From an optimization exercise on the open Yosys and OpenROAD flow, aimed at a short achievable clock period and few clock cycles; shortcuts taken in it are not production practice.
RTL that was checked went through simulation tests only; none was proved equivalent to the original.
Not every run is shown, and edits may drop behaviour that the tests do not exercise.
The RTL of runs 4 to 6 was laid out without a check of its function.

==> design.v <==
typedef logic [8-1:0] DEFAULT_TYPE;
typedef logic [9-1:0] EXTEND_DEFAULT_TYPE;
typedef struct packed{
  DEFAULT_TYPE a;
  DEFAULT_TYPE sp;
  DEFAULT_TYPE flag;
} REGISTER_PACK_TYPE;
typedef enum logic [2:0] {
  RESET_STAGE
  , FETCH_OPERATION
  , DECODE
  , FETCH_IMMEDIATE
  , EXECUTE
  , WRITE_REGISTER
  , WRITE_MEMORY
} STAGE_TYPE;
typedef enum logic [1:0] {
  IDL_FETCH_OPERATION
  , BGN_FETCH_OPERATION
  , END_FETCH_OPERATION
} STAGE_FETCH_OPERATION_TYPE;
typedef enum logic [3:0] {
  IDL_FETCH_IMMEDIATE
  , BGN_FETCH_IMMEDIATE
  , END_FETCH_IMMEDIATE
  , WAIT_IMMEDIATE
  , LOAD_IMMEDIATE
  , WAIT_SRC_ADDR
  , LOAD_SRC_ADDR
  , WAIT_SRC
  , LOAD_SRC
  , WAIT_DST_ADDR
  , LOAD_DST_ADDR
  , WAIT_DST
  , LOAD_DST
} STAGE_FETCH_IMMEDIATE_TYPE;
typedef enum logic [4:0] {ADD, CMP, MOV, HLT, JMP, NOP, PUSH, POP, JO, JNO, JC, JNC, JZ, JNZ, JBE, JA, JS, JNS, JP, JNP, JL, JGE, JLE, JG} OPECODE_TYPE;
typedef enum logic [3:0] {
  REG_A
  , REG_SP
  , ADDRESS_REG_A
  , ADDRESS_REG_SP_PUSH
  , ADDRESS_REG_SP_POP
  , ADDRESS_REG_SP
  , ADDRESS_IMM
  , IMM
  , UNUSED
} OPERAND_TYPE;
typedef enum logic [3:0] {MEMORY_STAY, MEMORY_READ, MEMORY_WRITE} MEMORY_FLAG_TYPE;
typedef enum logic [1:0] {
  IDL_WRITE_MEMORY
  , BGN_WRITE_MEMORY
  , END_WRITE_MEMORY
} STAGE_WRITE_MEMORY_TYPE;
typedef struct packed{
  OPECODE_TYPE ope;
  OPERAND_TYPE src;
  OPERAND_TYPE dst;
} INSTRUCTION_PACK_TYPE;
module cpu( 
  input logic CLOCK
  , input logic RESET
  , input  logic [8-1:0] read_bus
  , output logic [3:0]          ctrl_bus
  , output logic [8-1:0] addr_bus
  , output logic [8-1:0] write_bus
  , output logic [8-1:0] OUT
);
  STAGE_TYPE stage;
  STAGE_FETCH_OPERATION_TYPE stage_fetch_operation;
  STAGE_FETCH_IMMEDIATE_TYPE stage_fetch_immediate;
  STAGE_WRITE_MEMORY_TYPE    stage_write_memory;
  DEFAULT_TYPE ip;
  DEFAULT_TYPE ope;
  INSTRUCTION_PACK_TYPE instruction;
  decoder decoder0(.*);
  REGISTER_PACK_TYPE register;
  DEFAULT_TYPE imm;
  DEFAULT_TYPE mem_src, imm_src_addr;
  DEFAULT_TYPE mem_dst, imm_dst_addr;
  DEFAULT_TYPE addr_immediate;
  DEFAULT_TYPE next_ip_immediate;
  DEFAULT_TYPE src;
  decoder_src decoder_src0(.*);
  DEFAULT_TYPE original_dst;
  update_original_dst update_original_dst0(.*);
  DEFAULT_TYPE dst, dst_register_flag;;
  alu alu0(.*);
  update_register_value update_register_value0(.*);
  DEFAULT_TYPE jmp;
  jmp_addr_bus jmp_addr_bus0(.*);
  DEFAULT_TYPE addr_write;
  MEMORY_FLAG_TYPE ctrl_bus_write;
  update_memory_write update_memory_write0(.*,
    .addr(addr_write),
    .ctrl_bus(ctrl_bus_write)
  );
  update_memory_addr_bus update_memory_addr_bus0(.*);
  update_memory_flag update_memory_flag0(.*);
  update_stage update_stage0(.*);
  DEFAULT_TYPE next_ip_operation;
  update_stage_fetch_operation update_stage_fetch_operation0(.*, .next_ip(next_ip_operation));
  update_ip  update_ip0(.*);
  update_stage_fetch_immediate update_stage_fetch_immediate0(.*,
    .next_ip(next_ip_immediate),
    .addr(addr_immediate)
  );
  assign OUT = register.a;
  logic flag_carry, flag_zero, flag_sign, flag_overflow, flag_underflow;
  assign flag_carry     = register.flag[0];
  assign flag_zero      = register.flag[1];
  assign flag_sign      = register.flag[2];
  assign flag_overflow  = register.flag[3];
  assign flag_underflow = register.flag[4];
endmodule 
module decoder( 
  input    logic        CLOCK
  , input  logic        RESET
  , input  STAGE_TYPE   stage
  , input  DEFAULT_TYPE ope
  , output INSTRUCTION_PACK_TYPE instruction
);
  INSTRUCTION_PACK_TYPE next_instruction;
  always_comb begin
    case (stage)
      DECODE: casez (ope)
        8'b00_???_???: next_instruction.ope = MOV;
        8'b01_???_???: next_instruction.ope = ADD;
        8'b10_???_???: next_instruction.ope = CMP;
        8'b11_000_???: next_instruction.ope = PUSH;
        8'b11_001_???: next_instruction.ope = POP;
        8'b11_010_000: next_instruction.ope = JMP;
        8'b11_100_000: next_instruction.ope = JO;
        8'b11_100_001: next_instruction.ope = JNO;
        8'b11_100_010: next_instruction.ope = JC;
        8'b11_100_011: next_instruction.ope = JNC;
        8'b11_100_100: next_instruction.ope = JZ;
        8'b11_100_101: next_instruction.ope = JNZ;
        8'b11_100_110: next_instruction.ope = JBE;
        8'b11_100_111: next_instruction.ope = JA;
        8'b11_101_000: next_instruction.ope = JS;
        8'b11_101_001: next_instruction.ope = JNS;
        8'b11_101_010: next_instruction.ope = JP;
        8'b11_101_011: next_instruction.ope = JNP;
        8'b11_101_100: next_instruction.ope = JL;
        8'b11_101_101: next_instruction.ope = JGE;
        8'b11_101_110: next_instruction.ope = JLE;
        8'b11_101_111: next_instruction.ope = JG;
        8'b11_111_110: next_instruction.ope = NOP;
        8'b11_111_111: next_instruction.ope = HLT;
        default:              next_instruction.ope = HLT;
      endcase
      default:                next_instruction.ope = instruction.ope;
    endcase
  end
  always_comb begin
    case (stage)
      DECODE: casez (ope)
        8'b0?_000_???: next_instruction.dst = REG_A;
        8'b0?_001_???: next_instruction.dst = ADDRESS_REG_A;
        8'b0?_010_???: next_instruction.dst = ADDRESS_IMM;
        8'b0?_011_???: next_instruction.dst = IMM;
        8'b0?_100_???: next_instruction.dst = REG_SP;
        8'b0?_101_???: next_instruction.dst = ADDRESS_REG_SP;
        8'b0?_110_???: next_instruction.dst = ADDRESS_IMM;
        8'b0?_111_???: next_instruction.dst = IMM;
        8'b10_000_???: next_instruction.dst = REG_A;
        8'b10_001_???: next_instruction.dst = ADDRESS_REG_A;
        8'b10_010_???: next_instruction.dst = ADDRESS_IMM;
        8'b10_011_???: next_instruction.dst = IMM;
        8'b10_100_???: next_instruction.dst = REG_SP;
        8'b10_101_???: next_instruction.dst = ADDRESS_REG_SP;
        8'b10_110_???: next_instruction.dst = ADDRESS_IMM;
        8'b10_111_???: next_instruction.dst = IMM;
        8'b11_000_???: next_instruction.dst = ADDRESS_REG_SP;
        8'b11_001_000: next_instruction.dst = REG_A;
        8'b11_001_001: next_instruction.dst = ADDRESS_REG_A;
        8'b11_001_010: next_instruction.dst = ADDRESS_IMM;
        8'b11_001_011: next_instruction.dst = IMM;
        8'b11_001_100: next_instruction.dst = REG_SP;
        8'b11_001_101: next_instruction.dst = ADDRESS_REG_SP;
        8'b11_001_110: next_instruction.dst = ADDRESS_IMM;
        8'b11_001_111: next_instruction.dst = IMM;
        default:              next_instruction.dst = UNUSED;
        endcase
      default:                next_instruction.dst = instruction.dst;
    endcase
  end
  always_comb begin
    case (stage)
      DECODE: casez (ope)
        8'b0?_???_000: next_instruction.src = REG_A;
        8'b0?_???_001: next_instruction.src = ADDRESS_REG_A;
        8'b0?_???_010: next_instruction.src = ADDRESS_IMM;
        8'b0?_???_011: next_instruction.src = IMM;  
        8'b0?_???_100: next_instruction.src = REG_SP;
        8'b0?_???_101: next_instruction.src = ADDRESS_REG_SP;
        8'b0?_???_110: next_instruction.src = ADDRESS_IMM;
        8'b0?_???_111: next_instruction.src = IMM;
        8'b10_???_000: next_instruction.src = REG_A;
        8'b10_???_001: next_instruction.src = ADDRESS_REG_A;
        8'b10_???_010: next_instruction.src = ADDRESS_IMM;
        8'b10_???_011: next_instruction.src = IMM;  
        8'b10_???_100: next_instruction.src = REG_SP;
        8'b10_???_101: next_instruction.src = ADDRESS_REG_SP;
        8'b10_???_110: next_instruction.src = ADDRESS_IMM;
        8'b10_???_111: next_instruction.src = IMM;
        8'b11_000_000: next_instruction.src = REG_A;
        8'b11_000_001: next_instruction.src = ADDRESS_REG_A;
        8'b11_000_010: next_instruction.src = ADDRESS_IMM;
        8'b11_000_011: next_instruction.src = IMM;
        8'b11_000_100: next_instruction.src = REG_SP;
        8'b11_000_101: next_instruction.src = ADDRESS_REG_SP;
        8'b11_000_110: next_instruction.src = ADDRESS_IMM;
        8'b11_000_111: next_instruction.src = IMM;
        8'b11_001_???: next_instruction.src = ADDRESS_REG_SP;
        8'b11_01?_???: next_instruction.src = IMM;
        8'b11_10?_???: next_instruction.src = IMM;
        default:              next_instruction.src = UNUSED;
        endcase
      default:                next_instruction.src = instruction.src;
    endcase
  end
  always_ff @(posedge CLOCK) begin
    if (RESET) begin
      instruction.ope <= NOP;
      instruction.src <= UNUSED;
      instruction.dst <= UNUSED;
    end else begin
      instruction.ope <= next_instruction.ope;
      instruction.src <= next_instruction.src;
      instruction.dst <= next_instruction.dst;
    end
  end
endmodule 
module decoder_src( 
  input INSTRUCTION_PACK_TYPE instruction
  , input REGISTER_PACK_TYPE register
  , input DEFAULT_TYPE imm
  , input DEFAULT_TYPE mem_src
  , output DEFAULT_TYPE src
);
  always_comb begin
    case (instruction.src)
      REG_A:               src = register.a;
      REG_SP:              src = register.sp;
      ADDRESS_REG_A:       src = mem_src;
      ADDRESS_REG_SP:      src = mem_src;
      ADDRESS_IMM:         src = mem_src;
      IMM:                 src = imm;
      default:             src = 8'd0;
    endcase
  end
endmodule 
module update_original_dst( 
  input    logic        CLOCK
  , input  logic        RESET
  , input INSTRUCTION_PACK_TYPE instruction
  , input  REGISTER_PACK_TYPE register
  , input  DEFAULT_TYPE imm
  , input  DEFAULT_TYPE mem_dst
  , output DEFAULT_TYPE original_dst
);
  DEFAULT_TYPE next_original_dst;
  always_comb begin
    case (instruction.dst)
      REG_A:               next_original_dst = register.a;
      REG_SP:              next_original_dst = register.sp;
      ADDRESS_REG_A:       next_original_dst = mem_dst;
      ADDRESS_REG_SP:      next_original_dst = mem_dst;
      ADDRESS_IMM:         next_original_dst = mem_dst;
      default:             next_original_dst = 8'd0;
    endcase
  end
  always_ff @(posedge CLOCK) begin
    if (RESET) original_dst <= 8'b0;
    else original_dst <= next_original_dst;
  end
endmodule 
module alu( 
  input    logic        CLOCK
  , input  logic        RESET
  , input  STAGE_TYPE   stage
  , input  INSTRUCTION_PACK_TYPE instruction
  , input  DEFAULT_TYPE src
  , input  DEFAULT_TYPE original_dst
  , output DEFAULT_TYPE dst
  , output DEFAULT_TYPE dst_register_flag
);
  EXTEND_DEFAULT_TYPE u_ex_src1, u_ex_src2, u_ex_inv2;
  EXTEND_DEFAULT_TYPE s_ex_src1, s_ex_src2, s_ex_inv2;
  assign u_ex_src1 = {1'b0, original_dst};
  assign u_ex_src2 = {1'b0, src};
  assign u_ex_inv2 = {1'b0, 8'(~(src) + 8'b1)};
  assign s_ex_src1 = {original_dst[8-1], original_dst};
  assign s_ex_src2 = {src[8-1], src};
  assign s_ex_inv2 = ~(s_ex_src2) + 9'b1;
  EXTEND_DEFAULT_TYPE u_ex_dst;
  always_comb begin
    case (instruction.ope)
      ADD:     u_ex_dst = u_ex_src1 + u_ex_src2;
      CMP:     u_ex_dst = u_ex_src1 + u_ex_inv2;
      MOV:     u_ex_dst = u_ex_src2;
      PUSH:    u_ex_dst = u_ex_src2;
      POP:     u_ex_dst = u_ex_src2;
      HLT:     u_ex_dst = u_ex_src1;
      default: u_ex_dst = u_ex_src1;
    endcase
  end
  EXTEND_DEFAULT_TYPE s_ex_dst;
  always_comb begin
    case (instruction.ope)
      ADD:     s_ex_dst = s_ex_src1 + s_ex_src2;
      CMP:     s_ex_dst = s_ex_src1 + s_ex_inv2;
      MOV:     s_ex_dst = s_ex_src2;
      PUSH:    s_ex_dst = s_ex_src2;
      POP:     s_ex_dst = s_ex_src2;
      HLT:     s_ex_dst = s_ex_src1;
      default: s_ex_dst = s_ex_src1;
    endcase
  end
  logic carry, zero, sign, overflow, underflow;
  assign carry     = u_ex_dst[9-1];
  assign zero      = ~(|(u_ex_dst[8-1:0]));
  assign sign      = u_ex_dst[8-1];
  assign overflow  = ((s_ex_dst[9-1] == 1'b0) & (s_ex_dst[8-1] == 1'b1)) ? 1'b1 : 1'b0;
  assign underflow = ((s_ex_dst[9-1] == 1'b1) & (s_ex_dst[8-1] == 1'b0)) ? 1'b1 : 1'b0;
  DEFAULT_TYPE flag;
  assign flag = {1'b0, 1'b0, 1'b0, underflow, overflow, sign, zero, carry};
  DEFAULT_TYPE next_dst;
  always_comb begin
    case (stage)
      EXECUTE: case (instruction.ope)
        CMP:     next_dst = dst;
        default: next_dst = u_ex_dst[8-1:0];
      endcase
      default:   next_dst = dst;
    endcase
  end
  DEFAULT_TYPE next_flag;
  always_comb begin
    case (stage)
      EXECUTE: case (instruction.ope)
        ADD:     next_flag = flag;
        CMP:     next_flag = flag;
        default: next_flag = dst_register_flag;
      endcase
      default:   next_flag = dst_register_flag;
    endcase
  end
  always_ff @(posedge CLOCK) begin
    if (RESET) dst <= 8'd0;
    else dst <= next_dst;
    if (RESET) dst_register_flag <= 8'd0;
    else dst_register_flag <= next_flag;
  end
endmodule 
module jmp_addr_bus( 
  input INSTRUCTION_PACK_TYPE instruction
  , input DEFAULT_TYPE imm
  , input REGISTER_PACK_TYPE register
  , output DEFAULT_TYPE jmp
);
  logic cf, zf, sf, of;
  assign cf = register.flag[0];
  assign zf = register.flag[1];
  assign sf = register.flag[2];
  assign of = register.flag[3];
  always_comb begin
    case (instruction.ope)
      JMP:     jmp = imm;
      JO:      jmp = (of == 1'b1)                   ? imm : 8'd0;
      JNO:     jmp = (of == 1'b0)                   ? imm : 8'd0;
      JC:      jmp = (cf == 1'b1)                   ? imm : 8'd0;
      JNC:     jmp = (cf == 1'b0)                   ? imm : 8'd0;
      JZ:      jmp = (zf == 1'b1)                   ? imm : 8'd0;
      JNZ:     jmp = (zf == 1'b0)                   ? imm : 8'd0;
      JBE:     jmp = ((cf == 1'b1) | (zf == 1'b1))  ? imm : 8'd0;
      JA:      jmp = ((cf == 1'b0) & (zf == 1'b0))  ? imm : 8'd0;
      JS:      jmp = (sf == 1'b1)                   ? imm : 8'd0;
      JNS:     jmp = (sf == 1'b0)                   ? imm : 8'd0;
      JP:      jmp = imm;  
      JNP:     jmp = imm;  
      JL:      jmp = (sf != of)                     ? imm : 8'd0;
      JGE:     jmp = (sf == of)                     ? imm : 8'd0;
      JLE:     jmp = ((zf == 1'b1) | (sf != of))    ? imm : 8'd0;
      JG:      jmp = ((zf != 1'b1) & (sf == of))    ? imm : 8'd0;
      default: jmp = 8'd0;
    endcase
  end
endmodule 
module update_stage( 
  input    logic CLOCK
  , input  logic RESET
  , input STAGE_FETCH_OPERATION_TYPE stage_fetch_operation
  , input STAGE_FETCH_IMMEDIATE_TYPE stage_fetch_immediate
  , input STAGE_WRITE_MEMORY_TYPE    stage_write_memory
  , input INSTRUCTION_PACK_TYPE instruction
  , output STAGE_TYPE stage
);
  STAGE_TYPE next_stage;
  always_comb begin
    case (stage)
      RESET_STAGE: next_stage = FETCH_OPERATION;
      FETCH_OPERATION: case (stage_fetch_operation)
        END_FETCH_OPERATION: next_stage = DECODE;
        default:             next_stage = FETCH_OPERATION;
      endcase
      DECODE: next_stage = FETCH_IMMEDIATE;
      FETCH_IMMEDIATE: case (stage_fetch_immediate)
        END_FETCH_IMMEDIATE: next_stage = EXECUTE;
        default:             next_stage = FETCH_IMMEDIATE;
      endcase
      EXECUTE: next_stage = WRITE_REGISTER;
      WRITE_REGISTER: case (instruction.dst)
        ADDRESS_IMM:         next_stage = WRITE_MEMORY;
        ADDRESS_REG_SP:      next_stage = WRITE_MEMORY;
        default:             next_stage = FETCH_OPERATION;
      endcase
      WRITE_MEMORY: case (stage_write_memory)
        END_WRITE_MEMORY:    next_stage = FETCH_OPERATION;
        default:             next_stage = WRITE_MEMORY;
      endcase
      default: next_stage = FETCH_OPERATION;
    endcase
  end
  always_ff @(posedge CLOCK) begin
    if (RESET) stage <= RESET_STAGE;
    else stage <= next_stage;
  end
endmodule 
module update_register_value( 
  input    logic        CLOCK
  , input  logic        RESET
  , input  STAGE_TYPE   stage
  , input  INSTRUCTION_PACK_TYPE instruction
  , input  DEFAULT_TYPE dst
  , output REGISTER_PACK_TYPE register
  , input  DEFAULT_TYPE dst_register_flag
);
  REGISTER_PACK_TYPE next_register;
  always_comb begin
    if ((stage == WRITE_REGISTER) & (instruction.dst == REG_A )) next_register.a  = dst;
    else next_register.a = register.a;
  end
  always_comb begin
    if (stage == WRITE_REGISTER) begin
      if (instruction.dst == REG_SP)    next_register.sp = dst;
      else if (instruction.ope == PUSH) next_register.sp = register.sp-8'd1;
      else if (instruction.ope == POP)  next_register.sp = register.sp+8'd1;
      else next_register.sp = register.sp;
    end else next_register.sp = register.sp;
  end
  always_comb begin
    if (stage == WRITE_REGISTER) next_register.flag = dst_register_flag;
    else next_register.flag = register.flag;
  end
  always_ff @(posedge CLOCK) begin
    if (RESET) register.a <= 8'd0;
    else              register.a <= next_register.a;
    if (RESET) register.sp <= 8'd128;
    else              register.sp <= next_register.sp;
    if (RESET) register.flag <= 8'd128;
    else              register.flag <= next_register.flag;
  end
endmodule 
module update_ip( 
  input    logic        CLOCK
  , input  logic        RESET
  , input  STAGE_TYPE   stage
  , input INSTRUCTION_PACK_TYPE instruction
  , input  DEFAULT_TYPE next_ip_operation
  , input  DEFAULT_TYPE next_ip_immediate
  , input  DEFAULT_TYPE jmp
  , output DEFAULT_TYPE ip
);
  DEFAULT_TYPE next_ip;
  always_comb begin
    if (instruction.ope == HLT) next_ip = ip;
    else case (stage)
      FETCH_OPERATION: next_ip = next_ip_operation;
      FETCH_IMMEDIATE: next_ip = next_ip_immediate;
      EXECUTE:         next_ip = ip + jmp;
      default:         next_ip = ip;
    endcase
  end
  always_ff @(posedge CLOCK) begin
    if (RESET) ip <= 8'b0;
    else ip <= next_ip;
  end
endmodule 
module update_memory_addr_bus( 
  input    STAGE_TYPE   stage
  , input  DEFAULT_TYPE ip
  , input  DEFAULT_TYPE addr_immediate
  , input  DEFAULT_TYPE addr_write
  , output DEFAULT_TYPE addr_bus
);
  always_comb begin
    case (stage)
      FETCH_OPERATION: addr_bus = ip;
      FETCH_IMMEDIATE: addr_bus = addr_immediate;
      WRITE_MEMORY:    addr_bus = addr_write;
      default:         addr_bus = 8'd0;
    endcase
  end
endmodule 
module update_memory_write( 
  input    logic        CLOCK
  , input  logic        RESET
  , input  REGISTER_PACK_TYPE register
  , input  DEFAULT_TYPE imm_dst_addr
  , output DEFAULT_TYPE addr
  , input  STAGE_TYPE   stage
  , input INSTRUCTION_PACK_TYPE instruction
  , input  DEFAULT_TYPE dst
  , output DEFAULT_TYPE write_bus
  , output STAGE_WRITE_MEMORY_TYPE stage_write_memory
  , output MEMORY_FLAG_TYPE ctrl_bus
);
  STAGE_WRITE_MEMORY_TYPE next_stage_write_memory;
  always_comb begin
    case (stage)
      WRITE_MEMORY: begin
        case (stage_write_memory)
          BGN_WRITE_MEMORY: next_stage_write_memory = END_WRITE_MEMORY;
          END_WRITE_MEMORY: next_stage_write_memory = IDL_WRITE_MEMORY;
          IDL_WRITE_MEMORY: next_stage_write_memory = BGN_WRITE_MEMORY;
          default:          next_stage_write_memory = IDL_WRITE_MEMORY;
        endcase
      end
      default: next_stage_write_memory = IDL_WRITE_MEMORY;
    endcase
  end
  always_comb begin
    case (stage)
      WRITE_MEMORY: case(stage_write_memory)
        BGN_WRITE_MEMORY: ctrl_bus = MEMORY_WRITE;
        END_WRITE_MEMORY: ctrl_bus = MEMORY_WRITE;
        IDL_WRITE_MEMORY: ctrl_bus = MEMORY_STAY;
        default:          ctrl_bus = MEMORY_STAY;
      endcase
      default:            ctrl_bus = MEMORY_STAY;
    endcase
  end
  always_comb begin
    case (stage)
      WRITE_MEMORY: case (instruction.dst)
        ADDRESS_REG_A:  addr = register.a;
        ADDRESS_REG_SP: addr = register.sp;
        ADDRESS_IMM:    addr = imm_dst_addr;
        default:        addr = 8'd0;
      endcase
      default:          addr = 8'd0;
    endcase
  end
  DEFAULT_TYPE next_write_bus;
  always_comb begin
    case (stage)
      WRITE_MEMORY: case (instruction.dst)
        REG_A:          next_write_bus = write_bus;
        REG_SP:         next_write_bus = write_bus;
        ADDRESS_REG_A:  next_write_bus = dst;
        ADDRESS_REG_SP: next_write_bus = dst;
        ADDRESS_IMM:    next_write_bus = dst;
        default:        next_write_bus = write_bus;
      endcase
      default:         next_write_bus = write_bus;
    endcase
  end
  always_ff @(posedge CLOCK) begin
    if (RESET) begin
      stage_write_memory <= IDL_WRITE_MEMORY;
      write_bus <= 8'b0;
    end else begin
      stage_write_memory <= next_stage_write_memory;
      write_bus <= next_write_bus;
    end
  end
endmodule 
module update_memory_flag( 
  input    STAGE_TYPE       stage
  , input  MEMORY_FLAG_TYPE ctrl_bus_write
  , output MEMORY_FLAG_TYPE ctrl_bus
);
  always_comb begin
    case (stage)
      FETCH_OPERATION: ctrl_bus = MEMORY_READ;
      FETCH_IMMEDIATE: ctrl_bus = MEMORY_READ;
      WRITE_MEMORY:    ctrl_bus = ctrl_bus_write;
      default:         ctrl_bus = MEMORY_STAY;
    endcase
  end
endmodule 
module update_stage_fetch_operation( 
  input logic CLOCK
  , input logic RESET
  , input STAGE_TYPE stage
  , input  DEFAULT_TYPE read_bus
  , input  DEFAULT_TYPE ip
  , output STAGE_FETCH_OPERATION_TYPE stage_fetch_operation
  , output DEFAULT_TYPE next_ip
  , output DEFAULT_TYPE ope
);
  STAGE_FETCH_OPERATION_TYPE next_stage_fetch_operation;
  always_comb begin
    case (stage)
      FETCH_OPERATION: begin
        case (stage_fetch_operation)
          BGN_FETCH_OPERATION: next_stage_fetch_operation = END_FETCH_OPERATION;
          END_FETCH_OPERATION: next_stage_fetch_operation = IDL_FETCH_OPERATION;
          IDL_FETCH_OPERATION: next_stage_fetch_operation = BGN_FETCH_OPERATION;
          default:             next_stage_fetch_operation = IDL_FETCH_OPERATION;
        endcase
      end
      default: next_stage_fetch_operation = IDL_FETCH_OPERATION;
    endcase
  end
  DEFAULT_TYPE next_ope;
  always_comb begin
    case (stage)
      FETCH_OPERATION: begin
        case (stage_fetch_operation)
          BGN_FETCH_OPERATION: begin
            next_ope = read_bus;
            next_ip  = ip;
          end
          END_FETCH_OPERATION: begin
            next_ope = ope;
            next_ip  = ip + 8'd1;
          end
          default: begin
            next_ope = ope;
            next_ip  = ip;
          end
        endcase
      end
      default: begin
        next_ope = ope;
        next_ip  = ip;
      end
    endcase
  end
  always_ff @(posedge CLOCK) begin
    if (RESET) begin
      stage_fetch_operation <= IDL_FETCH_OPERATION;
      ope <= 8'b11111110;
    end else begin
      stage_fetch_operation <= next_stage_fetch_operation;
      ope <= next_ope;
    end
  end
endmodule 
module update_stage_fetch_immediate( 
  input logic CLOCK
  , input logic RESET
  , input STAGE_TYPE stage
  , input  DEFAULT_TYPE read_bus
  , input  DEFAULT_TYPE ip
  , input  REGISTER_PACK_TYPE register
  , input  INSTRUCTION_PACK_TYPE instruction
  , output STAGE_FETCH_IMMEDIATE_TYPE stage_fetch_immediate
  , output DEFAULT_TYPE next_ip
  , output DEFAULT_TYPE imm
  , output DEFAULT_TYPE mem_src
  , output DEFAULT_TYPE imm_src_addr
  , output DEFAULT_TYPE mem_dst
  , output DEFAULT_TYPE imm_dst_addr
  , output DEFAULT_TYPE addr
);
  STAGE_FETCH_IMMEDIATE_TYPE next_stage_fetch_immediate;
  always_comb begin
    case (stage)
      FETCH_IMMEDIATE: case (stage_fetch_immediate)
        BGN_FETCH_IMMEDIATE: begin
          if (instruction.src == IMM)            next_stage_fetch_immediate = WAIT_IMMEDIATE;
          else if     (instruction.src == ADDRESS_IMM)    next_stage_fetch_immediate = WAIT_SRC_ADDR;
          else if     (instruction.src == ADDRESS_REG_A)  next_stage_fetch_immediate = WAIT_SRC;
          else if     (instruction.src == ADDRESS_REG_SP) next_stage_fetch_immediate = WAIT_SRC;
          else if     (instruction.dst == ADDRESS_IMM)    next_stage_fetch_immediate = WAIT_DST_ADDR;
          else if     (instruction.dst == ADDRESS_REG_A)  next_stage_fetch_immediate = WAIT_DST;
          else if     (instruction.dst == ADDRESS_REG_SP) next_stage_fetch_immediate = WAIT_DST;
          else                                            next_stage_fetch_immediate = END_FETCH_IMMEDIATE;
        end
        LOAD_IMMEDIATE: begin
          if (instruction.dst == ADDRESS_IMM)    next_stage_fetch_immediate = WAIT_DST_ADDR;
          else if     (instruction.dst == ADDRESS_REG_A)  next_stage_fetch_immediate = WAIT_DST;
          else if     (instruction.dst == ADDRESS_REG_SP) next_stage_fetch_immediate = WAIT_DST;
          else                                            next_stage_fetch_immediate = END_FETCH_IMMEDIATE;
        end
        LOAD_SRC_ADDR: next_stage_fetch_immediate = WAIT_SRC;
        LOAD_SRC: begin
          if (instruction.dst == ADDRESS_IMM)    next_stage_fetch_immediate = WAIT_DST_ADDR;
          else if     (instruction.dst == ADDRESS_REG_A)  next_stage_fetch_immediate = WAIT_DST;
          else if     (instruction.dst == ADDRESS_REG_SP) next_stage_fetch_immediate = WAIT_DST;
          else                                            next_stage_fetch_immediate = END_FETCH_IMMEDIATE;
        end
        LOAD_DST_ADDR: next_stage_fetch_immediate = WAIT_DST;
        LOAD_DST: next_stage_fetch_immediate = END_FETCH_IMMEDIATE;
        WAIT_IMMEDIATE: next_stage_fetch_immediate = LOAD_IMMEDIATE;
        WAIT_SRC_ADDR:  next_stage_fetch_immediate = LOAD_SRC_ADDR;
        WAIT_SRC:       next_stage_fetch_immediate = LOAD_SRC;
        WAIT_DST_ADDR:  next_stage_fetch_immediate = LOAD_DST_ADDR;
        WAIT_DST:       next_stage_fetch_immediate = LOAD_DST;
        END_FETCH_IMMEDIATE: next_stage_fetch_immediate = IDL_FETCH_IMMEDIATE;
        IDL_FETCH_IMMEDIATE: next_stage_fetch_immediate = BGN_FETCH_IMMEDIATE;
        default:             next_stage_fetch_immediate = IDL_FETCH_IMMEDIATE;
      endcase
      default: next_stage_fetch_immediate = IDL_FETCH_IMMEDIATE;
    endcase
  end
  DEFAULT_TYPE next_imm;
  DEFAULT_TYPE next_mem_src;
  DEFAULT_TYPE next_mem_dst;
  DEFAULT_TYPE next_imm_src_addr;
  DEFAULT_TYPE next_imm_dst_addr;
  always_comb begin
    case (stage)
      FETCH_IMMEDIATE: case (stage_fetch_immediate)
        LOAD_IMMEDIATE: begin
          next_ip           = ip + 8'd1;
          next_imm          = read_bus;
          next_imm_src_addr = imm_src_addr;
          next_mem_src      = mem_src;
          next_imm_dst_addr = imm_dst_addr;
          next_mem_dst      = mem_dst;
        end
        LOAD_SRC_ADDR: begin
          next_ip           = ip + 8'd1;
          next_imm          = imm;
          next_imm_src_addr = read_bus;
          next_mem_src      = mem_src;
          next_imm_dst_addr = imm_dst_addr;
          next_mem_dst      = mem_dst;
        end
        LOAD_SRC: begin
          next_ip           = ip;
          next_imm          = imm;
          next_imm_src_addr = imm_src_addr;
          next_mem_src      = read_bus;
          next_imm_dst_addr = imm_dst_addr;
          next_mem_dst      = mem_dst;
        end
        LOAD_DST_ADDR: begin
          next_ip           = ip + 8'd1;
          next_imm          = imm;
          next_imm_src_addr = imm_src_addr;
          next_mem_src      = mem_src;
          next_imm_dst_addr = read_bus;
          next_mem_dst      = mem_dst;
        end
        LOAD_DST: begin
          next_ip           = ip;
          next_imm          = imm;
          next_imm_src_addr = imm_src_addr;
          next_mem_src      = mem_src;
          next_imm_dst_addr = imm_dst_addr;
          next_mem_dst      = read_bus;
        end
        default: begin
          next_ip           = ip;
          next_imm          = imm;
          next_imm_src_addr = imm_src_addr;
          next_mem_src      = mem_src;
          next_imm_dst_addr = imm_dst_addr;
          next_mem_dst      = mem_dst;
        end
      endcase
      default: begin
        next_ip           = ip;
        next_imm          = imm;
        next_imm_src_addr = imm_src_addr;
        next_mem_src      = mem_src;
        next_imm_dst_addr = imm_dst_addr;
        next_mem_dst      = mem_dst;
      end
    endcase
  end
  always_comb begin
    case (stage)
      FETCH_IMMEDIATE: begin
        case (stage_fetch_immediate)
          WAIT_IMMEDIATE, LOAD_IMMEDIATE:  addr = ip;
          WAIT_SRC_ADDR,  LOAD_SRC_ADDR:   addr = ip;
          WAIT_DST_ADDR,  LOAD_DST_ADDR:   addr = ip;
          WAIT_SRC, LOAD_SRC: case (instruction.src)
            ADDRESS_REG_A:       addr = register.a;
            ADDRESS_REG_SP:      addr = register.sp;
            ADDRESS_IMM:         addr = imm_src_addr;
            default:             addr = 8'd0;
          endcase
          WAIT_DST, LOAD_DST: case (instruction.dst)
            ADDRESS_REG_A:  addr = register.a;
            ADDRESS_REG_SP: addr = register.sp;
            ADDRESS_IMM:    addr = imm_dst_addr;
            default:        addr = 8'd0;
          endcase
          default:          addr = 8'd0;
        endcase
      end
      default:              addr = 8'd0;
    endcase
  end
  always_ff @(posedge CLOCK) begin
    if (RESET) begin
      stage_fetch_immediate <= IDL_FETCH_IMMEDIATE;
      imm          <= 8'd0;
      imm_src_addr <= 8'd0;
      mem_src      <= 8'd0;
      imm_dst_addr <= 8'd0;
      mem_dst      <= 8'd0;
    end else begin
      stage_fetch_immediate <= next_stage_fetch_immediate;
      imm          <= next_imm;
      imm_src_addr <= next_imm_src_addr;
      mem_src      <= next_mem_src;
      imm_dst_addr <= next_imm_dst_addr;
      mem_dst      <= next_mem_dst;
    end
  end
endmodule 
==> run.sh <==
#!/bin/bash
# synth_recipe.tcl (not shown) runs the flow's synth.tcl, then flattens the netlist and writes it again
# the make line also repeats each setting of config.mk as NAME=value (left out here)
make -C /OpenROAD-flow-scripts/flow DESIGN_CONFIG=/design/flow/config.mk WORK_HOME=/design/flow/orfs CLKGATE_MAP_FILE= SYNTH_SCRIPT=/design/flow/synth_recipe.tcl finish
==> config.mk <==
export PLATFORM = sky130hd
export DESIGN_NAME = cpu
export DESIGN_NICKNAME = cpu
export VERILOG_FILES = /design/flow/design.v
export SDC_FILE = /design/flow/constraint.sdc
export NUM_CORES = 4
export LEC_CHECK = 0
export CAP_MARGIN = 20
export CORE_MARGIN = 2
export CORE_UTILIZATION = 40
export SLEW_MARGIN = 20
==> constraint.sdc <==
create_clock -name core_clock -period 4.0 [get_ports {CLOCK}]
set_input_delay 0.8000 -clock core_clock [delete_from_list [all_inputs] [get_ports {CLOCK}]]
set_output_delay 0.8000 -clock core_clock [all_outputs]
set_load 0.01 [all_outputs]
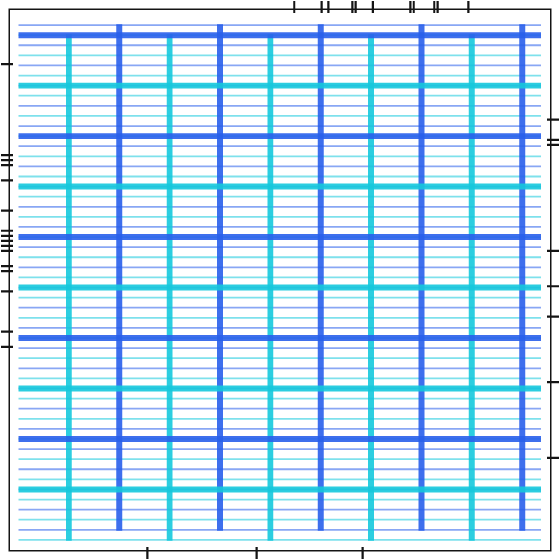
Run 1: power grid
Pins as bars on the die edge.
legend:
  cyan:
    net: VSS
  blue:
    net: VDD
rows: 51
met1 rails: 52
met4 straps: 10
met5 straps: 10
signal pins: 38
die width: 146 µm
chip height: 146 µm
total core area: 19500 µm²

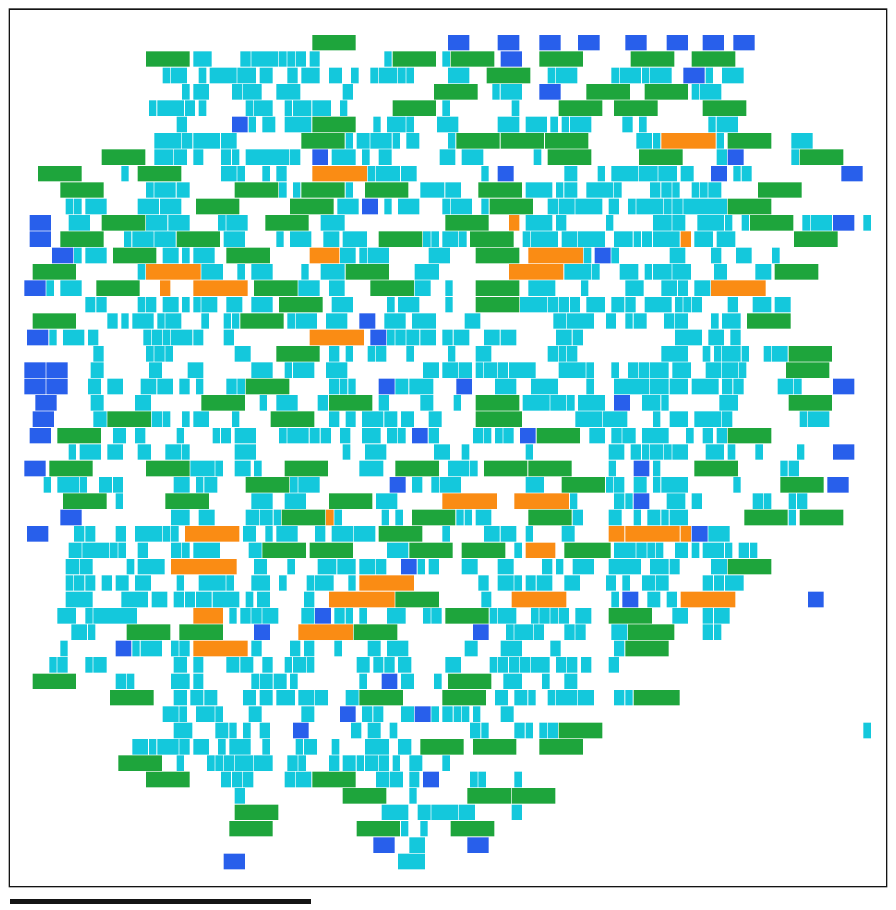
Run 1: cells coloured by class
Bar = 50 µm.
legend:
  cyan:
    class: remaining logic cells
    cells: 813
    share_of_their_area: 58%
  green:
    class: sequential cells
    cells: 128
    share_of_their_area: 29%
  orange:
    class: clock drivers and dummy loads
    cells: 28
    share_of_their_area: 6.3%
  blue:
    class: remaining buffers and delay cells
    cells: 64
    share_of_their_area: 6.4%
std cell rows: 51
sequential share of cell area: 28.0%

==> impl_metrics.ini, run 1 <==
[placement]
dp_slack_ps = 122
portBuffers = 35
place_inst = 1270
gp_congestion = 0.889
dp_hpwl_mm = 17.8
dpl_cell_area_um2 = 8590

[logic_synthesis]
yosysTopAreaCellShare_pct = 32.0
synth.avg_cell_area_um2 = 7.93
ys_ff_latch = 128
syn_area_um2 = 8010
synthArstFlopShare_pct = 0
yosys_warnings = 13
synth_cells = 1010
synth.distinct_cells = 66
synth_ff_type = dfxtp_1
ys_seq_area_share_pct = 32.0

[sta]
fmax_mhz = 264
min_period_over_period_pct = 94.6
setup_viol = 0
slew_violations = 0
relSlewSlack_pct = 34.9
tightestPinTransition_ps = 977
setup_tns_ps = 0
rsz0062_at_grt = false
finalCriticalPeriod_ps = 3780
setup_ws_ps = 216

[cells_and_area]
nets = 1078
seq_cell_count = 128
final_cell_mix = 146 x nor2_1, 124 x dfxtp_1, 82 x nand2_1
signal_buffers = 64
multi_input_gates = 770
mostFrequentLayoutCell = nor2_1
area_growth_pct = 14.5
design_area_um2 = 9170
multi_input_area_share_pct = 54.4
top_area_cell_class = multi-input gates
clkCellAreaFrac_pct = 6.08
non_clock_inverter_count = 43
fill_cells = 1977
multiInputGateArea_um2 = 4990
drive_above_1_share_pct = 8.62
nClkBuffers = 21
stdcell_count = 1298
antenna_cells = 0

[cts]
cts_resized = 0
cts_buffer_depth = 2
cts_made_buffers = 17
postCtsHoldBufs = 0
cts_max_level = 4
cts_tree = yes
post_cts_buffers = 0
clk_pin_slew_worst_paths_ps = 60
cts_root_buf = clkbuf_16
clock-sinks = 128
clkLatencyLatePin_ps = 430

[global_routing]
overflow = 0
first_global_vias = 6772
antenna_found_initial = 0
grt_max_degree = 89
grt_first_pass_wirelength_mm = 38.4

[status]
status = complete, no violations

[setup_path]
crit_required_ps = 3200
critPathKind = reg2out
max_stage_delay_ps = 570
critical-path-top-delay-family = buffers and inverters
cp-endpoint = addr_bus[7]
path_cells = buf_4 -> nand3b_1 -> a21oi_1 -> buf_4 -> and3_1 -> a22oi_1 -> o22ai_1 -> clkdlybuf4s50_1
cp-end-kind = output port
reg2reg_slack_ps = 270
path_max_fanout = 10
reg2reg_to = alu0.dst_register_flag[1]$_SDFFE_PP0P_
arrival_ps = 2980
reg2reg_from = decoder0.instruction[4]$_SDFFE_PP0P_
cp-start-kind = flip-flop
cp.buffers_inverters = 3
rr_worst_depth = 16
critPathMostFrequentCell = buf_4
critPathLaunch = decoder0.instruction[4]$_SDFFE_PP0P_

[routing]
viasPerCell = 5.61
dr.pass1.iters = 5
ant_nets = 0
drc_errors = 0
drt_wl_total_mm = 24.3

[die]
start_util_pct = 41.0
die-area_um2 = 21200
boundaryPins = 38
n_tap_cell = 265

[flow_run]
max_cap_violations = 0

[min_path]
hold_end = update_register_value0.register[2]$_SDFFE_PP0P_
hold_depth = 2
hp-class = reg2reg
worstHoldStart = alu0.dst_register_flag[2]$_SDFFE_PP0P_
Testbench counts for the RTL of run 1, summed over its fixed seeds: cycles 108,034.
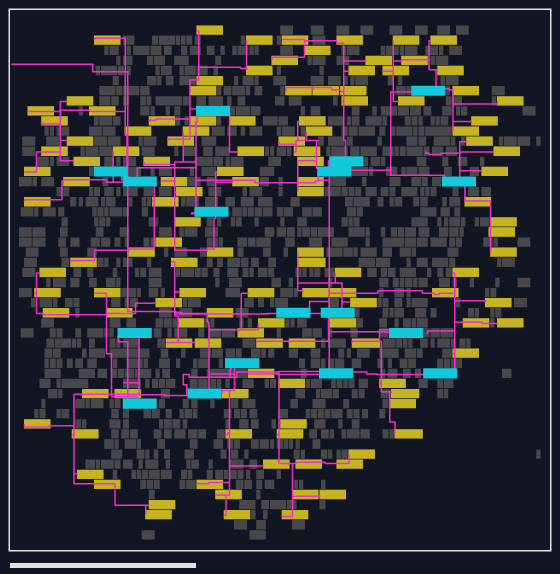
Run 1: clock wires, drivers and flops
Bar = 50 µm.
legend:
  cyan:
    item: clock-net drivers
    count: 17
  magenta:
    item: clock wires
    length: 1880 µm
  yellow:
    item: flip-flops
    count: 128
flops lie: widely spread
routed clock nets: 18
skew final: 8.22 ps

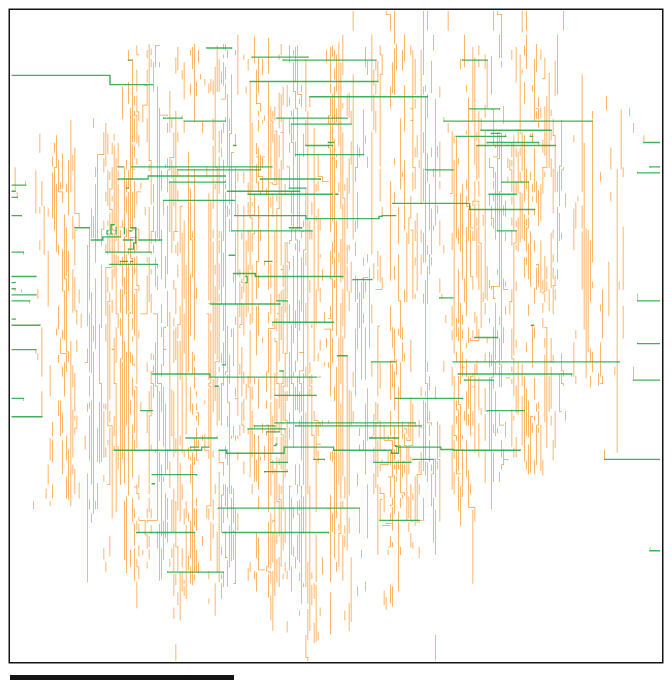
Run 1: wiring by layer
Bar = 50 µm. Only two layers are drawn.
legend:
  orange:
    layer: M2
    wire_length: 10700 µm
  green:
    layer: M3
    wire_length: 1240 µm
via count: 7285
Tot GR Track Use: 23.1%
Routed wire per std cell: 18.7 µm

==> run 1: kinds of logic after synthesis <==
family                     synth area share (%)
and+or+nand+nor                            21.7
adders and majority gates                  7.16
muxes                                      10.3
buffers and inverters                      6.03
other                                    0.0468
xor gates and xnor gates                   2.19
AOI/OAI and AO/OA                          20.5
DFF                                        32.0
==> run 1: metal layers <==
| layer | track usage (%) | wire length [µm] | vias to the layer above |
|---|---|---|---|
| met4 | 7.06 | 521 | 0 |
| met2 | 35.7 | 10700 | 211 |
| met3 | 4.45 | 1240 | 43 |
| met1 | 32.7 | 11800 | 3411 |
| met5 | 0 | 0 | - |
| li1 | - | - | 3620 |
==> run 1: cell usage after synthesis, drive strengths merged, types with 7 or more instances <==
cell	n
a211oi	16
a21oi	71
a22oi	24
a31oi	12
and2	7
and3	9
buf	22
clkbuf	48
dfxtp	128
ha	41
inv	43
mux2	12
mux2i	69
nand2	82
nand2b	16
nand3	26
nand3b	7
nor2	148
nor2b	16
nor3	19
nor3b	8
nor4	8
o211ai	9
o21a	7
o21ai	51
o22ai	11
xnor2	15
==> run 1: registers in the layout, summed over array words and instances, names as in the netlist, 8 cells and up <==
signal / cells
update_original_dst0.original_dst: 8
update_ip0.ip: 8
update_stage_fetch_immediate0.imm_dst_addr: 8
update_stage_fetch_immediate0.mem_src: 8
update_stage_fetch_immediate0.mem_dst: 8
update_memory_write0.write_bus: 8
decoder0.instruction: 13
update_stage_fetch_immediate0.imm_src_addr: 8
alu0.dst: 8
update_stage_fetch_immediate0.imm: 8
update_register_value0.register: 20
update_stage_fetch_operation0.ope: 8
==> run 1: metrics by stage <==
| stage | util, % | hold slack (ps) |
|---|---|---|
| floorplan | - | 427 |
| global placement | 44.0 | 452 |
| detailed placement | 44.0 | 463 |
| CTS | 46.8 | 464 |
| global route | 47.0 | 477 |
| finish | 47.0 | 463 |
==> run 1: worst reg2reg max path, cell delays in order, from the launching register on <==
cell	delay, ps
dfxtp_1	500
buf_4	220
nand3b_1	110
a21oi_1	210
a221o_1	320
inv_1	130
ha_1	230
nor2_1	140
xor2_1	230
ha_1	290
nand2_1	120
a31oi_1	110
or4_1	400
o21ai_0	100
xnor2_1	140
a21oi_1	120
a31o_2	250
Run 1, wires after detailed routing:
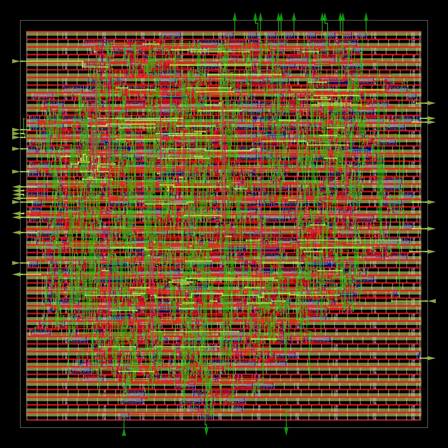

--- run 2 (changed files replaced; the others as in run 1) ---
==> design.v <==
module cpu (
    input  logic       CLOCK
  , input  logic       RESET
  , input  logic [7:0] read_bus
  , output logic [3:0] ctrl_bus
  , output logic [7:0] addr_bus
  , output logic [7:0] write_bus
  , output logic [7:0] OUT
);
  logic [7:0] a, sp, last;
  logic       fc, fz, fs, fo, fu;
  logic [7:0] addr_q, wd_q;
  logic       wr_q;
  logic [7:0] fp;             
  logic [7:0] hd;             
  logic [7:0] q [0:3];        
  logic [2:0] qn;             
  logic       pv;             
  logic       rv;             
  logic       ph;             
  localparam logic [1:0] S_DEC = 2'd0, S_A1 = 2'd1, S_A2 = 2'd2, S_A3 = 2'd3;
  logic [1:0] st;
  logic       i_add, i_cmp, i_push, i_pop, i_dsta, i_dstsp, i_r1, i_r2, i_w, i_wimm;
  logic [7:0] i_x, i_y, i_r2addr, i_db;
  assign addr_bus  = addr_q;
  assign write_bus = wd_q;
  assign ctrl_bus  = {2'b00, wr_q, 1'b0};
  assign OUT       = a;
  logic [7:0] o;
  assign o = q[0];
  logic d_mac, d_mov, d_add, d_cmp, d_push, d_pop, d_jmp, d_jcc, d_nop, d_hlt;
  always_comb begin
    d_mac  = ~(o[7] & o[6]);
    d_mov  = o[7:6] == 2'b00;
    d_add  = o[7:6] == 2'b01;
    d_cmp  = o[7:6] == 2'b10;
    d_push = o[7:3] == 5'b11000;
    d_pop  = o[7:3] == 5'b11001;
    d_jmp  = o == 8'b11010000;
    d_jcc  = o[7:4] == 4'b1110;
    d_nop  = o == 8'b11111110;
    d_hlt  = o[7:6] == 2'b11 & ~(d_push | d_pop | d_jmp | d_jcc | d_nop);
  end
  logic [2:0] sm, dm;
  assign sm = o[2:0];
  assign dm = d_pop ? o[2:0] : o[5:3];
  logic has_sb, has_db, d_r1, d_r2, d_w, d_wimm, d_dsta, d_dstsp;
  always_comb begin
    has_sb  = (d_mac | d_push) & sm[1];
    has_db  = (d_mac | d_pop) & (dm[1:0] == 2'b10);
    d_r1    = ((d_mac | d_push) & (sm[1:0] == 2'b01 | sm[1:0] == 2'b10)) | d_pop;
    d_r2    = (d_add | d_cmp) & (dm[1:0] == 2'b01 | dm[1:0] == 2'b10);
    d_wimm  = (d_mac | d_pop) & (dm[1:0] == 2'b10);
    d_w     = d_wimm | ((d_mac | d_pop) & dm == 3'b101) | d_push;
    d_dsta  = (d_mac | d_pop) & dm == 3'b000;
    d_dstsp = (d_mac | d_pop) & dm == 3'b100;
  end
  logic [1:0] nb;
  logic [2:0] need;
  logic [1:0] cons_n;
  always_comb begin
    if (d_jmp | d_jcc) nb = 2'd1;
    else if (d_hlt | d_nop) nb = 2'd0;
    else nb = {1'b0, has_sb} + {1'b0, has_db};
    need   = {2'b00, ~ph} + {1'b0, nb};
    if (need == 3'd0) need = 3'd1;
    cons_n = d_hlt ? {1'b0, ~ph} : ({1'b0, ~ph} + nb);
  end
  logic [7:0] sb, db;
  always_comb begin
    sb = ph ? q[0] : q[1];
    case ({~ph, has_sb})
      2'b00:   db = q[0];
      2'b01,
      2'b10:   db = q[1];
      default: db = q[2];
    endcase
  end
  logic [7:0] dx, dy;
  always_comb begin
    if (dm[1:0] == 2'b00) dx = dm[2] ? sp : a;
    else dx = 8'd0;
    if (d_pop) dy = 8'd0;
    else if (sm[1:0] == 2'b00) dy = sm[2] ? sp : a;
    else dy = sb;
  end
  logic taken;
  always_comb begin
    logic base;
    case (o[3:1])
      3'd0: base = fo;
      3'd1: base = fc;
      3'd2: base = fz;
      3'd3: base = fc | fz;
      3'd4: base = fs;
      3'd5: base = 1'b0;
      3'd6: base = fs ^ fo;
      default: base = fz | (fs ^ fo);
    endcase
    taken = d_jmp | (d_jcc & ((o[3:1] == 3'd5) | (base ^ o[0])));
  end
  logic avail, go;
  assign avail = qn >= need;
  assign go    = (st == S_DEC) & avail;
  logic [7:0] hd_next_ip;    
  assign hd_next_ip = hd + {6'd0, cons_n};
  logic ex_dec, ex_a3, ex;
  assign ex_dec = go & (d_mac | d_push | d_pop) & ~d_r1 & ~d_r2;
  assign ex_a3  = st == S_A3;
  assign ex     = ex_dec | ex_a3;
  logic e_add, e_cmp, e_push, e_pop, e_dsta, e_dstsp, e_w, e_wimm;
  logic [7:0] e_x, e_y, e_db;
  always_comb begin
    if (ex_a3) begin
      e_add = i_add; e_cmp = i_cmp; e_push = i_push; e_pop = i_pop;
      e_dsta = i_dsta; e_dstsp = i_dstsp; e_w = i_w; e_wimm = i_wimm;
      e_x = i_r2 ? read_bus : i_x;
      e_y = (i_r1 & ~i_r2) ? read_bus : i_y;
      e_db = i_db;
    end else begin
      e_add = d_add; e_cmp = d_cmp; e_push = d_push; e_pop = d_pop;
      e_dsta = d_dsta; e_dstsp = d_dstsp; e_w = d_w; e_wimm = d_wimm;
      e_x = dx;
      e_y = dy;
      e_db = db;
    end
  end
  logic [7:0] yy, sum, res;
  logic       c8, s8;
  logic       n_c, n_z, n_s, n_o, n_u;
  always_comb begin
    yy = e_cmp ? ~e_y : e_y;
    {c8, sum} = {1'b0, e_x} + {1'b0, yy} + {8'd0, e_cmp};
    s8 = e_x[7] ^ yy[7] ^ c8;
    n_c = e_cmp ? (c8 & (e_y != 8'd0)) : c8;
    n_z = sum == 8'd0;
    n_s = sum[7];
    n_o = ~s8 & sum[7];
    n_u = s8 & ~sum[7];
    res = e_add ? sum : e_cmp ? last : e_y;
  end
  logic [7:0] sp_inc, sp_dec, sp_wr;
  assign sp_inc = sp + 8'd1;
  assign sp_dec = sp - 8'd1;
  assign sp_wr  = e_push ? sp_dec : e_pop ? sp_inc : sp;
  logic [7:0] e_waddr;
  assign e_waddr = e_wimm ? e_db : sp_wr;
  logic       rq, rq_w;
  logic [7:0] rq_addr;
  always_comb begin
    rq = 1'b0; rq_w = 1'b0; rq_addr = 8'd0;
    if (go & d_r1) begin
      rq = 1'b1;
      if (d_pop) rq_addr = sp;
      else if (sm[1:0] == 2'b10) rq_addr = sb;
      else rq_addr = sm[2] ? sp : a;
    end else if (go & d_r2) begin
      rq = 1'b1;
      if (dm[1:0] == 2'b10) rq_addr = db;
      else rq_addr = dm[2] ? sp : a;
    end else if (st == S_A1 & i_r1 & i_r2) begin
      rq = 1'b1;
      rq_addr = i_r2addr;
    end else if (ex & e_w) begin
      rq = 1'b1; rq_w = 1'b1;
      rq_addr = e_waddr;
    end
  end
  logic [2:0] consumed;
  assign consumed = go ? {1'b0, cons_n} : 3'd0;
  logic [7:0] hd_after;
  assign hd_after = hd + {5'd0, consumed};
  logic jflush, wdiff_hit, wflush, flush;
  logic [7:0] wdiff;
  assign jflush   = go & taken;
  assign wdiff    = e_waddr - hd_after;
  assign wdiff_hit = wdiff[7:3] == 5'd0;
  assign wflush   = ex & e_w & (e_waddr[7] | (e_waddr[6] & e_waddr[5])) & wdiff_hit;
  assign flush    = jflush | wflush;
  logic [7:0] new_fp;
  assign new_fp = jflush ? (hd_next_ip + sb) : hd_after;
  logic [2:0] qn_after;
  assign qn_after = flush ? 3'd0 : (qn - consumed + {2'b00, rv});
  logic pv_keep;
  assign pv_keep = pv & ~flush;
  logic fetch;
  assign fetch = ~rq & ({1'b0, qn_after} + {3'b000, pv_keep} < 4'd4);
  logic [7:0] fp_cur;
  assign fp_cur = flush ? new_fp : fp;
  logic [7:0] qs [0:3];
  always_comb begin
    for (int i = 0; i < 4; i++) begin
      logic [2:0] k;
      k = 3'(i) + consumed;
      if (k < qn) qs[i] = q[k[1:0]];
      else qs[i] = read_bus;
    end
  end
  always_ff @(posedge CLOCK) begin
    if (RESET) begin
      a <= 8'd0; sp <= 8'h80; last <= 8'd0;
      fc <= 1'b0; fz <= 1'b0; fs <= 1'b0; fo <= 1'b0; fu <= 1'b0;
      addr_q <= 8'd0; wd_q <= 8'd0; wr_q <= 1'b0;
      fp <= 8'd1; hd <= 8'd0; qn <= 3'd0; pv <= 1'b1; rv <= 1'b0; ph <= 1'b0;
      st <= S_DEC;
      for (int i = 0; i < 4; i++) q[i] <= 8'd0;
      i_add <= 1'b0; i_cmp <= 1'b0; i_push <= 1'b0; i_pop <= 1'b0;
      i_dsta <= 1'b0; i_dstsp <= 1'b0; i_r1 <= 1'b0; i_r2 <= 1'b0; i_w <= 1'b0; i_wimm <= 1'b0;
      i_x <= 8'd0; i_y <= 8'd0; i_r2addr <= 8'd0; i_db <= 8'd0;
    end else begin
      for (int i = 0; i < 4; i++) q[i] <= qs[i];
      qn <= qn_after;
      hd <= jflush ? new_fp : hd_after;
      rv <= pv_keep;
      if (rq) begin
        addr_q <= rq_addr;
        wr_q   <= rq_w;
        if (rq_w) wd_q <= res;
        pv     <= 1'b0;
        fp     <= fp_cur;
      end else if (fetch) begin
        addr_q <= fp_cur;
        wr_q   <= 1'b0;
        pv     <= 1'b1;
        fp     <= fp_cur + 8'd1;
      end else begin
        wr_q   <= 1'b0;
        pv     <= 1'b0;
        fp     <= fp_cur;
      end
      if (go) ph <= d_hlt;
      if (go & (d_jmp | d_jcc | d_nop | d_hlt)) last <= 8'd0;
      if (ex) begin
        last <= res;
        if (e_dsta) a <= res;
        if (e_dstsp) sp <= res;
        else sp <= sp_wr;
        if (e_add | e_cmp) begin
          fc <= n_c; fz <= n_z; fs <= n_s; fo <= n_o; fu <= n_u;
        end
      end
      case (st)
        S_DEC: if (go & (d_r1 | d_r2)) begin
          st <= S_A1;
          i_add <= d_add; i_cmp <= d_cmp; i_push <= d_push; i_pop <= d_pop;
          i_dsta <= d_dsta; i_dstsp <= d_dstsp; i_w <= d_w; i_wimm <= d_wimm;
          i_r1 <= d_r1; i_r2 <= d_r2;
          i_x <= dx; i_y <= dy; i_db <= db;
          i_r2addr <= (dm[1:0] == 2'b10) ? db : (dm[2] ? sp : a);
        end
        S_A1: st <= (i_r1 & i_r2) ? S_A2 : S_A3;
        S_A2: begin
          i_y <= read_bus;
          st <= S_A3;
        end
        default: st <= S_DEC;
      endcase
    end
  end
endmodule
==> config.mk <==
export PLATFORM = sky130hd
export DESIGN_NAME = cpu
export DESIGN_NICKNAME = cpu
export VERILOG_FILES = /design/flow/design.v
export SDC_FILE = /design/flow/constraint.sdc
export NUM_CORES = 4
export LEC_CHECK = 0
export ABC_CLOCK_PERIOD_IN_PS = 1500
export CAP_MARGIN = 20
export CORE_MARGIN = 2
export CORE_UTILIZATION = 40
export SETUP_SLACK_MARGIN = 2.0
export SLEW_MARGIN = 20
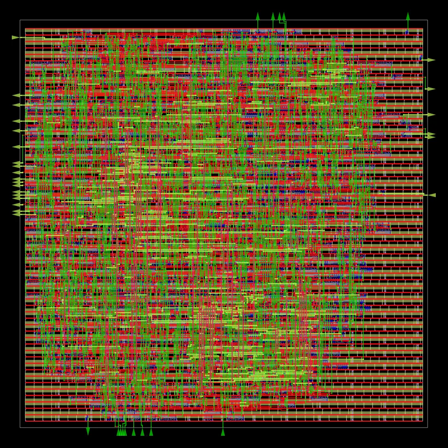
Run 2: wires after detailed routing
Routed wire per std cell: 20.6 µm
Detailed Route WL: 44.4 mm
Tot GR Track Use: 29.6%
highest metal used: met4
met3 routed WL: 2.89 mm

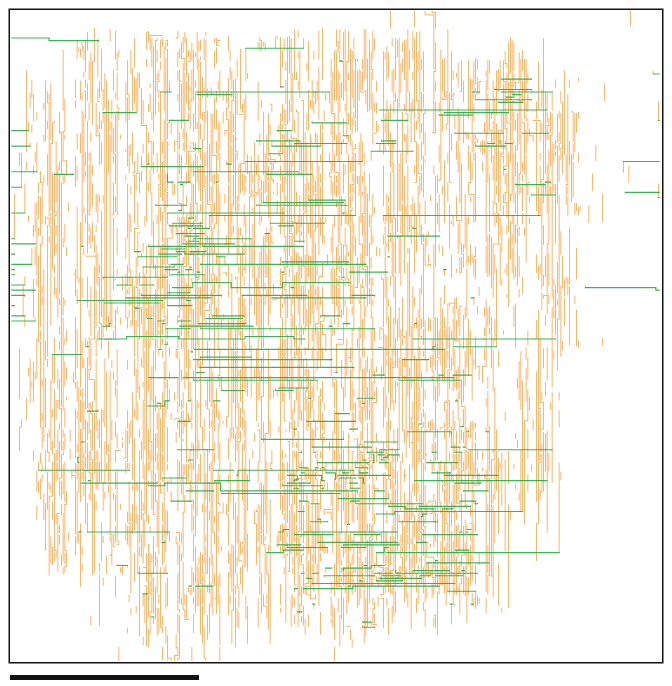
Run 2: wiring by layer
Bar = 50 µm. Only two layers are drawn.
legend:
  green:
    layer: M3
    wire_length: 2890 µm
  orange:
    layer: M2
    wire_length: 20.9 mm
via count: 12700

==> run 2 against run 1 <==
Now fails the layout checks on setup timing. Cell count rose by 66%. Largest cell class unchanged. Highest routed layer unchanged. Via count is 74% higher.
==> impl_metrics.ini, run 2 <==
[cells_and_area]
regMostFlops = q
multiInputGateArea_um2 = 9030
antenna_cells = 0
stdcell_count = 2155
seq_area_um2 = 2870
area_growth_pct = 46.2
final_cell_mix = 289 x buf_4, 187 x nor2_1, 139 x dfxtp_1
fill_cells = 2387
drive_above_1_share_pct = 35.4
nets = 1845
mostFrequentLayoutCell = buf_4
largest_register_ffs = 32

[global_routing]
grt_use_met1_pct = 38.2
grt.busiest_layer = met2
grt_max_degree = 79
overflow = 0
grt_first_pass_wirelength_mm = 67.9
first_global_vias = 12300
antenna_found_initial = 0
grt_use_met2_pct = 50.2
met3_usage_pct = 3.50

[placement]
portBuffers = 34
dp_hpwl_mm = 31.6
dpl_cell_area_um2 = 14600
gp_congestion = 0.930
place_inst = 2079

[logic_synthesis]
ys_seq_area_share_pct = 25.3
ys_top_cells_by_area = dfxtp_1 25%, ha_1 7.2%, nor2_1 6.9%
netlist_top_cells_count = 208 x nor2_1, 153 x a21oi_1, 143 x dfxtp_1, 119 x nand2_1, 80 x clkbuf_1
synth_xor_area_share_pct = 3.17
yosys_warnings = 3
yosys.area_share.simple_pct = 20.5
synth.distinct_cells = 96
syn_area_um2 = 11300
synth-compound-area-share_pct = 27.1
synth_edf_count = 0
synthArstFlopShare_pct = 0
ys_ff_latch = 143
synth_cells = 1474
synth_top_family_by_area = compound AO/OA/AOI/OAI gates
synth_mux_area_share_pct = 9.30
yosysMostFrequentCell = nor2_1
yosysTopAreaCellShare_pct = 25.3
synth_ff_type = dfxtp_1
synth.avg_cell_area_um2 = 7.69
synthAdderAreaFrac_pct = 8.34
synth_top_area_cell = dfxtp_1

[routing]
ant_nets = 0
drc_errors = 0
dr.pass1.iters = 8
drtIter0Drc = 1072
wl_met2_mm = 20.9
viasPerCell = 5.90
wl_met1_mm = 18.7

[cts]
cts_buffer_depth = 2
cts_max_level = 4
cts_made_buffers = 17
cts_root_buf = clkbuf_16
cts_tree = yes
clk_pin_slew_worst_paths_ps = 70
clock-sinks = 143
postCtsHoldBufs = 0

[setup_path]
arrival_ps = 7030
critical-path-top-delay-family = compound AO/OA/AOI/OAI gates
cpMaxStageDelayCell = fa_2
critPathKind = reg2reg
cp-end-kind = flip-flop
critPathMostFrequentCell = ha_4
crit_required_ps = 4370
max_stage_delay_ps = 590
cp-start-kind = flip-flop
path_max_fanout = 5
cp.buffers_inverters = 6

[sta]
min_period_over_period_pct = 167
relSlewSlack_pct = 34.1
setup_viol = 142
finalCriticalPeriod_ps = 6660
final-hold-violation-count = 0
rsz0062_at_grt = true
slew_violations = 0
fmax_mhz = 150
tightestPinTransition_ps = 989
setup_ws_ps = -2660

[min_path]
hp-class = reg2reg

[die]
start_util_pct = 40.7
die_h_um = 172
die-area_um2 = 29700
die_w_um = 172
boundaryPins = 38

[status]
so_faults = setup timing
status = finished with violations

[flow_run]
max_cap_violations = 0
Testbench counts for the RTL of run 2, summed over its fixed seeds: cycles 22,933.
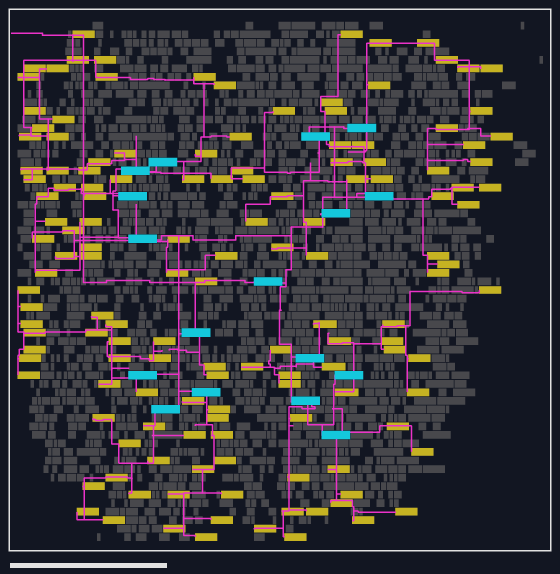
Run 2: clock wires, drivers and flops
Bar = 50 µm.
legend:
  cyan:
    item: clock-net drivers
    count: 17
  yellow:
    item: flip-flops
    count: 143
  magenta:
    item: clock wires
    length: 2320 µm
flops lie: widely spread
skew final: 19.5 ps
Clk Latency, worst-skew pair: 440 ps

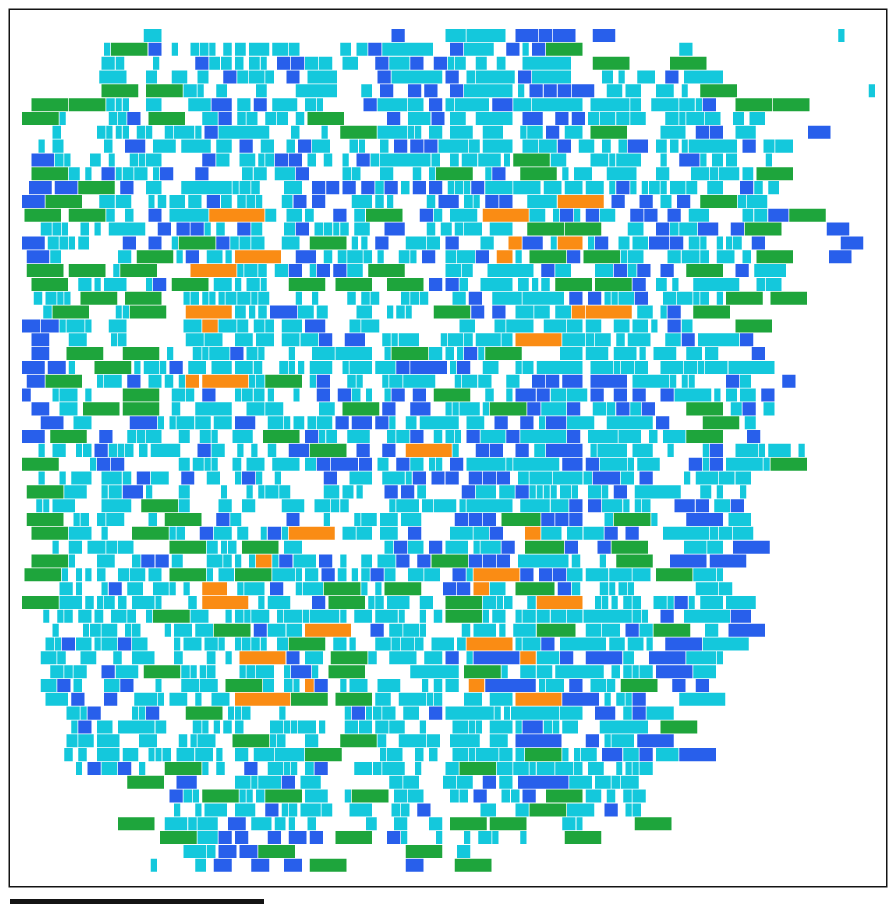
Run 2: cells coloured by class
Bar = 50 µm.
legend:
  orange:
    class: clock drivers and dummy loads
    cells: 32
    share_of_their_area: 3.7%
  green:
    class: sequential cells
    cells: 143
    share_of_their_area: 18%
  blue:
    class: remaining buffers and delay cells
    cells: 376
    share_of_their_area: 21%
  cyan:
    class: remaining logic cells
    cells: 1226
    share_of_their_area: 58%
std cell rows: 61
cell area after layout: 16600 µm²
Util after Layout: 59.5%
sequential share of cell area: 17.3%
total core area: 27900 µm²

run 2: cell types whose count changed after synthesis, sizes merged, moves of 33 or more:
cell    previous run  this run
clkbuf            48        81
a211oi            16        66
nand2             82       121
a21oi             71       154
a221oi             3        36
nor2             148       208
run 2: cell type report:
class	count	share of cell area, %
clock buffer	19	2.73
clock inverter	13	0.899
inverter	63	1.47
multi-input combinational	1163	54.5
sequential	143	17.3
tap	378	2.85
timing repair buffer	376	20.2
run 2: cell families after synthesis:
family                   after synthesis
adder cells (fa/ha/maj)               72
AND/OR/NAND/NOR                      500
buffers and inverters                172
XOR/XNOR                              38
flip-flops                           143
AO/OA/AOI/OAI                        447
multiplexers                         101
other                                  1
run 2: worst paths after layout:
check	from	end	slack, ps	cells past startpoint
max	q[0][4]$_SDFFE_PP0P_	fp[4]$_SDFF_PP0_	-2660	36
min	i_db[2]$_SDFFE_PP0P_	i_db[2]$_SDFFE_PP0P_	450	2
max reg2reg	q[0][4]$_SDFFE_PP0P_	fp[4]$_SDFF_PP0_	-2660	36
min reg2reg	i_db[2]$_SDFFE_PP0P_	i_db[2]$_SDFFE_PP0P_	450	2
run 2: worst min-delay path, stage by stage (launching register included):
cell and delay [ps]:
dfxtp_1 310, nand2_1 50, a21oi_1 50
run 2: what timing repair did:
| item | CTS | global route |
|---|---|---|
| endpoints found under the setup margin | 168 | 168 |
| gates resized for setup | 118 | 98 |
| setup buffers | 20 | 18 |
| pin swaps | 54 | 44 |
| gates cloned | 3 | 3 |
run 2: metrics by stage:
step	setup TNS (ps)	hold slack [ps]	setup slack, ps	util, %
floorplan	-129650	428	-2990	-
CTS	-117730	454	-2560	57.2
global route	-164340	483	-2910	59.5
finish	-137480	453	-2660	59.5
global placement	-138320	435	-2700	52.3
detailed placement	-149890	445	-2850	52.3
Run 2, power grid:
Pins as bars on the die edge.
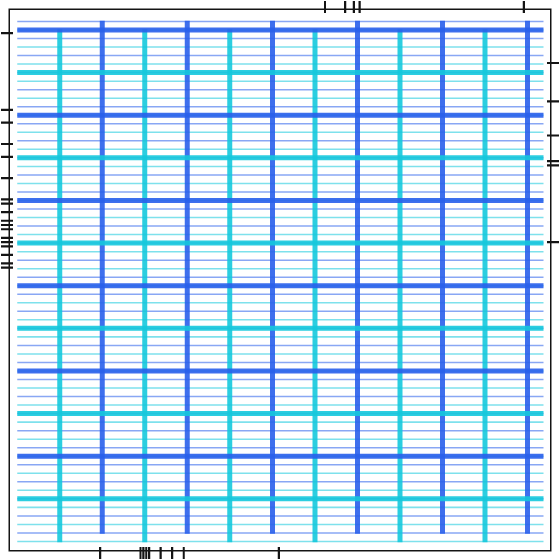

==> run 2 -> run 3 <==
--- a/config.mk
+++ b/config.mk
@@ -6,8 +6,6 @@
 export NUM_CORES = 4
 export LEC_CHECK = 0
-export ABC_CLOCK_PERIOD_IN_PS = 1500
 export CAP_MARGIN = 20
 export CORE_MARGIN = 2
 export CORE_UTILIZATION = 40
-export SETUP_SLACK_MARGIN = 2.0
 export SLEW_MARGIN = 20
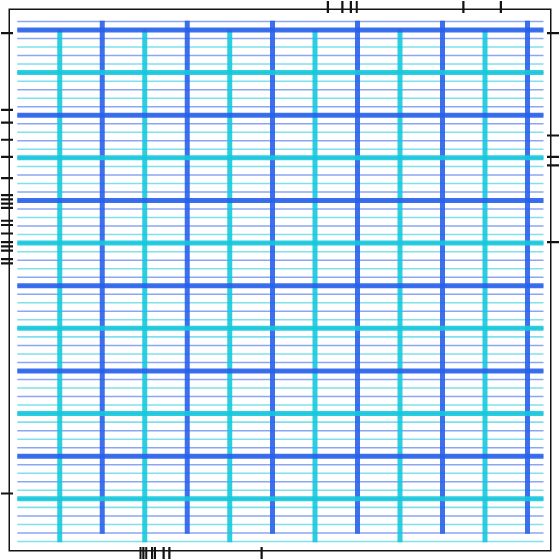
Run 3: power grid
Pins as bars on the die edge.
legend:
  blue:
    net: VDD
  cyan:
    net: VSS
met5 straps: 12
signal pins: 38
met1 rails: 62
rows: 61
chip height: 172 µm
die width: 172 µm

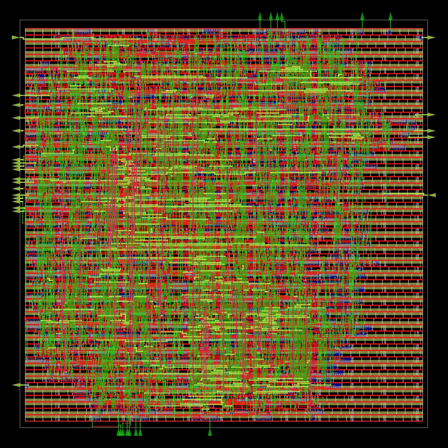
Run 3: wires after detailed routing
Routed wire per std cell: 21.1 µm
Tot GR Track Use: 29.8%
M1 wire length: 19.0 mm
via count: 12900
metal2 WL: 21.6 mm

==> run 3 against run 2 <==
The layout still fails its checks (setup timing). First-iteration DRC count up 27%. Register-to-register slack worse by 40 ps. Synthesized cell count unchanged. Design area up 2.2%. Utilization up 1.3 points. Synthesized area unchanged. Sequential share of layout area down 0.36 points. Critical path type unchanged.
==> impl_metrics.ini, run 3 <==
[status]
status = finished with violations
so_faults = setup timing

[setup_path]
critPathMostFrequentCell = ha_4
path_max_fanout = 4
cp-start-kind = flip-flop
arrival_ps = 7080
cp-end-kind = flip-flop
max_stage_delay_ps = 580
crit_required_ps = 4370
critPathLaunch = q[0][5]$_SDFFE_PP0P_
critPathKind = reg2reg
cpMaxStageDelayCell = fa_2
reg2reg_from = q[0][5]$_SDFFE_PP0P_

[routing]
drc_errors = 0
dr.pass1.iters = 5
ant_nets = 0
drtIter0Drc = 1361
viasPerCell = 5.96

[sta]
tightestPinTransition_ps = 811
fin_hold_ws_ps = 458
clock_skew_ps = 14.5
setup_tns_ps = -143220
relSlewSlack_pct = 45.4
min_period_over_period_pct = 168
setup_ws_ps = -2710
fmax_mhz = 149
finalCriticalPeriod_ps = 6710
rsz0062_at_grt = true
setup_viol = 137
slew_violations = 0
final-hold-violation-count = 0

[cells_and_area]
regMostFlops = q
antenna_cells = 0
multiInputGateArea_um2 = 9170
final_cell_mix = 269 x buf_4, 190 x nor2_1, 138 x dfxtp_1
area_growth_pct = 49.4
fill_cells = 2352
mostFrequentLayoutCell = buf_4
drive_above_1_share_pct = 37.0
nets = 1853
largest_register_ffs = 32
seq_area_um2 = 2870
stdcell_count = 2163

[placement]
place_inst = 2078
portBuffers = 34
dpl_cell_area_um2 = 14600
gp_congestion = 0.921
dp_hpwl_mm = 32.2

[logic_synthesis]
synth_top_area_cell = dfxtp_1
ys_ff_latch = 143
synth_edf_count = 0
synth_cells = 1474
yosysMostFrequentCell = nor2_1
syn_area_um2 = 11300
synth.avg_cell_area_um2 = 7.69
yosysTopAreaCellShare_pct = 25.3
synth.distinct_cells = 96
yosys_warnings = 3
ys_seq_area_share_pct = 25.3
synthArstFlopShare_pct = 0
synth_ff_type = dfxtp_1
ys_top_cells_by_area = dfxtp_1 25%, ha_1 7.2%, nor2_1 6.9%
netlist_top_cells_count = 208 x nor2_1, 153 x a21oi_1, 143 x dfxtp_1, 119 x nand2_1, 80 x clkbuf_1

[global_routing]
grt_first_pass_wirelength_mm = 67.9
antenna_found_initial = 0
overflow = 0
grt_max_degree = 64
first_global_vias = 12000

[cts]
cts_tree = yes
clk_pin_slew_worst_paths_ps = 60
clkLatencyLatePin_ps = 440
cts_buffer_depth = 2
cts_made_buffers = 17
clock-sinks = 143
cts_root_buf = clkbuf_16
cts_max_level = 4

[die]
boundaryPins = 38
num_rows = 61
coreArea_um2 = 27900
start_util_pct = 40.7
die-area_um2 = 29700

[flow_run]
max_cap_violations = 0

[min_path]
worstHoldStart = i_x[1]$_SDFFE_PP0P_
hp-class = reg2reg
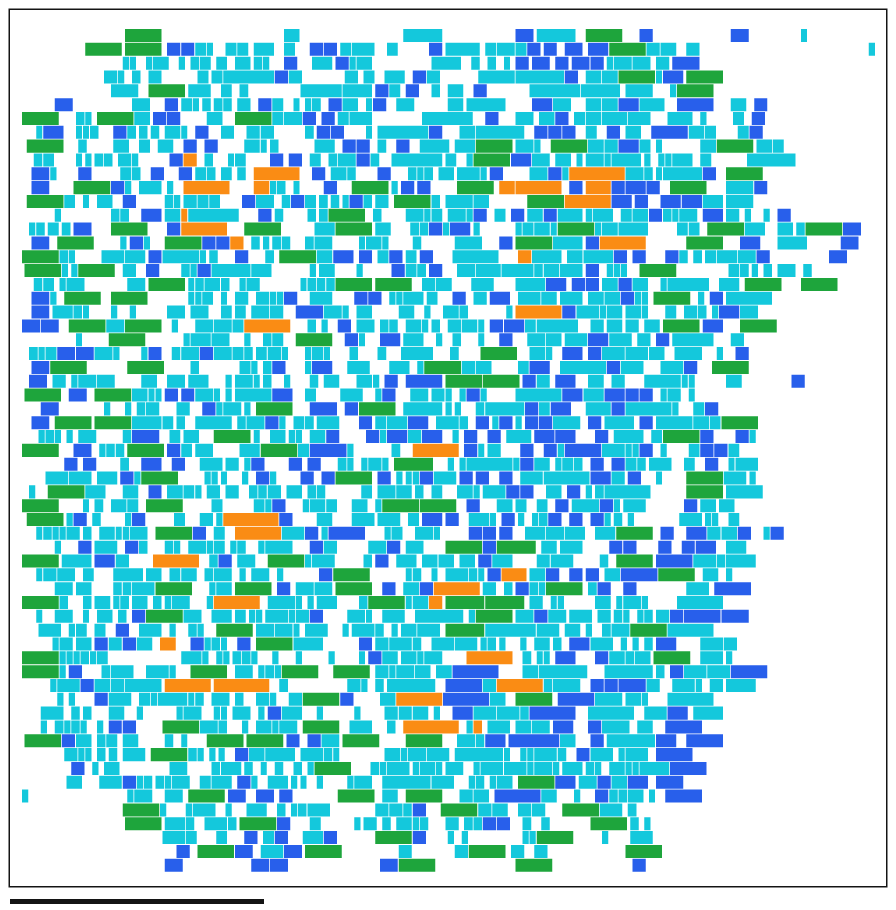
Run 3: cells coloured by class
Bar = 50 µm.
legend:
  orange:
    class: clock drivers and dummy loads
    cells: 32
    share_of_their_area: 3.9%
  green:
    class: sequential cells
    cells: 143
    share_of_their_area: 17%
  cyan:
    class: remaining logic cells
    cells: 1226
    share_of_their_area: 57%
  blue:
    class: remaining buffers and delay cells
    cells: 384
    share_of_their_area: 21%
cell area after layout: 16900 µm²
Util after Layout: 60.8%

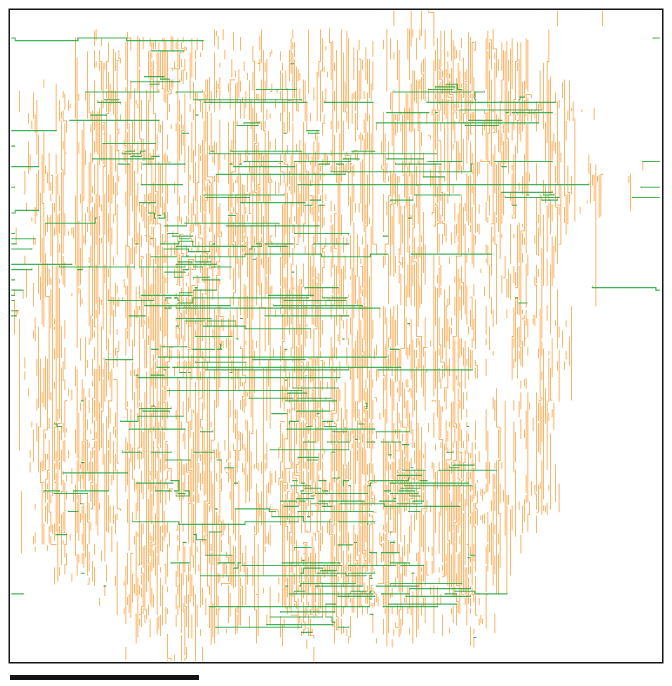
Run 3: wiring by layer
Bar = 50 µm. Only two layers are drawn.
legend:
  orange:
    layer: M2
    wire_length: 21.6 mm
  green:
    layer: M3
    wire_length: 3170 µm
Detailed Route WL: 45.6 mm

-- run 3: changes by cell type in the layout (fill, tap and decap cells not counted), sizes merged --
cell | previous run | this run
inv | 69 | 65
clkinvlp | 3 | 4
dlymetal6s2s | 17 | 0
buf | 341 | 347
clkdlybuf4s50 | 15 | 33
clkbuf | 22 | 24
bufinv | 2 | 4
-- run 3: worst paths after layout --
kind | end | slack [ps] | cells after the start
worst min register to register | i_x[1]$_SDFFE_PP0P_ | 460 | 2
worst min-delay path | i_x[1]$_SDFFE_PP0P_ | 460 | 2
worst max register to register | fp[4]$_SDFF_PP0_ | -2710 | 36
worst max-delay path | fp[4]$_SDFF_PP0_ | -2710 | 36
-- run 3: repair_timing --
action	CTS	global route
resized for setup	118	152
buffers inserted	22	28
setup endpoints to repair	142	142
hold buffers	0	0
pin swaps	50	58
cloned	1	7
-- run 3: routing by layer --
layer / share of wire, % / track usage, %
met3: 7.0 / 3.66
met1: 42 / 38.8
met5: 0 / 0
met2: 47 / 50.7
met4: 4.1 / 10.6
-- run 3: cell families (layout without fill, tap and decap cells) --
logic type	Yosys count	in the layout	synth area share, %
other	1	3	0.0331
DFF	143	143	25.3
muxes	101	101	9.30
buffers and inverters	172	479	6.27
and+or+nand+nor	500	501	20.5
adders and majority gates	72	72	8.34
AOI/OAI and AO/OA	447	448	27.1
xor gates and xnor gates	38	38	3.17
-- run 3: metrics by stage --
stage	setup slack (ps)	utilization, %
2_1_floorplan	-2990	-
3_3_place_gp	-2740	52.3
3_5_place_dp	-2920	52.3
4_1_cts	-2700	57.2
5_1_grt	-3020	60.8
6_report	-2710	60.8
-- run 3: cell type report --
type	instances	area share [%]
flip-flops and latches	143	16.9
inverters	63	1.52
well taps	378	2.79
multi-input cells	1163	54.1
clock inverters	12	1.07
repair buffers	384	20.8
clock buffers	20	2.70
-- run 3: worst max-delay path, delay by kind of cell, from the launching register on --
kind,cells,cell delay [ps]
AND/OR/NAND/NOR,7,980
multiplexers,1,340
AO/OA/AOI/OAI,14,2280
buffers and inverters,6,520
flip-flops,1,330
adder cells (fa/ha/maj),8,2180
Run 3, clock wires, drivers and flops:
Bar = 50 µm.
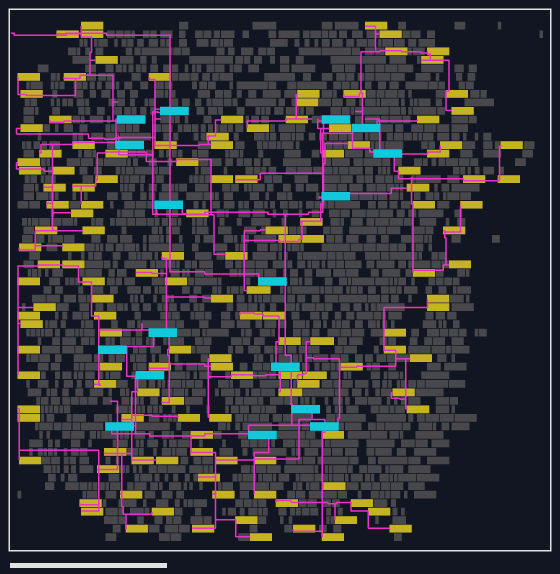

## Run 4: files that changed since run 3, shown whole
==> design.v <==
module cpu (
    input  logic       CLOCK
  , input  logic       RESET
  , input  logic [7:0] read_bus
  , output logic [3:0] ctrl_bus
  , output logic [7:0] addr_bus
  , output logic [7:0] write_bus
  , output logic [7:0] OUT
);
  logic [7:0] a, sp, last;
  logic       fc, fz, fs, fo, fu;
  logic [7:0] addr_q, wd_q;
  logic       wr_q;
  logic [7:0] fp;             
  logic [7:0] hd;             
  logic [7:0] hd1, hd2;       
  logic [4:0] hdw1;           
  logic [7:0] q [0:3];        
  logic [2:0] qn;             
  logic       pv;             
  logic       rv;             
  logic       ph;             
  logic       whit;           
  localparam logic [1:0] S_DEC = 2'd0, S_A1 = 2'd1, S_A2 = 2'd2, S_A3 = 2'd3;
  logic [1:0] st;
  logic       i_add, i_cmp, i_push, i_pop, i_dsta, i_dstsp, i_r1, i_r2, i_w, i_wimm;
  logic [7:0] i_x, i_y, i_r2addr, i_db;
  assign addr_bus  = addr_q;
  assign write_bus = wd_q;
  assign ctrl_bus  = {2'b00, wr_q, 1'b0};
  assign OUT       = a;
  logic [7:0] vq [0:4];
  always_comb begin
    for (int i = 0; i < 5; i++) begin
      if (i < 4 && 3'(i) < qn) vq[i] = q[i[1:0]];
      else vq[i] = read_bus;
    end
  end
  logic [2:0] avail;
  assign avail = qn + {2'b00, rv};
  logic [7:0] o;
  assign o = vq[0];
  logic d_mac, d_add, d_cmp, d_push, d_pop, d_jmp, d_jcc, d_nop, d_hlt;
  always_comb begin
    d_mac  = ~(o[7] & o[6]);
    d_add  = o[7:6] == 2'b01;
    d_cmp  = o[7:6] == 2'b10;
    d_push = o[7:3] == 5'b11000;
    d_pop  = o[7:3] == 5'b11001;
    d_jmp  = o == 8'b11010000;
    d_jcc  = o[7:4] == 4'b1110;
    d_nop  = o == 8'b11111110;
    d_hlt  = o[7:6] == 2'b11 & ~(d_push | d_pop | d_jmp | d_jcc | d_nop);
  end
  logic [2:0] sm, dm;
  assign sm = o[2:0];
  assign dm = d_pop ? o[2:0] : o[5:3];
  logic has_sb, has_db, d_r1, d_r2, d_w, d_wimm, d_dsta, d_dstsp;
  always_comb begin
    has_sb  = (d_mac | d_push) & sm[1];
    has_db  = (d_mac | d_pop) & (dm[1:0] == 2'b10);
    d_r1    = ((d_mac | d_push) & (sm[1:0] == 2'b01 | sm[1:0] == 2'b10)) | d_pop;
    d_r2    = (d_add | d_cmp) & (dm[1:0] == 2'b01 | dm[1:0] == 2'b10);
    d_wimm  = has_db;
    d_w     = d_wimm | ((d_mac | d_pop) & dm == 3'b101) | d_push;
    d_dsta  = (d_mac | d_pop) & dm == 3'b000;
    d_dstsp = (d_mac | d_pop) & dm == 3'b100;
  end
  logic [1:0] nb;
  logic [2:0] need;
  logic [1:0] cons_n;
  always_comb begin
    if (d_jmp | d_jcc) nb = 2'd1;
    else if (d_hlt | d_nop) nb = 2'd0;
    else nb = {1'b0, has_sb} + {1'b0, has_db};
    need   = {2'b00, ~ph} + {1'b0, nb};
    if (need == 3'd0) need = 3'd1;
    cons_n = d_hlt ? {1'b0, ~ph} : ({1'b0, ~ph} + nb);
  end
  logic [7:0] sb, db;
  always_comb begin
    sb = ph ? vq[0] : vq[1];
    case ({~ph, has_sb})
      2'b00:   db = vq[0];
      2'b01,
      2'b10:   db = vq[1];
      default: db = vq[2];
    endcase
  end
  logic [7:0] dx, dy;
  always_comb begin
    if (dm[1:0] == 2'b00) dx = dm[2] ? sp : a;
    else dx = 8'd0;
    if (sm[1:0] == 2'b00) dy = sm[2] ? sp : a;
    else dy = sb;
  end
  logic taken, cbase;
  always_comb begin
    case (o[3:1])
      3'd0: cbase = fo;
      3'd1: cbase = fc;
      3'd2: cbase = fz;
      3'd3: cbase = fc | fz;
      3'd4: cbase = fs;
      3'd5: cbase = 1'b0;
      3'd6: cbase = fs ^ fo;
      default: cbase = fz | (fs ^ fo);
    endcase
    taken = d_jmp | (d_jcc & ((o[3:1] == 3'd5) | (cbase ^ o[0])));
  end
  logic go;
  assign go = (st == S_DEC) & ~whit & (avail >= need);
  logic ex_dec, ex_a3, ex;
  assign ex_dec = go & (d_mac | d_push | d_pop) & ~d_r1 & ~d_r2;
  assign ex_a3  = st == S_A3;
  assign ex     = ex_dec | ex_a3;
  logic e_add, e_cmp, e_push, e_pop, e_dsta, e_dstsp, e_w, e_wimm;
  logic [7:0] e_x, e_y;
  always_comb begin
    if (st == S_A3) begin
      e_add = i_add; e_cmp = i_cmp; e_push = i_push; e_pop = i_pop;
      e_dsta = i_dsta; e_dstsp = i_dstsp; e_w = i_w; e_wimm = i_wimm;
      e_x = i_r2 ? read_bus : i_x;
      e_y = (i_r1 & ~i_r2) ? read_bus : i_y;
    end else begin
      e_add = d_add; e_cmp = d_cmp; e_push = d_push; e_pop = d_pop;
      e_dsta = d_dsta; e_dstsp = d_dstsp; e_w = d_w; e_wimm = d_wimm;
      e_x = dx;
      e_y = dy;
    end
  end
  logic [7:0] yy, sum, res;
  logic       c8, s8;
  logic       n_c, n_z, n_s, n_o, n_u;
  always_comb begin
    yy = e_cmp ? ~e_y : e_y;
    {c8, sum} = {1'b0, e_x} + {1'b0, yy} + {8'd0, e_cmp};
    s8 = e_x[7] ^ yy[7] ^ c8;
    n_c = e_cmp ? (c8 & (e_y != 8'd0)) : c8;
    n_z = sum == 8'd0;
    n_s = sum[7];
    n_o = ~s8 & sum[7];
    n_u = s8 & ~sum[7];
    res = e_add ? sum : e_cmp ? last : e_y;
  end
  logic [7:0] sp_inc, sp_dec;
  assign sp_inc = sp + 8'd1;
  assign sp_dec = sp - 8'd1;
  function automatic logic near_hd(input logic [7:0] x, input logic [7:0] h, input logic [4:0] h1);
    logic ram, nr;
    ram = x[7] | (x[6] & x[5]);
    nr = (x[7:3] == h[7:3]) | (x[7:3] == h1);
    near_hd = ram & nr;
  endfunction
  logic [7:0] e_waddr;
  logic       e_whit;
  always_comb begin
    logic [7:0] wdb;
    wdb = (st == S_A3) ? i_db : db;
    if (e_wimm) begin
      e_waddr = wdb;
      e_whit  = near_hd(wdb, hd, hdw1);
    end else if (e_push) begin
      e_waddr = sp_dec;
      e_whit  = near_hd(sp_dec, hd, hdw1);
    end else if (e_pop) begin
      e_waddr = sp_inc;
      e_whit  = near_hd(sp_inc, hd, hdw1);
    end else begin
      e_waddr = sp;
      e_whit  = near_hd(sp, hd, hdw1);
    end
  end
  logic       rq, rq_w;
  logic [7:0] rq_addr;
  always_comb begin
    rq = 1'b0; rq_w = 1'b0; rq_addr = 8'd0;
    if (go & d_r1) begin
      rq = 1'b1;
      if (d_pop) rq_addr = sp;
      else if (sm[1:0] == 2'b10) rq_addr = sb;
      else rq_addr = sm[2] ? sp : a;
    end else if (go & d_r2) begin
      rq = 1'b1;
      if (dm[1:0] == 2'b10) rq_addr = db;
      else rq_addr = dm[2] ? sp : a;
    end else if (st == S_A1 & i_r1 & i_r2) begin
      rq = 1'b1;
      rq_addr = i_r2addr;
    end else if (ex & e_w) begin
      rq = 1'b1; rq_w = 1'b1;
      rq_addr = e_waddr;
    end
  end
  logic [1:0] consumed;
  assign consumed = go ? cons_n : 2'd0;
  logic jflush;
  assign jflush = go & taken;
  logic [7:0] target;
  assign target = (ph ? hd1 : hd2) + sb;
  logic [7:0] hd_after;
  always_comb begin
    case (consumed)
      2'd0: hd_after = hd;
      2'd1: hd_after = hd1;
      2'd2: hd_after = hd2;
      default: hd_after = hd + 8'd3;
    endcase
    if (jflush) hd_after = target;
  end
  logic flush;
  assign flush = jflush | whit;
  logic fetch_room;
  assign fetch_room = ({1'b0, qn} + {3'b000, rv} + {3'b000, pv} < 4'd4) | (go & ~ph);
  logic [7:0] qs [0:3];
  always_comb begin
    for (int i = 0; i < 4; i++) begin
      case (consumed)
        2'd0: qs[i] = vq[i];
        2'd1: qs[i] = vq[i + 1];
        2'd2: qs[i] = vq[i + 2];
        default: qs[i] = (i < 2) ? vq[i + 3] : read_bus;
      endcase
    end
  end
  always_ff @(posedge CLOCK) begin
    if (RESET) begin
      a <= 8'd0; sp <= 8'h80; last <= 8'd0;
      fc <= 1'b0; fz <= 1'b0; fs <= 1'b0; fo <= 1'b0; fu <= 1'b0;
      addr_q <= 8'd0; wd_q <= 8'd0; wr_q <= 1'b0;
      fp <= 8'd1; hd <= 8'd0; hd1 <= 8'd1; hd2 <= 8'd2; hdw1 <= 5'd1;
      qn <= 3'd0; pv <= 1'b1; rv <= 1'b0; ph <= 1'b0; whit <= 1'b0;
      st <= S_DEC;
      for (int i = 0; i < 4; i++) q[i] <= 8'd0;
      i_add <= 1'b0; i_cmp <= 1'b0; i_push <= 1'b0; i_pop <= 1'b0;
      i_dsta <= 1'b0; i_dstsp <= 1'b0; i_r1 <= 1'b0; i_r2 <= 1'b0; i_w <= 1'b0; i_wimm <= 1'b0;
      i_x <= 8'd0; i_y <= 8'd0; i_r2addr <= 8'd0; i_db <= 8'd0;
    end else begin
      for (int i = 0; i < 4; i++) q[i] <= qs[i];
      qn <= flush ? 3'd0 : (avail - {1'b0, consumed});
      rv <= pv & ~flush;
      hd <= hd_after;
      hd1 <= hd_after + 8'd1;
      hd2 <= hd_after + 8'd2;
      hdw1 <= hd_after[7:3] + 5'd1;
      whit <= rq_w & e_whit;
      if (rq) begin
        addr_q <= rq_addr;
        wr_q   <= rq_w;
        if (rq_w) wd_q <= res;
        pv     <= 1'b0;
        if (whit) fp <= hd;
        else if (jflush) fp <= target;
      end else if (whit) begin
        addr_q <= hd;
        wr_q   <= 1'b0;
        pv     <= 1'b1;
        fp     <= hd1;
      end else if (jflush) begin
        addr_q <= target;
        wr_q   <= 1'b0;
        pv     <= 1'b1;
        fp     <= target + 8'd1;
      end else if (fetch_room) begin
        addr_q <= fp;
        wr_q   <= 1'b0;
        pv     <= 1'b1;
        fp     <= fp + 8'd1;
      end else begin
        wr_q   <= 1'b0;
        pv     <= 1'b0;
      end
      if (go) ph <= d_hlt;
      if (go & (d_jmp | d_jcc | d_nop | d_hlt)) last <= 8'd0;
      if (ex) begin
        last <= res;
        if (e_dsta) a <= res;
        if (e_dstsp) sp <= res;
        else if (e_push) sp <= sp_dec;
        else if (e_pop) sp <= sp_inc;
        if (e_add | e_cmp) begin
          fc <= n_c; fz <= n_z; fs <= n_s; fo <= n_o; fu <= n_u;
        end
      end
      case (st)
        S_DEC: if (go & (d_r1 | d_r2)) begin
          st <= S_A1;
          i_add <= d_add; i_cmp <= d_cmp; i_push <= d_push; i_pop <= d_pop;
          i_dsta <= d_dsta; i_dstsp <= d_dstsp; i_w <= d_w; i_wimm <= d_wimm;
          i_r1 <= d_r1; i_r2 <= d_r2;
          i_x <= dx; i_y <= dy; i_db <= db;
          i_r2addr <= (dm[1:0] == 2'b10) ? db : (dm[2] ? sp : a);
        end
        S_A1: st <= (i_r1 & i_r2) ? S_A2 : S_A3;
        S_A2: begin
          i_y <= read_bus;
          st <= S_A3;
        end
        default: st <= S_DEC;
      endcase
    end
  end
endmodule
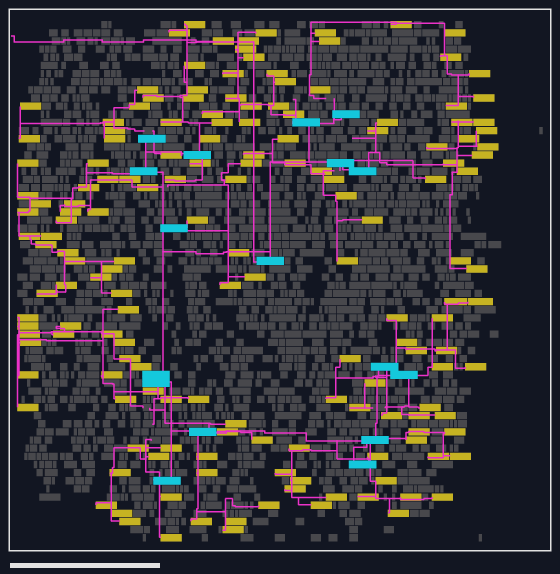
Run 4: clock wires, drivers and flops
Bar = 50 µm.
legend:
  magenta:
    item: clock wires
    length: 2510 µm
  cyan:
    item: clock-net drivers
    count: 17
  yellow:
    item: flip-flops
    count: 164
flops lie: widely spread
skew final: 15.8 ps

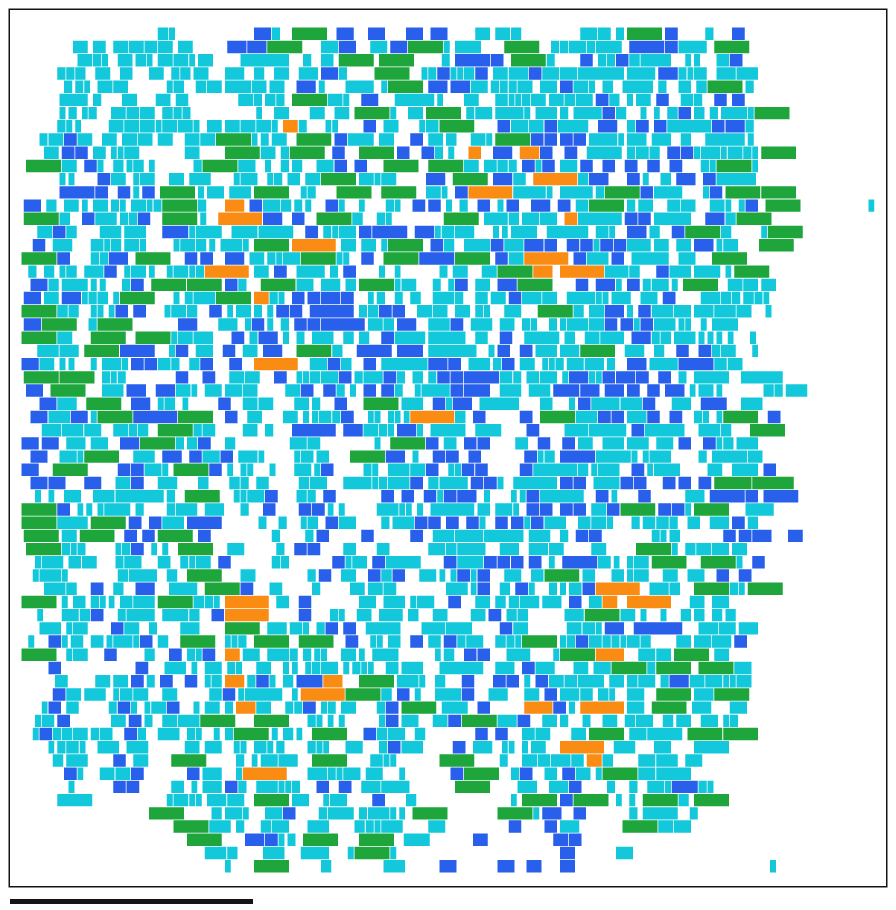
Run 4: cells coloured by class
Bar = 50 µm.
legend:
  cyan:
    class: remaining logic cells
    cells: 1322
    share_of_their_area: 56%
  blue:
    class: remaining buffers and delay cells
    cells: 463
    share_of_their_area: 23%
  orange:
    class: clock drivers and dummy loads
    cells: 32
    share_of_their_area: 3.2%
  green:
    class: sequential cells
    cells: 164
    share_of_their_area: 18%
std cell rows: 64
total core area: 30600 µm²

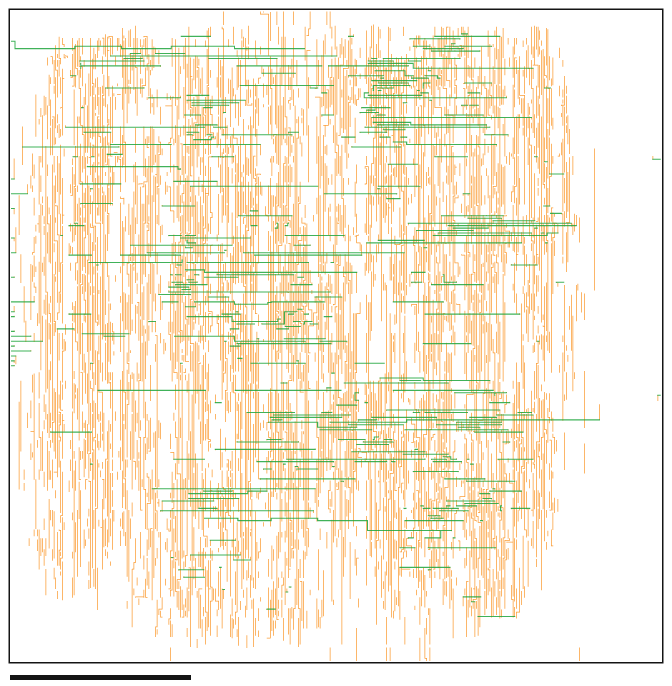
Run 4: wiring by layer
Bar = 50 µm. Only two layers are drawn.
legend:
  green:
    layer: M3
    wire_length: 3630 µm
  orange:
    layer: M2
    wire_length: 24.5 mm
Routed wire per std cell: 21.8 µm
Tot GR Track Use: 29.6%

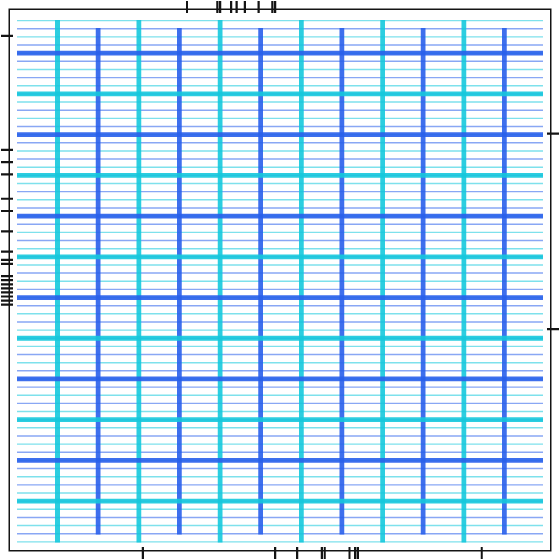
Run 4: power grid
Pins as bars on the die edge.
legend:
  cyan:
    net: VSS
  blue:
    net: VDD
rows: 64
signal pins: 38
die width: 180 µm
chip height: 180 µm

==> run 4 against run 3 <==
The layout still fails its checks (setup timing). Wire length up 14%. Maximum frequency increased by 24%. Non-clock buffer count rose by 79. Hold slack got worse by 6.4 ps. Cell count up 9.9%. Highest routed layer is now met5.
==> impl_metrics.ini, run 4 <==
[global_routing]
grt_max_degree = 58
grt_first_pass_wirelength_mm = 76.1
first_global_vias = 13300
met3_usage_pct = 5.11
antenna_found_initial = 1
grt_use_met2_pct = 50.0

[cells_and_area]
drive_above_1_share_pct = 39.6
fill_cells = 2663
antenna_cells = 0
seq_cell_count = 164
seq_share_pct = 17.7
largest_register_ffs = 32
top_area_cell_class = multi-input gates
multiInputGateArea_um2 = 9950
multi_input_area_share_pct = 53.5
regMostFlops = q
mostFrequentLayoutCell = buf_4
bufAreaShareNonClock_pct = 21.9
multi_input_gates = 1270
nets = 2024
clkCellAreaFrac_pct = 3.14
nClkBuffers = 17
signal_buffers = 463
non_clock_inverter_count = 52
seq_area_um2 = 3290
final_cell_mix = 349 x buf_4, 162 x dfxtp_1, 160 x nand2_1
area_growth_pct = 49.5

[sta]
fin_hold_ws_ps = 451
min_period_over_period_pct = 135
fmax_mhz = 185
setup_viol = 164
final-hold-violation-count = 0
tightestPinTransition_ps = 915
relSlewSlack_pct = 39.0
setup_ws_ps = -1410
rsz0062_at_grt = true

[routing]
viasPerCell = 5.95
drc_errors = 0
vias = 14100
wl_met1_mm = 21.8
wl_met3_mm = 3.63
top_layer = met5
ant_nets = 0
drtIter0Drc = 1473
dr.pass1.iters = 8
drt_wl_total_mm = 51.8
wl_met2_mm = 24.5

[setup_path]
cp-start-kind = flip-flop
arrival_ps = 5750
critPathKind = reg2reg
cp-end-kind = flip-flop

[logic_synthesis]
syn_area_um2 = 12400
ys_seq_area_share_pct = 26.4
synth_edf_count = 0
synth.avg_cell_area_um2 = 7.76
synth.distinct_cells = 103
yosysTopAreaCellShare_pct = 26.4
yosys_warnings = 4
synth_cells = 1603
ys_top_cells_by_area = dfxtp_1 26%, nand2_1 5.7%, mux2i_1 5.7%

[status]
status = finished with violations
so_faults = setup timing

[placement]
dp_hpwl_mm = 37.1
gp_congestion = 0.962
portBuffers = 34

[min_path]
hold_depth = 2

[cts]
cts_tree = yes
clk_pin_slew_worst_paths_ps = 70
cts_max_level = 4
cts_root_buf = clkbuf_16
clock-sinks = 164
clkLatencyLatePin_ps = 460
postCtsHoldBufs = 0

[die]
n_tap_cell = 396
boundaryPins = 38
start_util_pct = 40.7

[flow_run]
max_cap_violations = 0
run 4: cell types whose count changed after synthesis, moves of 16 or more:
cell / previous run / this run
a211oi_1: 66 / 27
a21oi_1: 153 / 130
dfxtp_1: 143 / 164
ha_1: 65 / 43
mux2_2: 23 / 41
nand2_1: 119 / 190
nand3_1: 19 / 38
nor2_1: 208 / 175
nor3_1: 43 / 26
o21ai_0: 47 / 73
o22ai_1: 10 / 29
xnor2_1: 26 / 56
xor2_1: 10 / 26
run 4: worst max-delay path, stage by stage, from the launching register on:
cell and delay (ps):
dfxtp_4 360, or3_1 380, buf_6 160, mux2_4 320, ha_4 200, nand4b_1 160, nor3_2 70, a221o_1 330
a21o_1 200, ha_4 170, ha_4 280, o21ai_2 50, ha_1 260, nand2b_4 150, a211oi_4 300, buf_6 150
buf_4 110, nor3_4 40, buf_6 160, a41o_4 230, a311oi_4 290, buf_6 200, a221oi_4 80, buf_4 180
buf_4 130, buf_4 130, o21ai_2 110, a21oi_1 80
run 4: repair_timing:
action	CTS	global route
pin swaps	21	72
endpoints found under the setup margin	164	164
buffers inserted	21	46
endpoints found under the hold margin	0	0
gates resized for setup	92	217
gates cloned	4	7
run 4: logic make-up after synthesis:
group           synth area share [%]
simple gates                    19.9
compound gates                  25.9
buf+inv                         5.76
flops                           26.4
mux                             11.3
xor+xnor                        5.90
fa+ha+maj                       4.81
other cells                   0.0301
run 4: path summary, 6_finish.rpt:
| path | startpoint | slack (ps) | end |
|---|---|---|---|
| hold reg to reg | i_db[6]$_SDFFE_PP0P_ | 450 | i_db[6]$_SDFFE_PP0P_ |
| hold / removal | i_db[6]$_SDFFE_PP0P_ | 450 | i_db[6]$_SDFFE_PP0P_ |
| setup / recovery | qn[1]$_SDFF_PP0_ | -1410 | fp[7]$_SDFFE_PP0P_ |
| setup reg to reg | qn[1]$_SDFF_PP0_ | -1410 | fp[7]$_SDFFE_PP0P_ |
run 4: stage by stage:
| stage | std cells | area (µm²) | setup WS (ps) | setup TNS (ps) |
|---|---|---|---|---|
| after global placement | 2277 | 16100 | -1820 | -227850 |
| final | 2377 | 18600 | -1410 | -154540 |
| after detailed placement | 2277 | 16100 | -1950 | -241750 |
| after CTS | 2334 | 17300 | -1290 | -117750 |
| after floorplan | 1605 | 13300 | -1520 | -118940 |
| after global routing | 2377 | 18600 | -1530 | -175030 |
Run 4, wires after detailed routing:
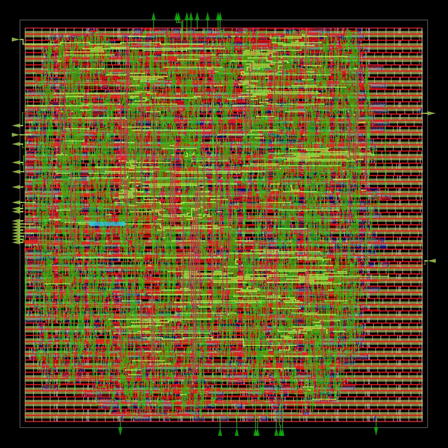

==> run 4 -> run 5 <==
--- a/config.mk
+++ b/config.mk
@@ -6,6 +6,8 @@
 export NUM_CORES = 4
 export LEC_CHECK = 0
+export ABC_CLOCK_PERIOD_IN_PS = 2000
 export CAP_MARGIN = 20
 export CORE_MARGIN = 2
 export CORE_UTILIZATION = 40
+export SETUP_SLACK_MARGIN = 2.0
 export SLEW_MARGIN = 20
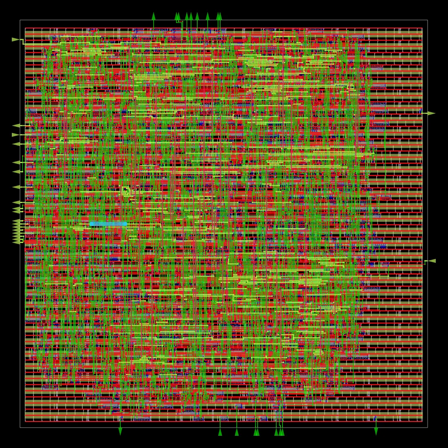
Run 5: wires after detailed routing
M1 wire length: 21.1 mm
Routed wire per std cell: 21.1 µm
via count: 13800

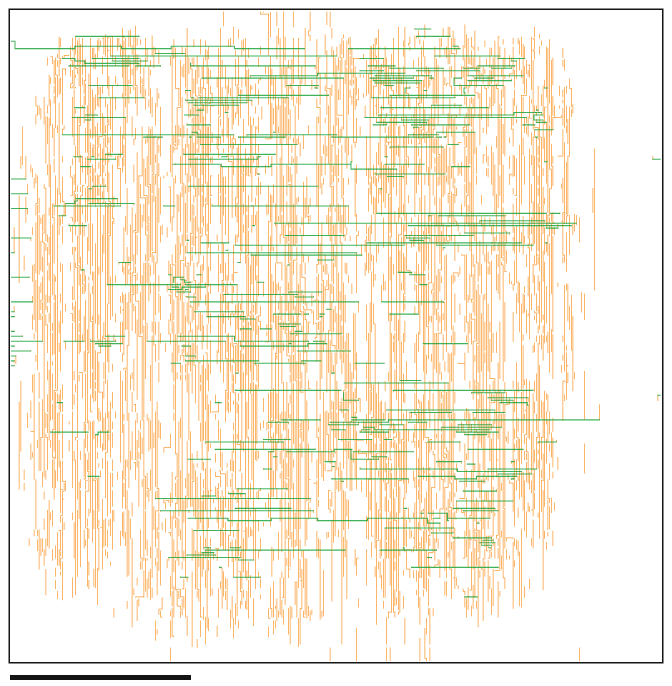
Run 5: wiring by layer
Bar = 50 µm. Only two layers are drawn.
legend:
  green:
    layer: M3
    wire_length: 3690 µm
  orange:
    layer: M2
    wire_length: 23.4 mm
Tot GR Track Use: 29.6%
Detailed Route WL: 49.7 mm

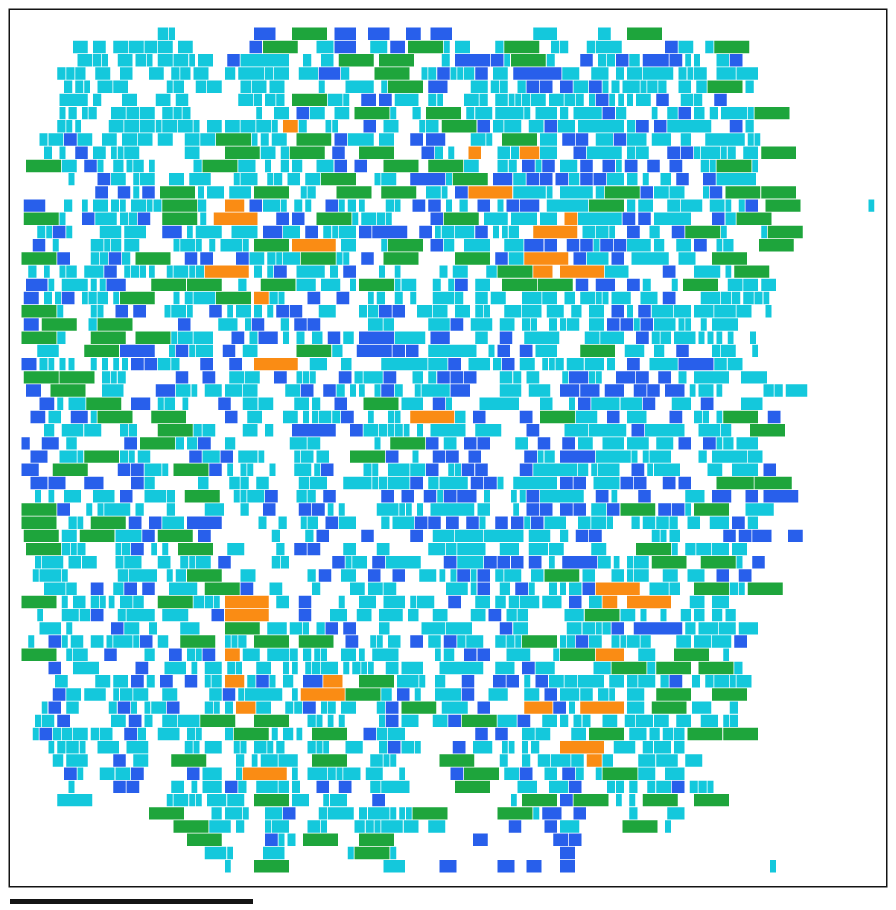
Run 5: cells coloured by class
Bar = 50 µm.
legend:
  orange:
    class: clock drivers and dummy loads
    cells: 32
    share_of_their_area: 3.4%
  cyan:
    class: remaining logic cells
    cells: 1320
    share_of_their_area: 56%
  green:
    class: sequential cells
    cells: 164
    share_of_their_area: 19%
  blue:
    class: remaining buffers and delay cells
    cells: 438
    share_of_their_area: 21%
cell area after layout: 17700 µm²
sequential share of cell area: 18.6%
Util after Layout: 57.8%

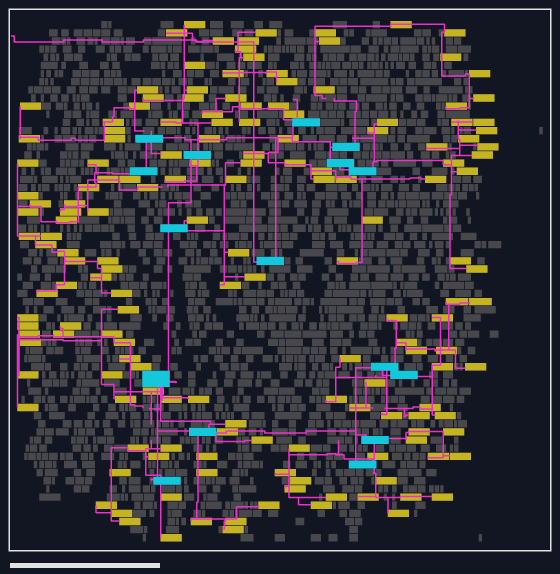
Run 5: clock wires, drivers and flops
Bar = 50 µm.
legend:
  yellow:
    item: flip-flops
    count: 164
  magenta:
    item: clock wires
    length: 2520 µm
  cyan:
    item: clock-net drivers
    count: 17
flops lie: widely spread
Clk Latency, worst-skew pair: 460 ps

==> run 5 against run 4 <==
The layout still fails its checks (setup timing). Critical path depth decreased by 2. Non-clock buffer count decreased by 25. Wire length decreased by 4.1%. Flip-flop and latch count unchanged. Sequential share of layout area increased by 0.90 points. Critical path type unchanged.
==> impl_metrics.ini, run 5 <==
[routing]
wl_met3_mm = 3.69
wl_met2_mm = 23.4
drtIter0Drc = 1249
top_layer = met5
viasPerCell = 5.89
drc_errors = 0
ant_nets = 0
dr.pass1.iters = 6

[die]
coreArea_um2 = 30600
die_h_um = 180
num_rows = 64
die-area_um2 = 32500
boundaryPins = 38
start_util_pct = 40.7
die_w_um = 180

[setup_path]
reg2reg_from = qn[1]$_SDFF_PP0_
rr_worst_depth = 25
critPathKind = reg2reg
reg2reg_slack_ps = -1320
max_stage_delay_ps = 380
critical-path-top-delay-family = compound AO/OA/AOI/OAI gates
cp.buffers_inverters = 4
cpMaxStageDelayCell = or3_1
reg2reg_to = hd1[6]$_SDFF_PP0_
critPathMostFrequentCell = ha_4
cp-end-kind = flip-flop
cp-start-kind = flip-flop
crit_required_ps = 4340
path_max_fanout = 6
arrival_ps = 5660

[sta]
final-hold-violation-count = 0
slew_violations = 0
min_period_over_period_pct = 133
setup_ws_ps = -1320
setup_viol = 164
rsz0062_at_grt = true
relSlewSlack_pct = 40.9
finalCriticalPeriod_ps = 5320
fmax_mhz = 188
clock_skew_ps = 14.7
tightestPinTransition_ps = 886

[logic_synthesis]
synth_edf_count = 0
synth_top_area_cell = dfxtp_1
netlist_top_cells_count = 190 x nand2_1, 175 x nor2_1, 164 x dfxtp_1, 130 x a21oi_1, 85 x clkbuf_1
synth.distinct_cells = 103
ys_top_cells_by_area = dfxtp_1 26%, nand2_1 5.7%, mux2i_1 5.7%
ys_seq_area_share_pct = 26.4
synth_cells = 1603
syn_area_um2 = 12400
synth_ff_type = dfxtp_1
yosys_warnings = 4
ys_ff_latch = 164
synth.avg_cell_area_um2 = 7.76
yosysTopAreaCellShare_pct = 26.4
yosysMostFrequentCell = nand2_1
synthArstFlopShare_pct = 0

[placement]
gp_congestion = 0.962
portBuffers = 34
dp_slack_ps = -1950
place_inst = 2277
dp_hpwl_mm = 37.1

[global_routing]
met3_usage_pct = 5.11
grt_use_met1_pct = 38.7
grt_max_degree = 58
grt_use_met2_pct = 50.0
grt.busiest_layer = met2
grt_first_pass_wirelength_mm = 76.1
overflow = 0
antenna_found_initial = 1
first_global_vias = 13300

[cells_and_area]
antenna_cells = 0
seq_area_um2 = 3290
nets = 1997
stdcell_count = 2350
largest_register_ffs = 32
mostFrequentLayoutCell = buf_4
final_cell_mix = 365 x buf_4, 175 x nand2_1, 162 x dfxtp_1
fill_cells = 2771
drive_above_1_share_pct = 35.0
multiInputGateArea_um2 = 9450
regMostFlops = q
area_growth_pct = 42.1

[cts]
clock-sinks = 164
cts_max_level = 4
postCtsHoldBufs = 0
cts_buffer_depth = 2
cts_root_buf = clkbuf_16
cts_tree = yes
cts_made_buffers = 17
clk_pin_slew_worst_paths_ps = 80

[min_path]
hold_depth = 2
worstHoldStart = i_x[5]$_SDFFE_PP0P_
hp-class = reg2reg
hold_end = i_x[5]$_SDFFE_PP0P_

[flow_run]
max_cap_violations = 0

[status]
so_faults = setup timing
status = finished with violations
[run 5: cell counts after synthesis]
No cell type changed its count.
[run 5: per-stage QoR]
stage	TNS [ps]	instance area, µm²	hold slack (ps)	utilization (%)
6_report	-130520	17700	456	57.8
5_1_grt	-156830	17700	473	57.8
4_1_cts	-117750	17300	456	56.6
3_5_place_dp	-241750	16100	447	52.8
3_3_place_gp	-227850	16100	441	52.8
2_1_floorplan	-118940	13300	431	-
[run 5: repair_timing]
action / in CTS / in global routing
resized for setup: 107 / 61
gates cloned: 4 / 1
setup buffers: 21 / 15
pin swaps: 21 / 13
setup endpoints to repair: 189 / 180
[run 5: worst max-delay path by stage]
stage	startpoint	end	slack, ps	cells past startpoint
final	qn[1]$_SDFF_PP0_	hd1[6]$_SDFF_PP0_	-1320	25
after global routing	read_bus[5]	hd1[6]$_SDFF_PP0_	-1520	28
after CTS	qn[1]$_SDFF_PP0_	hd1[6]$_SDFF_PP0_	-1290	25
after detailed placement	read_bus[5]	hd2[7]$_SDFF_PP0_	-1950	26
after global placement	read_bus[5]	hd1[6]$_SDFF_PP0_	-1820	25
after floorplan	qn[1]$_SDFF_PP0_	hd1[6]$_SDFF_PP0_	-1520	27
[run 5: kinds of logic (layout without fill, tap and decap cells)]
logic type | count (synthesis) | in the layout | share of synthesized area (%)
adders and majority gates | 46 | 46 | 4.81
buffers and inverters | 173 | 522 | 5.76
muxes | 127 | 127 | 11.3
other | 1 | 3 | 0.0301
xor gates and xnor gates | 83 | 83 | 5.90
and+or+nand+nor | 537 | 537 | 19.9
DFF | 164 | 164 | 26.4
AOI/OAI and AO/OA | 472 | 472 | 25.9
[run 5: area by class of cell]
cell class	count	share of cell area (%)
Multi-Input combinational cell	1268	53.4
Timing Repair Buffer	438	20.7
Sequential cell	164	18.6
Tap cell	396	2.80
Clock buffer	17	2.41
Inverter	52	1.15
Clock inverter	15	0.899
--- run 6: outline of the changes from run 5 ---
design.v: 303 -> 339 lines; modules unchanged: 0
  cpu: edited, 303 -> 339 lines
--- a/config.mk
+++ b/config.mk
@@ -6,8 +6,6 @@
 export NUM_CORES = 4
 export LEC_CHECK = 0
-export ABC_CLOCK_PERIOD_IN_PS = 2000
 export CAP_MARGIN = 20
 export CORE_MARGIN = 2
 export CORE_UTILIZATION = 40
-export SETUP_SLACK_MARGIN = 2.0
 export SLEW_MARGIN = 20
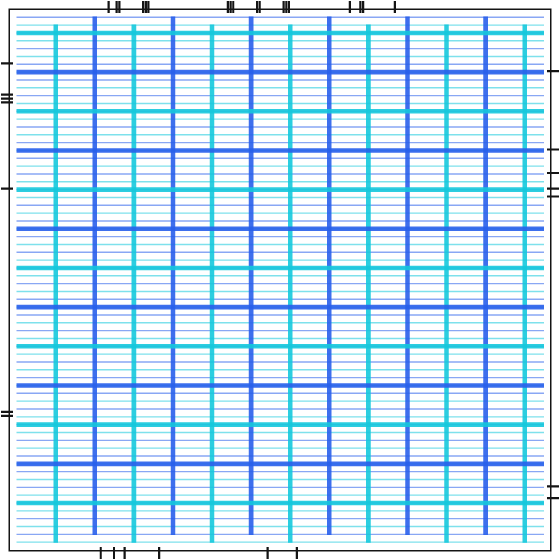
Run 6: power grid
Pins as bars on the die edge.
legend:
  cyan:
    net: VSS
  blue:
    net: VDD
rows: 67
met4 straps: 13
total core area: 33400 µm²

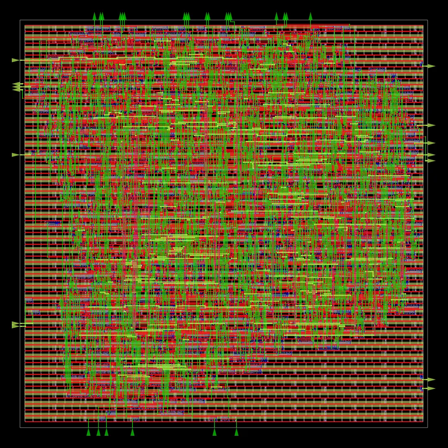
Run 6: wires after detailed routing
M1 wire length: 20.4 mm
metal2 WL: 22.0 mm

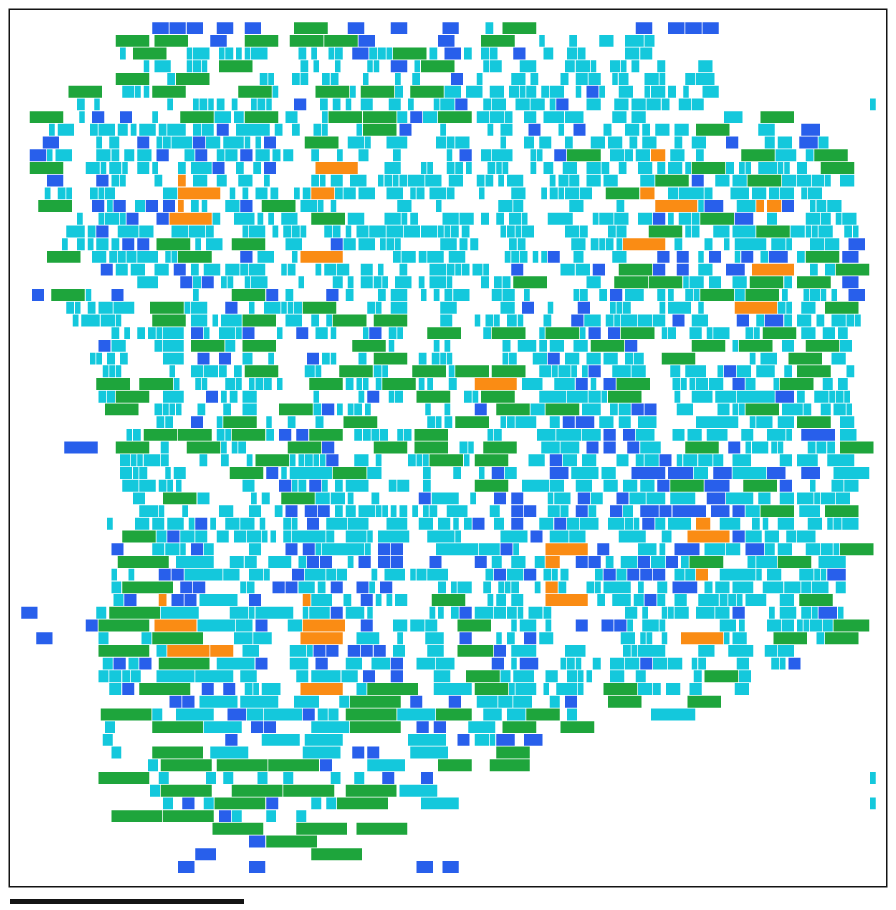
Run 6: cells coloured by class
Bar = 50 µm.
legend:
  blue:
    class: remaining buffers and delay cells
    cells: 285
    share_of_their_area: 14%
  green:
    class: sequential cells
    cells: 189
    share_of_their_area: 25%
  orange:
    class: clock drivers and dummy loads
    cells: 32
    share_of_their_area: 3.4%
  cyan:
    class: remaining logic cells
    cells: 1348
    share_of_their_area: 57%
cell area after layout: 17100 µm²
sequential share of cell area: 24.0%
std cell rows: 67
Util after Layout: 51.3%

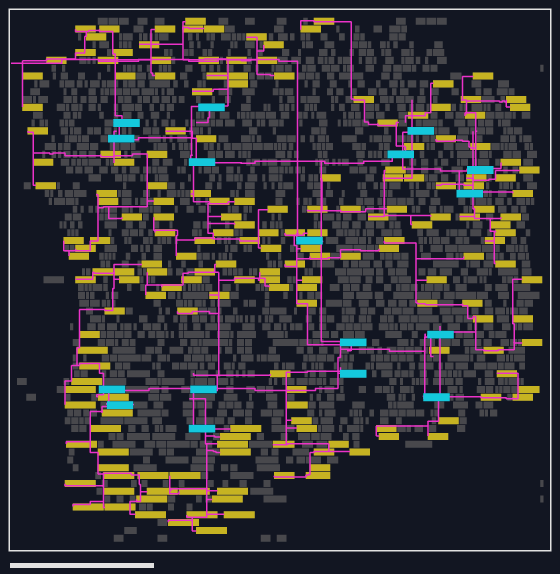
Run 6: clock wires, drivers and flops
Bar = 50 µm.
legend:
  magenta:
    item: clock wires
    length: 2680 µm
  yellow:
    item: flip-flops
    count: 189
  cyan:
    item: clock-net drivers
    count: 17
routed clock nets: 18
skew final: 14.9 ps

==> run 6 against run 5 <==
Synthesized cell count grew 4.6%. Wire length is 7.6% lower. Synthesized area up 8.3%. Design area decreased by 3.3%. Setup slack improved by 960 ps. Critical path type unchanged. Utilization decreased by 6.6 points. Hold slack about the same. Count of clock-buffer cells in the layout grew 4. Maximum frequency grew 22%. Still fails the layout checks on setup timing. Critical path depth shrank 6.
==> impl_metrics.ini, run 6 <==
[sta]
rsz0062_at_grt = true
setup_ws_ps = -356
finalCriticalPeriod_ps = 4360
setup_viol = 37

[cts]
clock-sinks = 189
cts_tree = yes

[status]
so_faults = setup timing
status = finished with violations

[logic_synthesis]
yosys.area_share.simple_pct = 19.5
ys_ff_latch = 189

[min_path]
worstHoldStart = last[7]$_SDFFE_PP0P_
==> run 6: changes by cell type in the layout (fill, tap and decap cells not counted), moves of 16 or more <==
cell / change
a21oi_1: +38
and2_1: +22
buf_4: -144
clkdlybuf4s50_1: +25
edfxtp_1: +32
mux4_2: +22
o22ai_1: -16
==> run 6: per-layer routing <==
metal | vias to the layer above | track usage, % | part of all wire (%) | routed length, µm
met2 | 387 | 41.9 | 48 | 22000
li1 | 6315 | - | - | -
met3 | 79 | 4.39 | 4.8 | 2210
met1 | 6473 | 33.7 | 44 | 20400
met5 | - | 0 | 0 | 0
met4 | 0 | 8.48 | 2.7 | 1250
==> run 6: cell type report <==
cell class	instances	area, µm²	area share (%)
clock buffer	21	482	2.82
clock inverter	11	78.8	0.461
inverter	51	196	1.15
multi-input combinational	1297	9280	54.3
sequential	189	4110	24.0
tap	448	561	3.28
timing repair buffer	285	2390	14.0
==> run 6: stage by stage <==
stage                     area (µm²)  util (%)  cells  TNS (ps)  hold slack [ps]
after detailed placement       15600      46.8   2238    -34580              444
after global routing           17100      51.3   2302    -13910              476
after global placement         15600      46.8   2238    -28720              438
after CTS                      16500      49.5   2284     -3910              455
after floorplan                13700         -   1679     -2190              427
final                          17100      51.3   2302     -5320              456

==> static timing again, ports no longer ideal <==
The results above use ideal ports. As a check the final layouts listed here were re-extracted and re-timed, cells and wires unchanged. Step 1, drivers: a clkbuf_16 drives CLOCK and a buf_2 each remaining input, both assumed. Step 2 moves the port delays by t, midway between the first and last clock arrival at a register: inputs arrive t later, outputs are due t later. That takes back most of the time a late clock gives input paths. Slacks: no drivers / after step 1 / after step 2; pairs: no drivers / after step 1.
run	t (ns)	setup slack, ns	worst setup path at the end	worst register clock-pin slew, ns
run 1	0.473	0.216 / 0.167 / 0.272	register to register	0.06 / 0.06
run 2	0.486	-2.664 / -2.664 / -2.664	register to register	0.07 / 0.07
run 3	0.485	-2.706 / -2.706 / -2.706	register to register	0.07 / 0.07
run 4	0.502	-1.409 / -1.409 / -1.818	input to register	0.08 / 0.08
run 5	0.503	-1.319 / -1.319 / -1.778	input to register	0.08 / 0.08
run 6	0.502	-0.356 / -0.356 / -0.750	input to register	0.08 / 0.08
The setup slack of run 5, which loses most, moves by 0.000 ns with the drivers and by -0.459 ns with both steps.
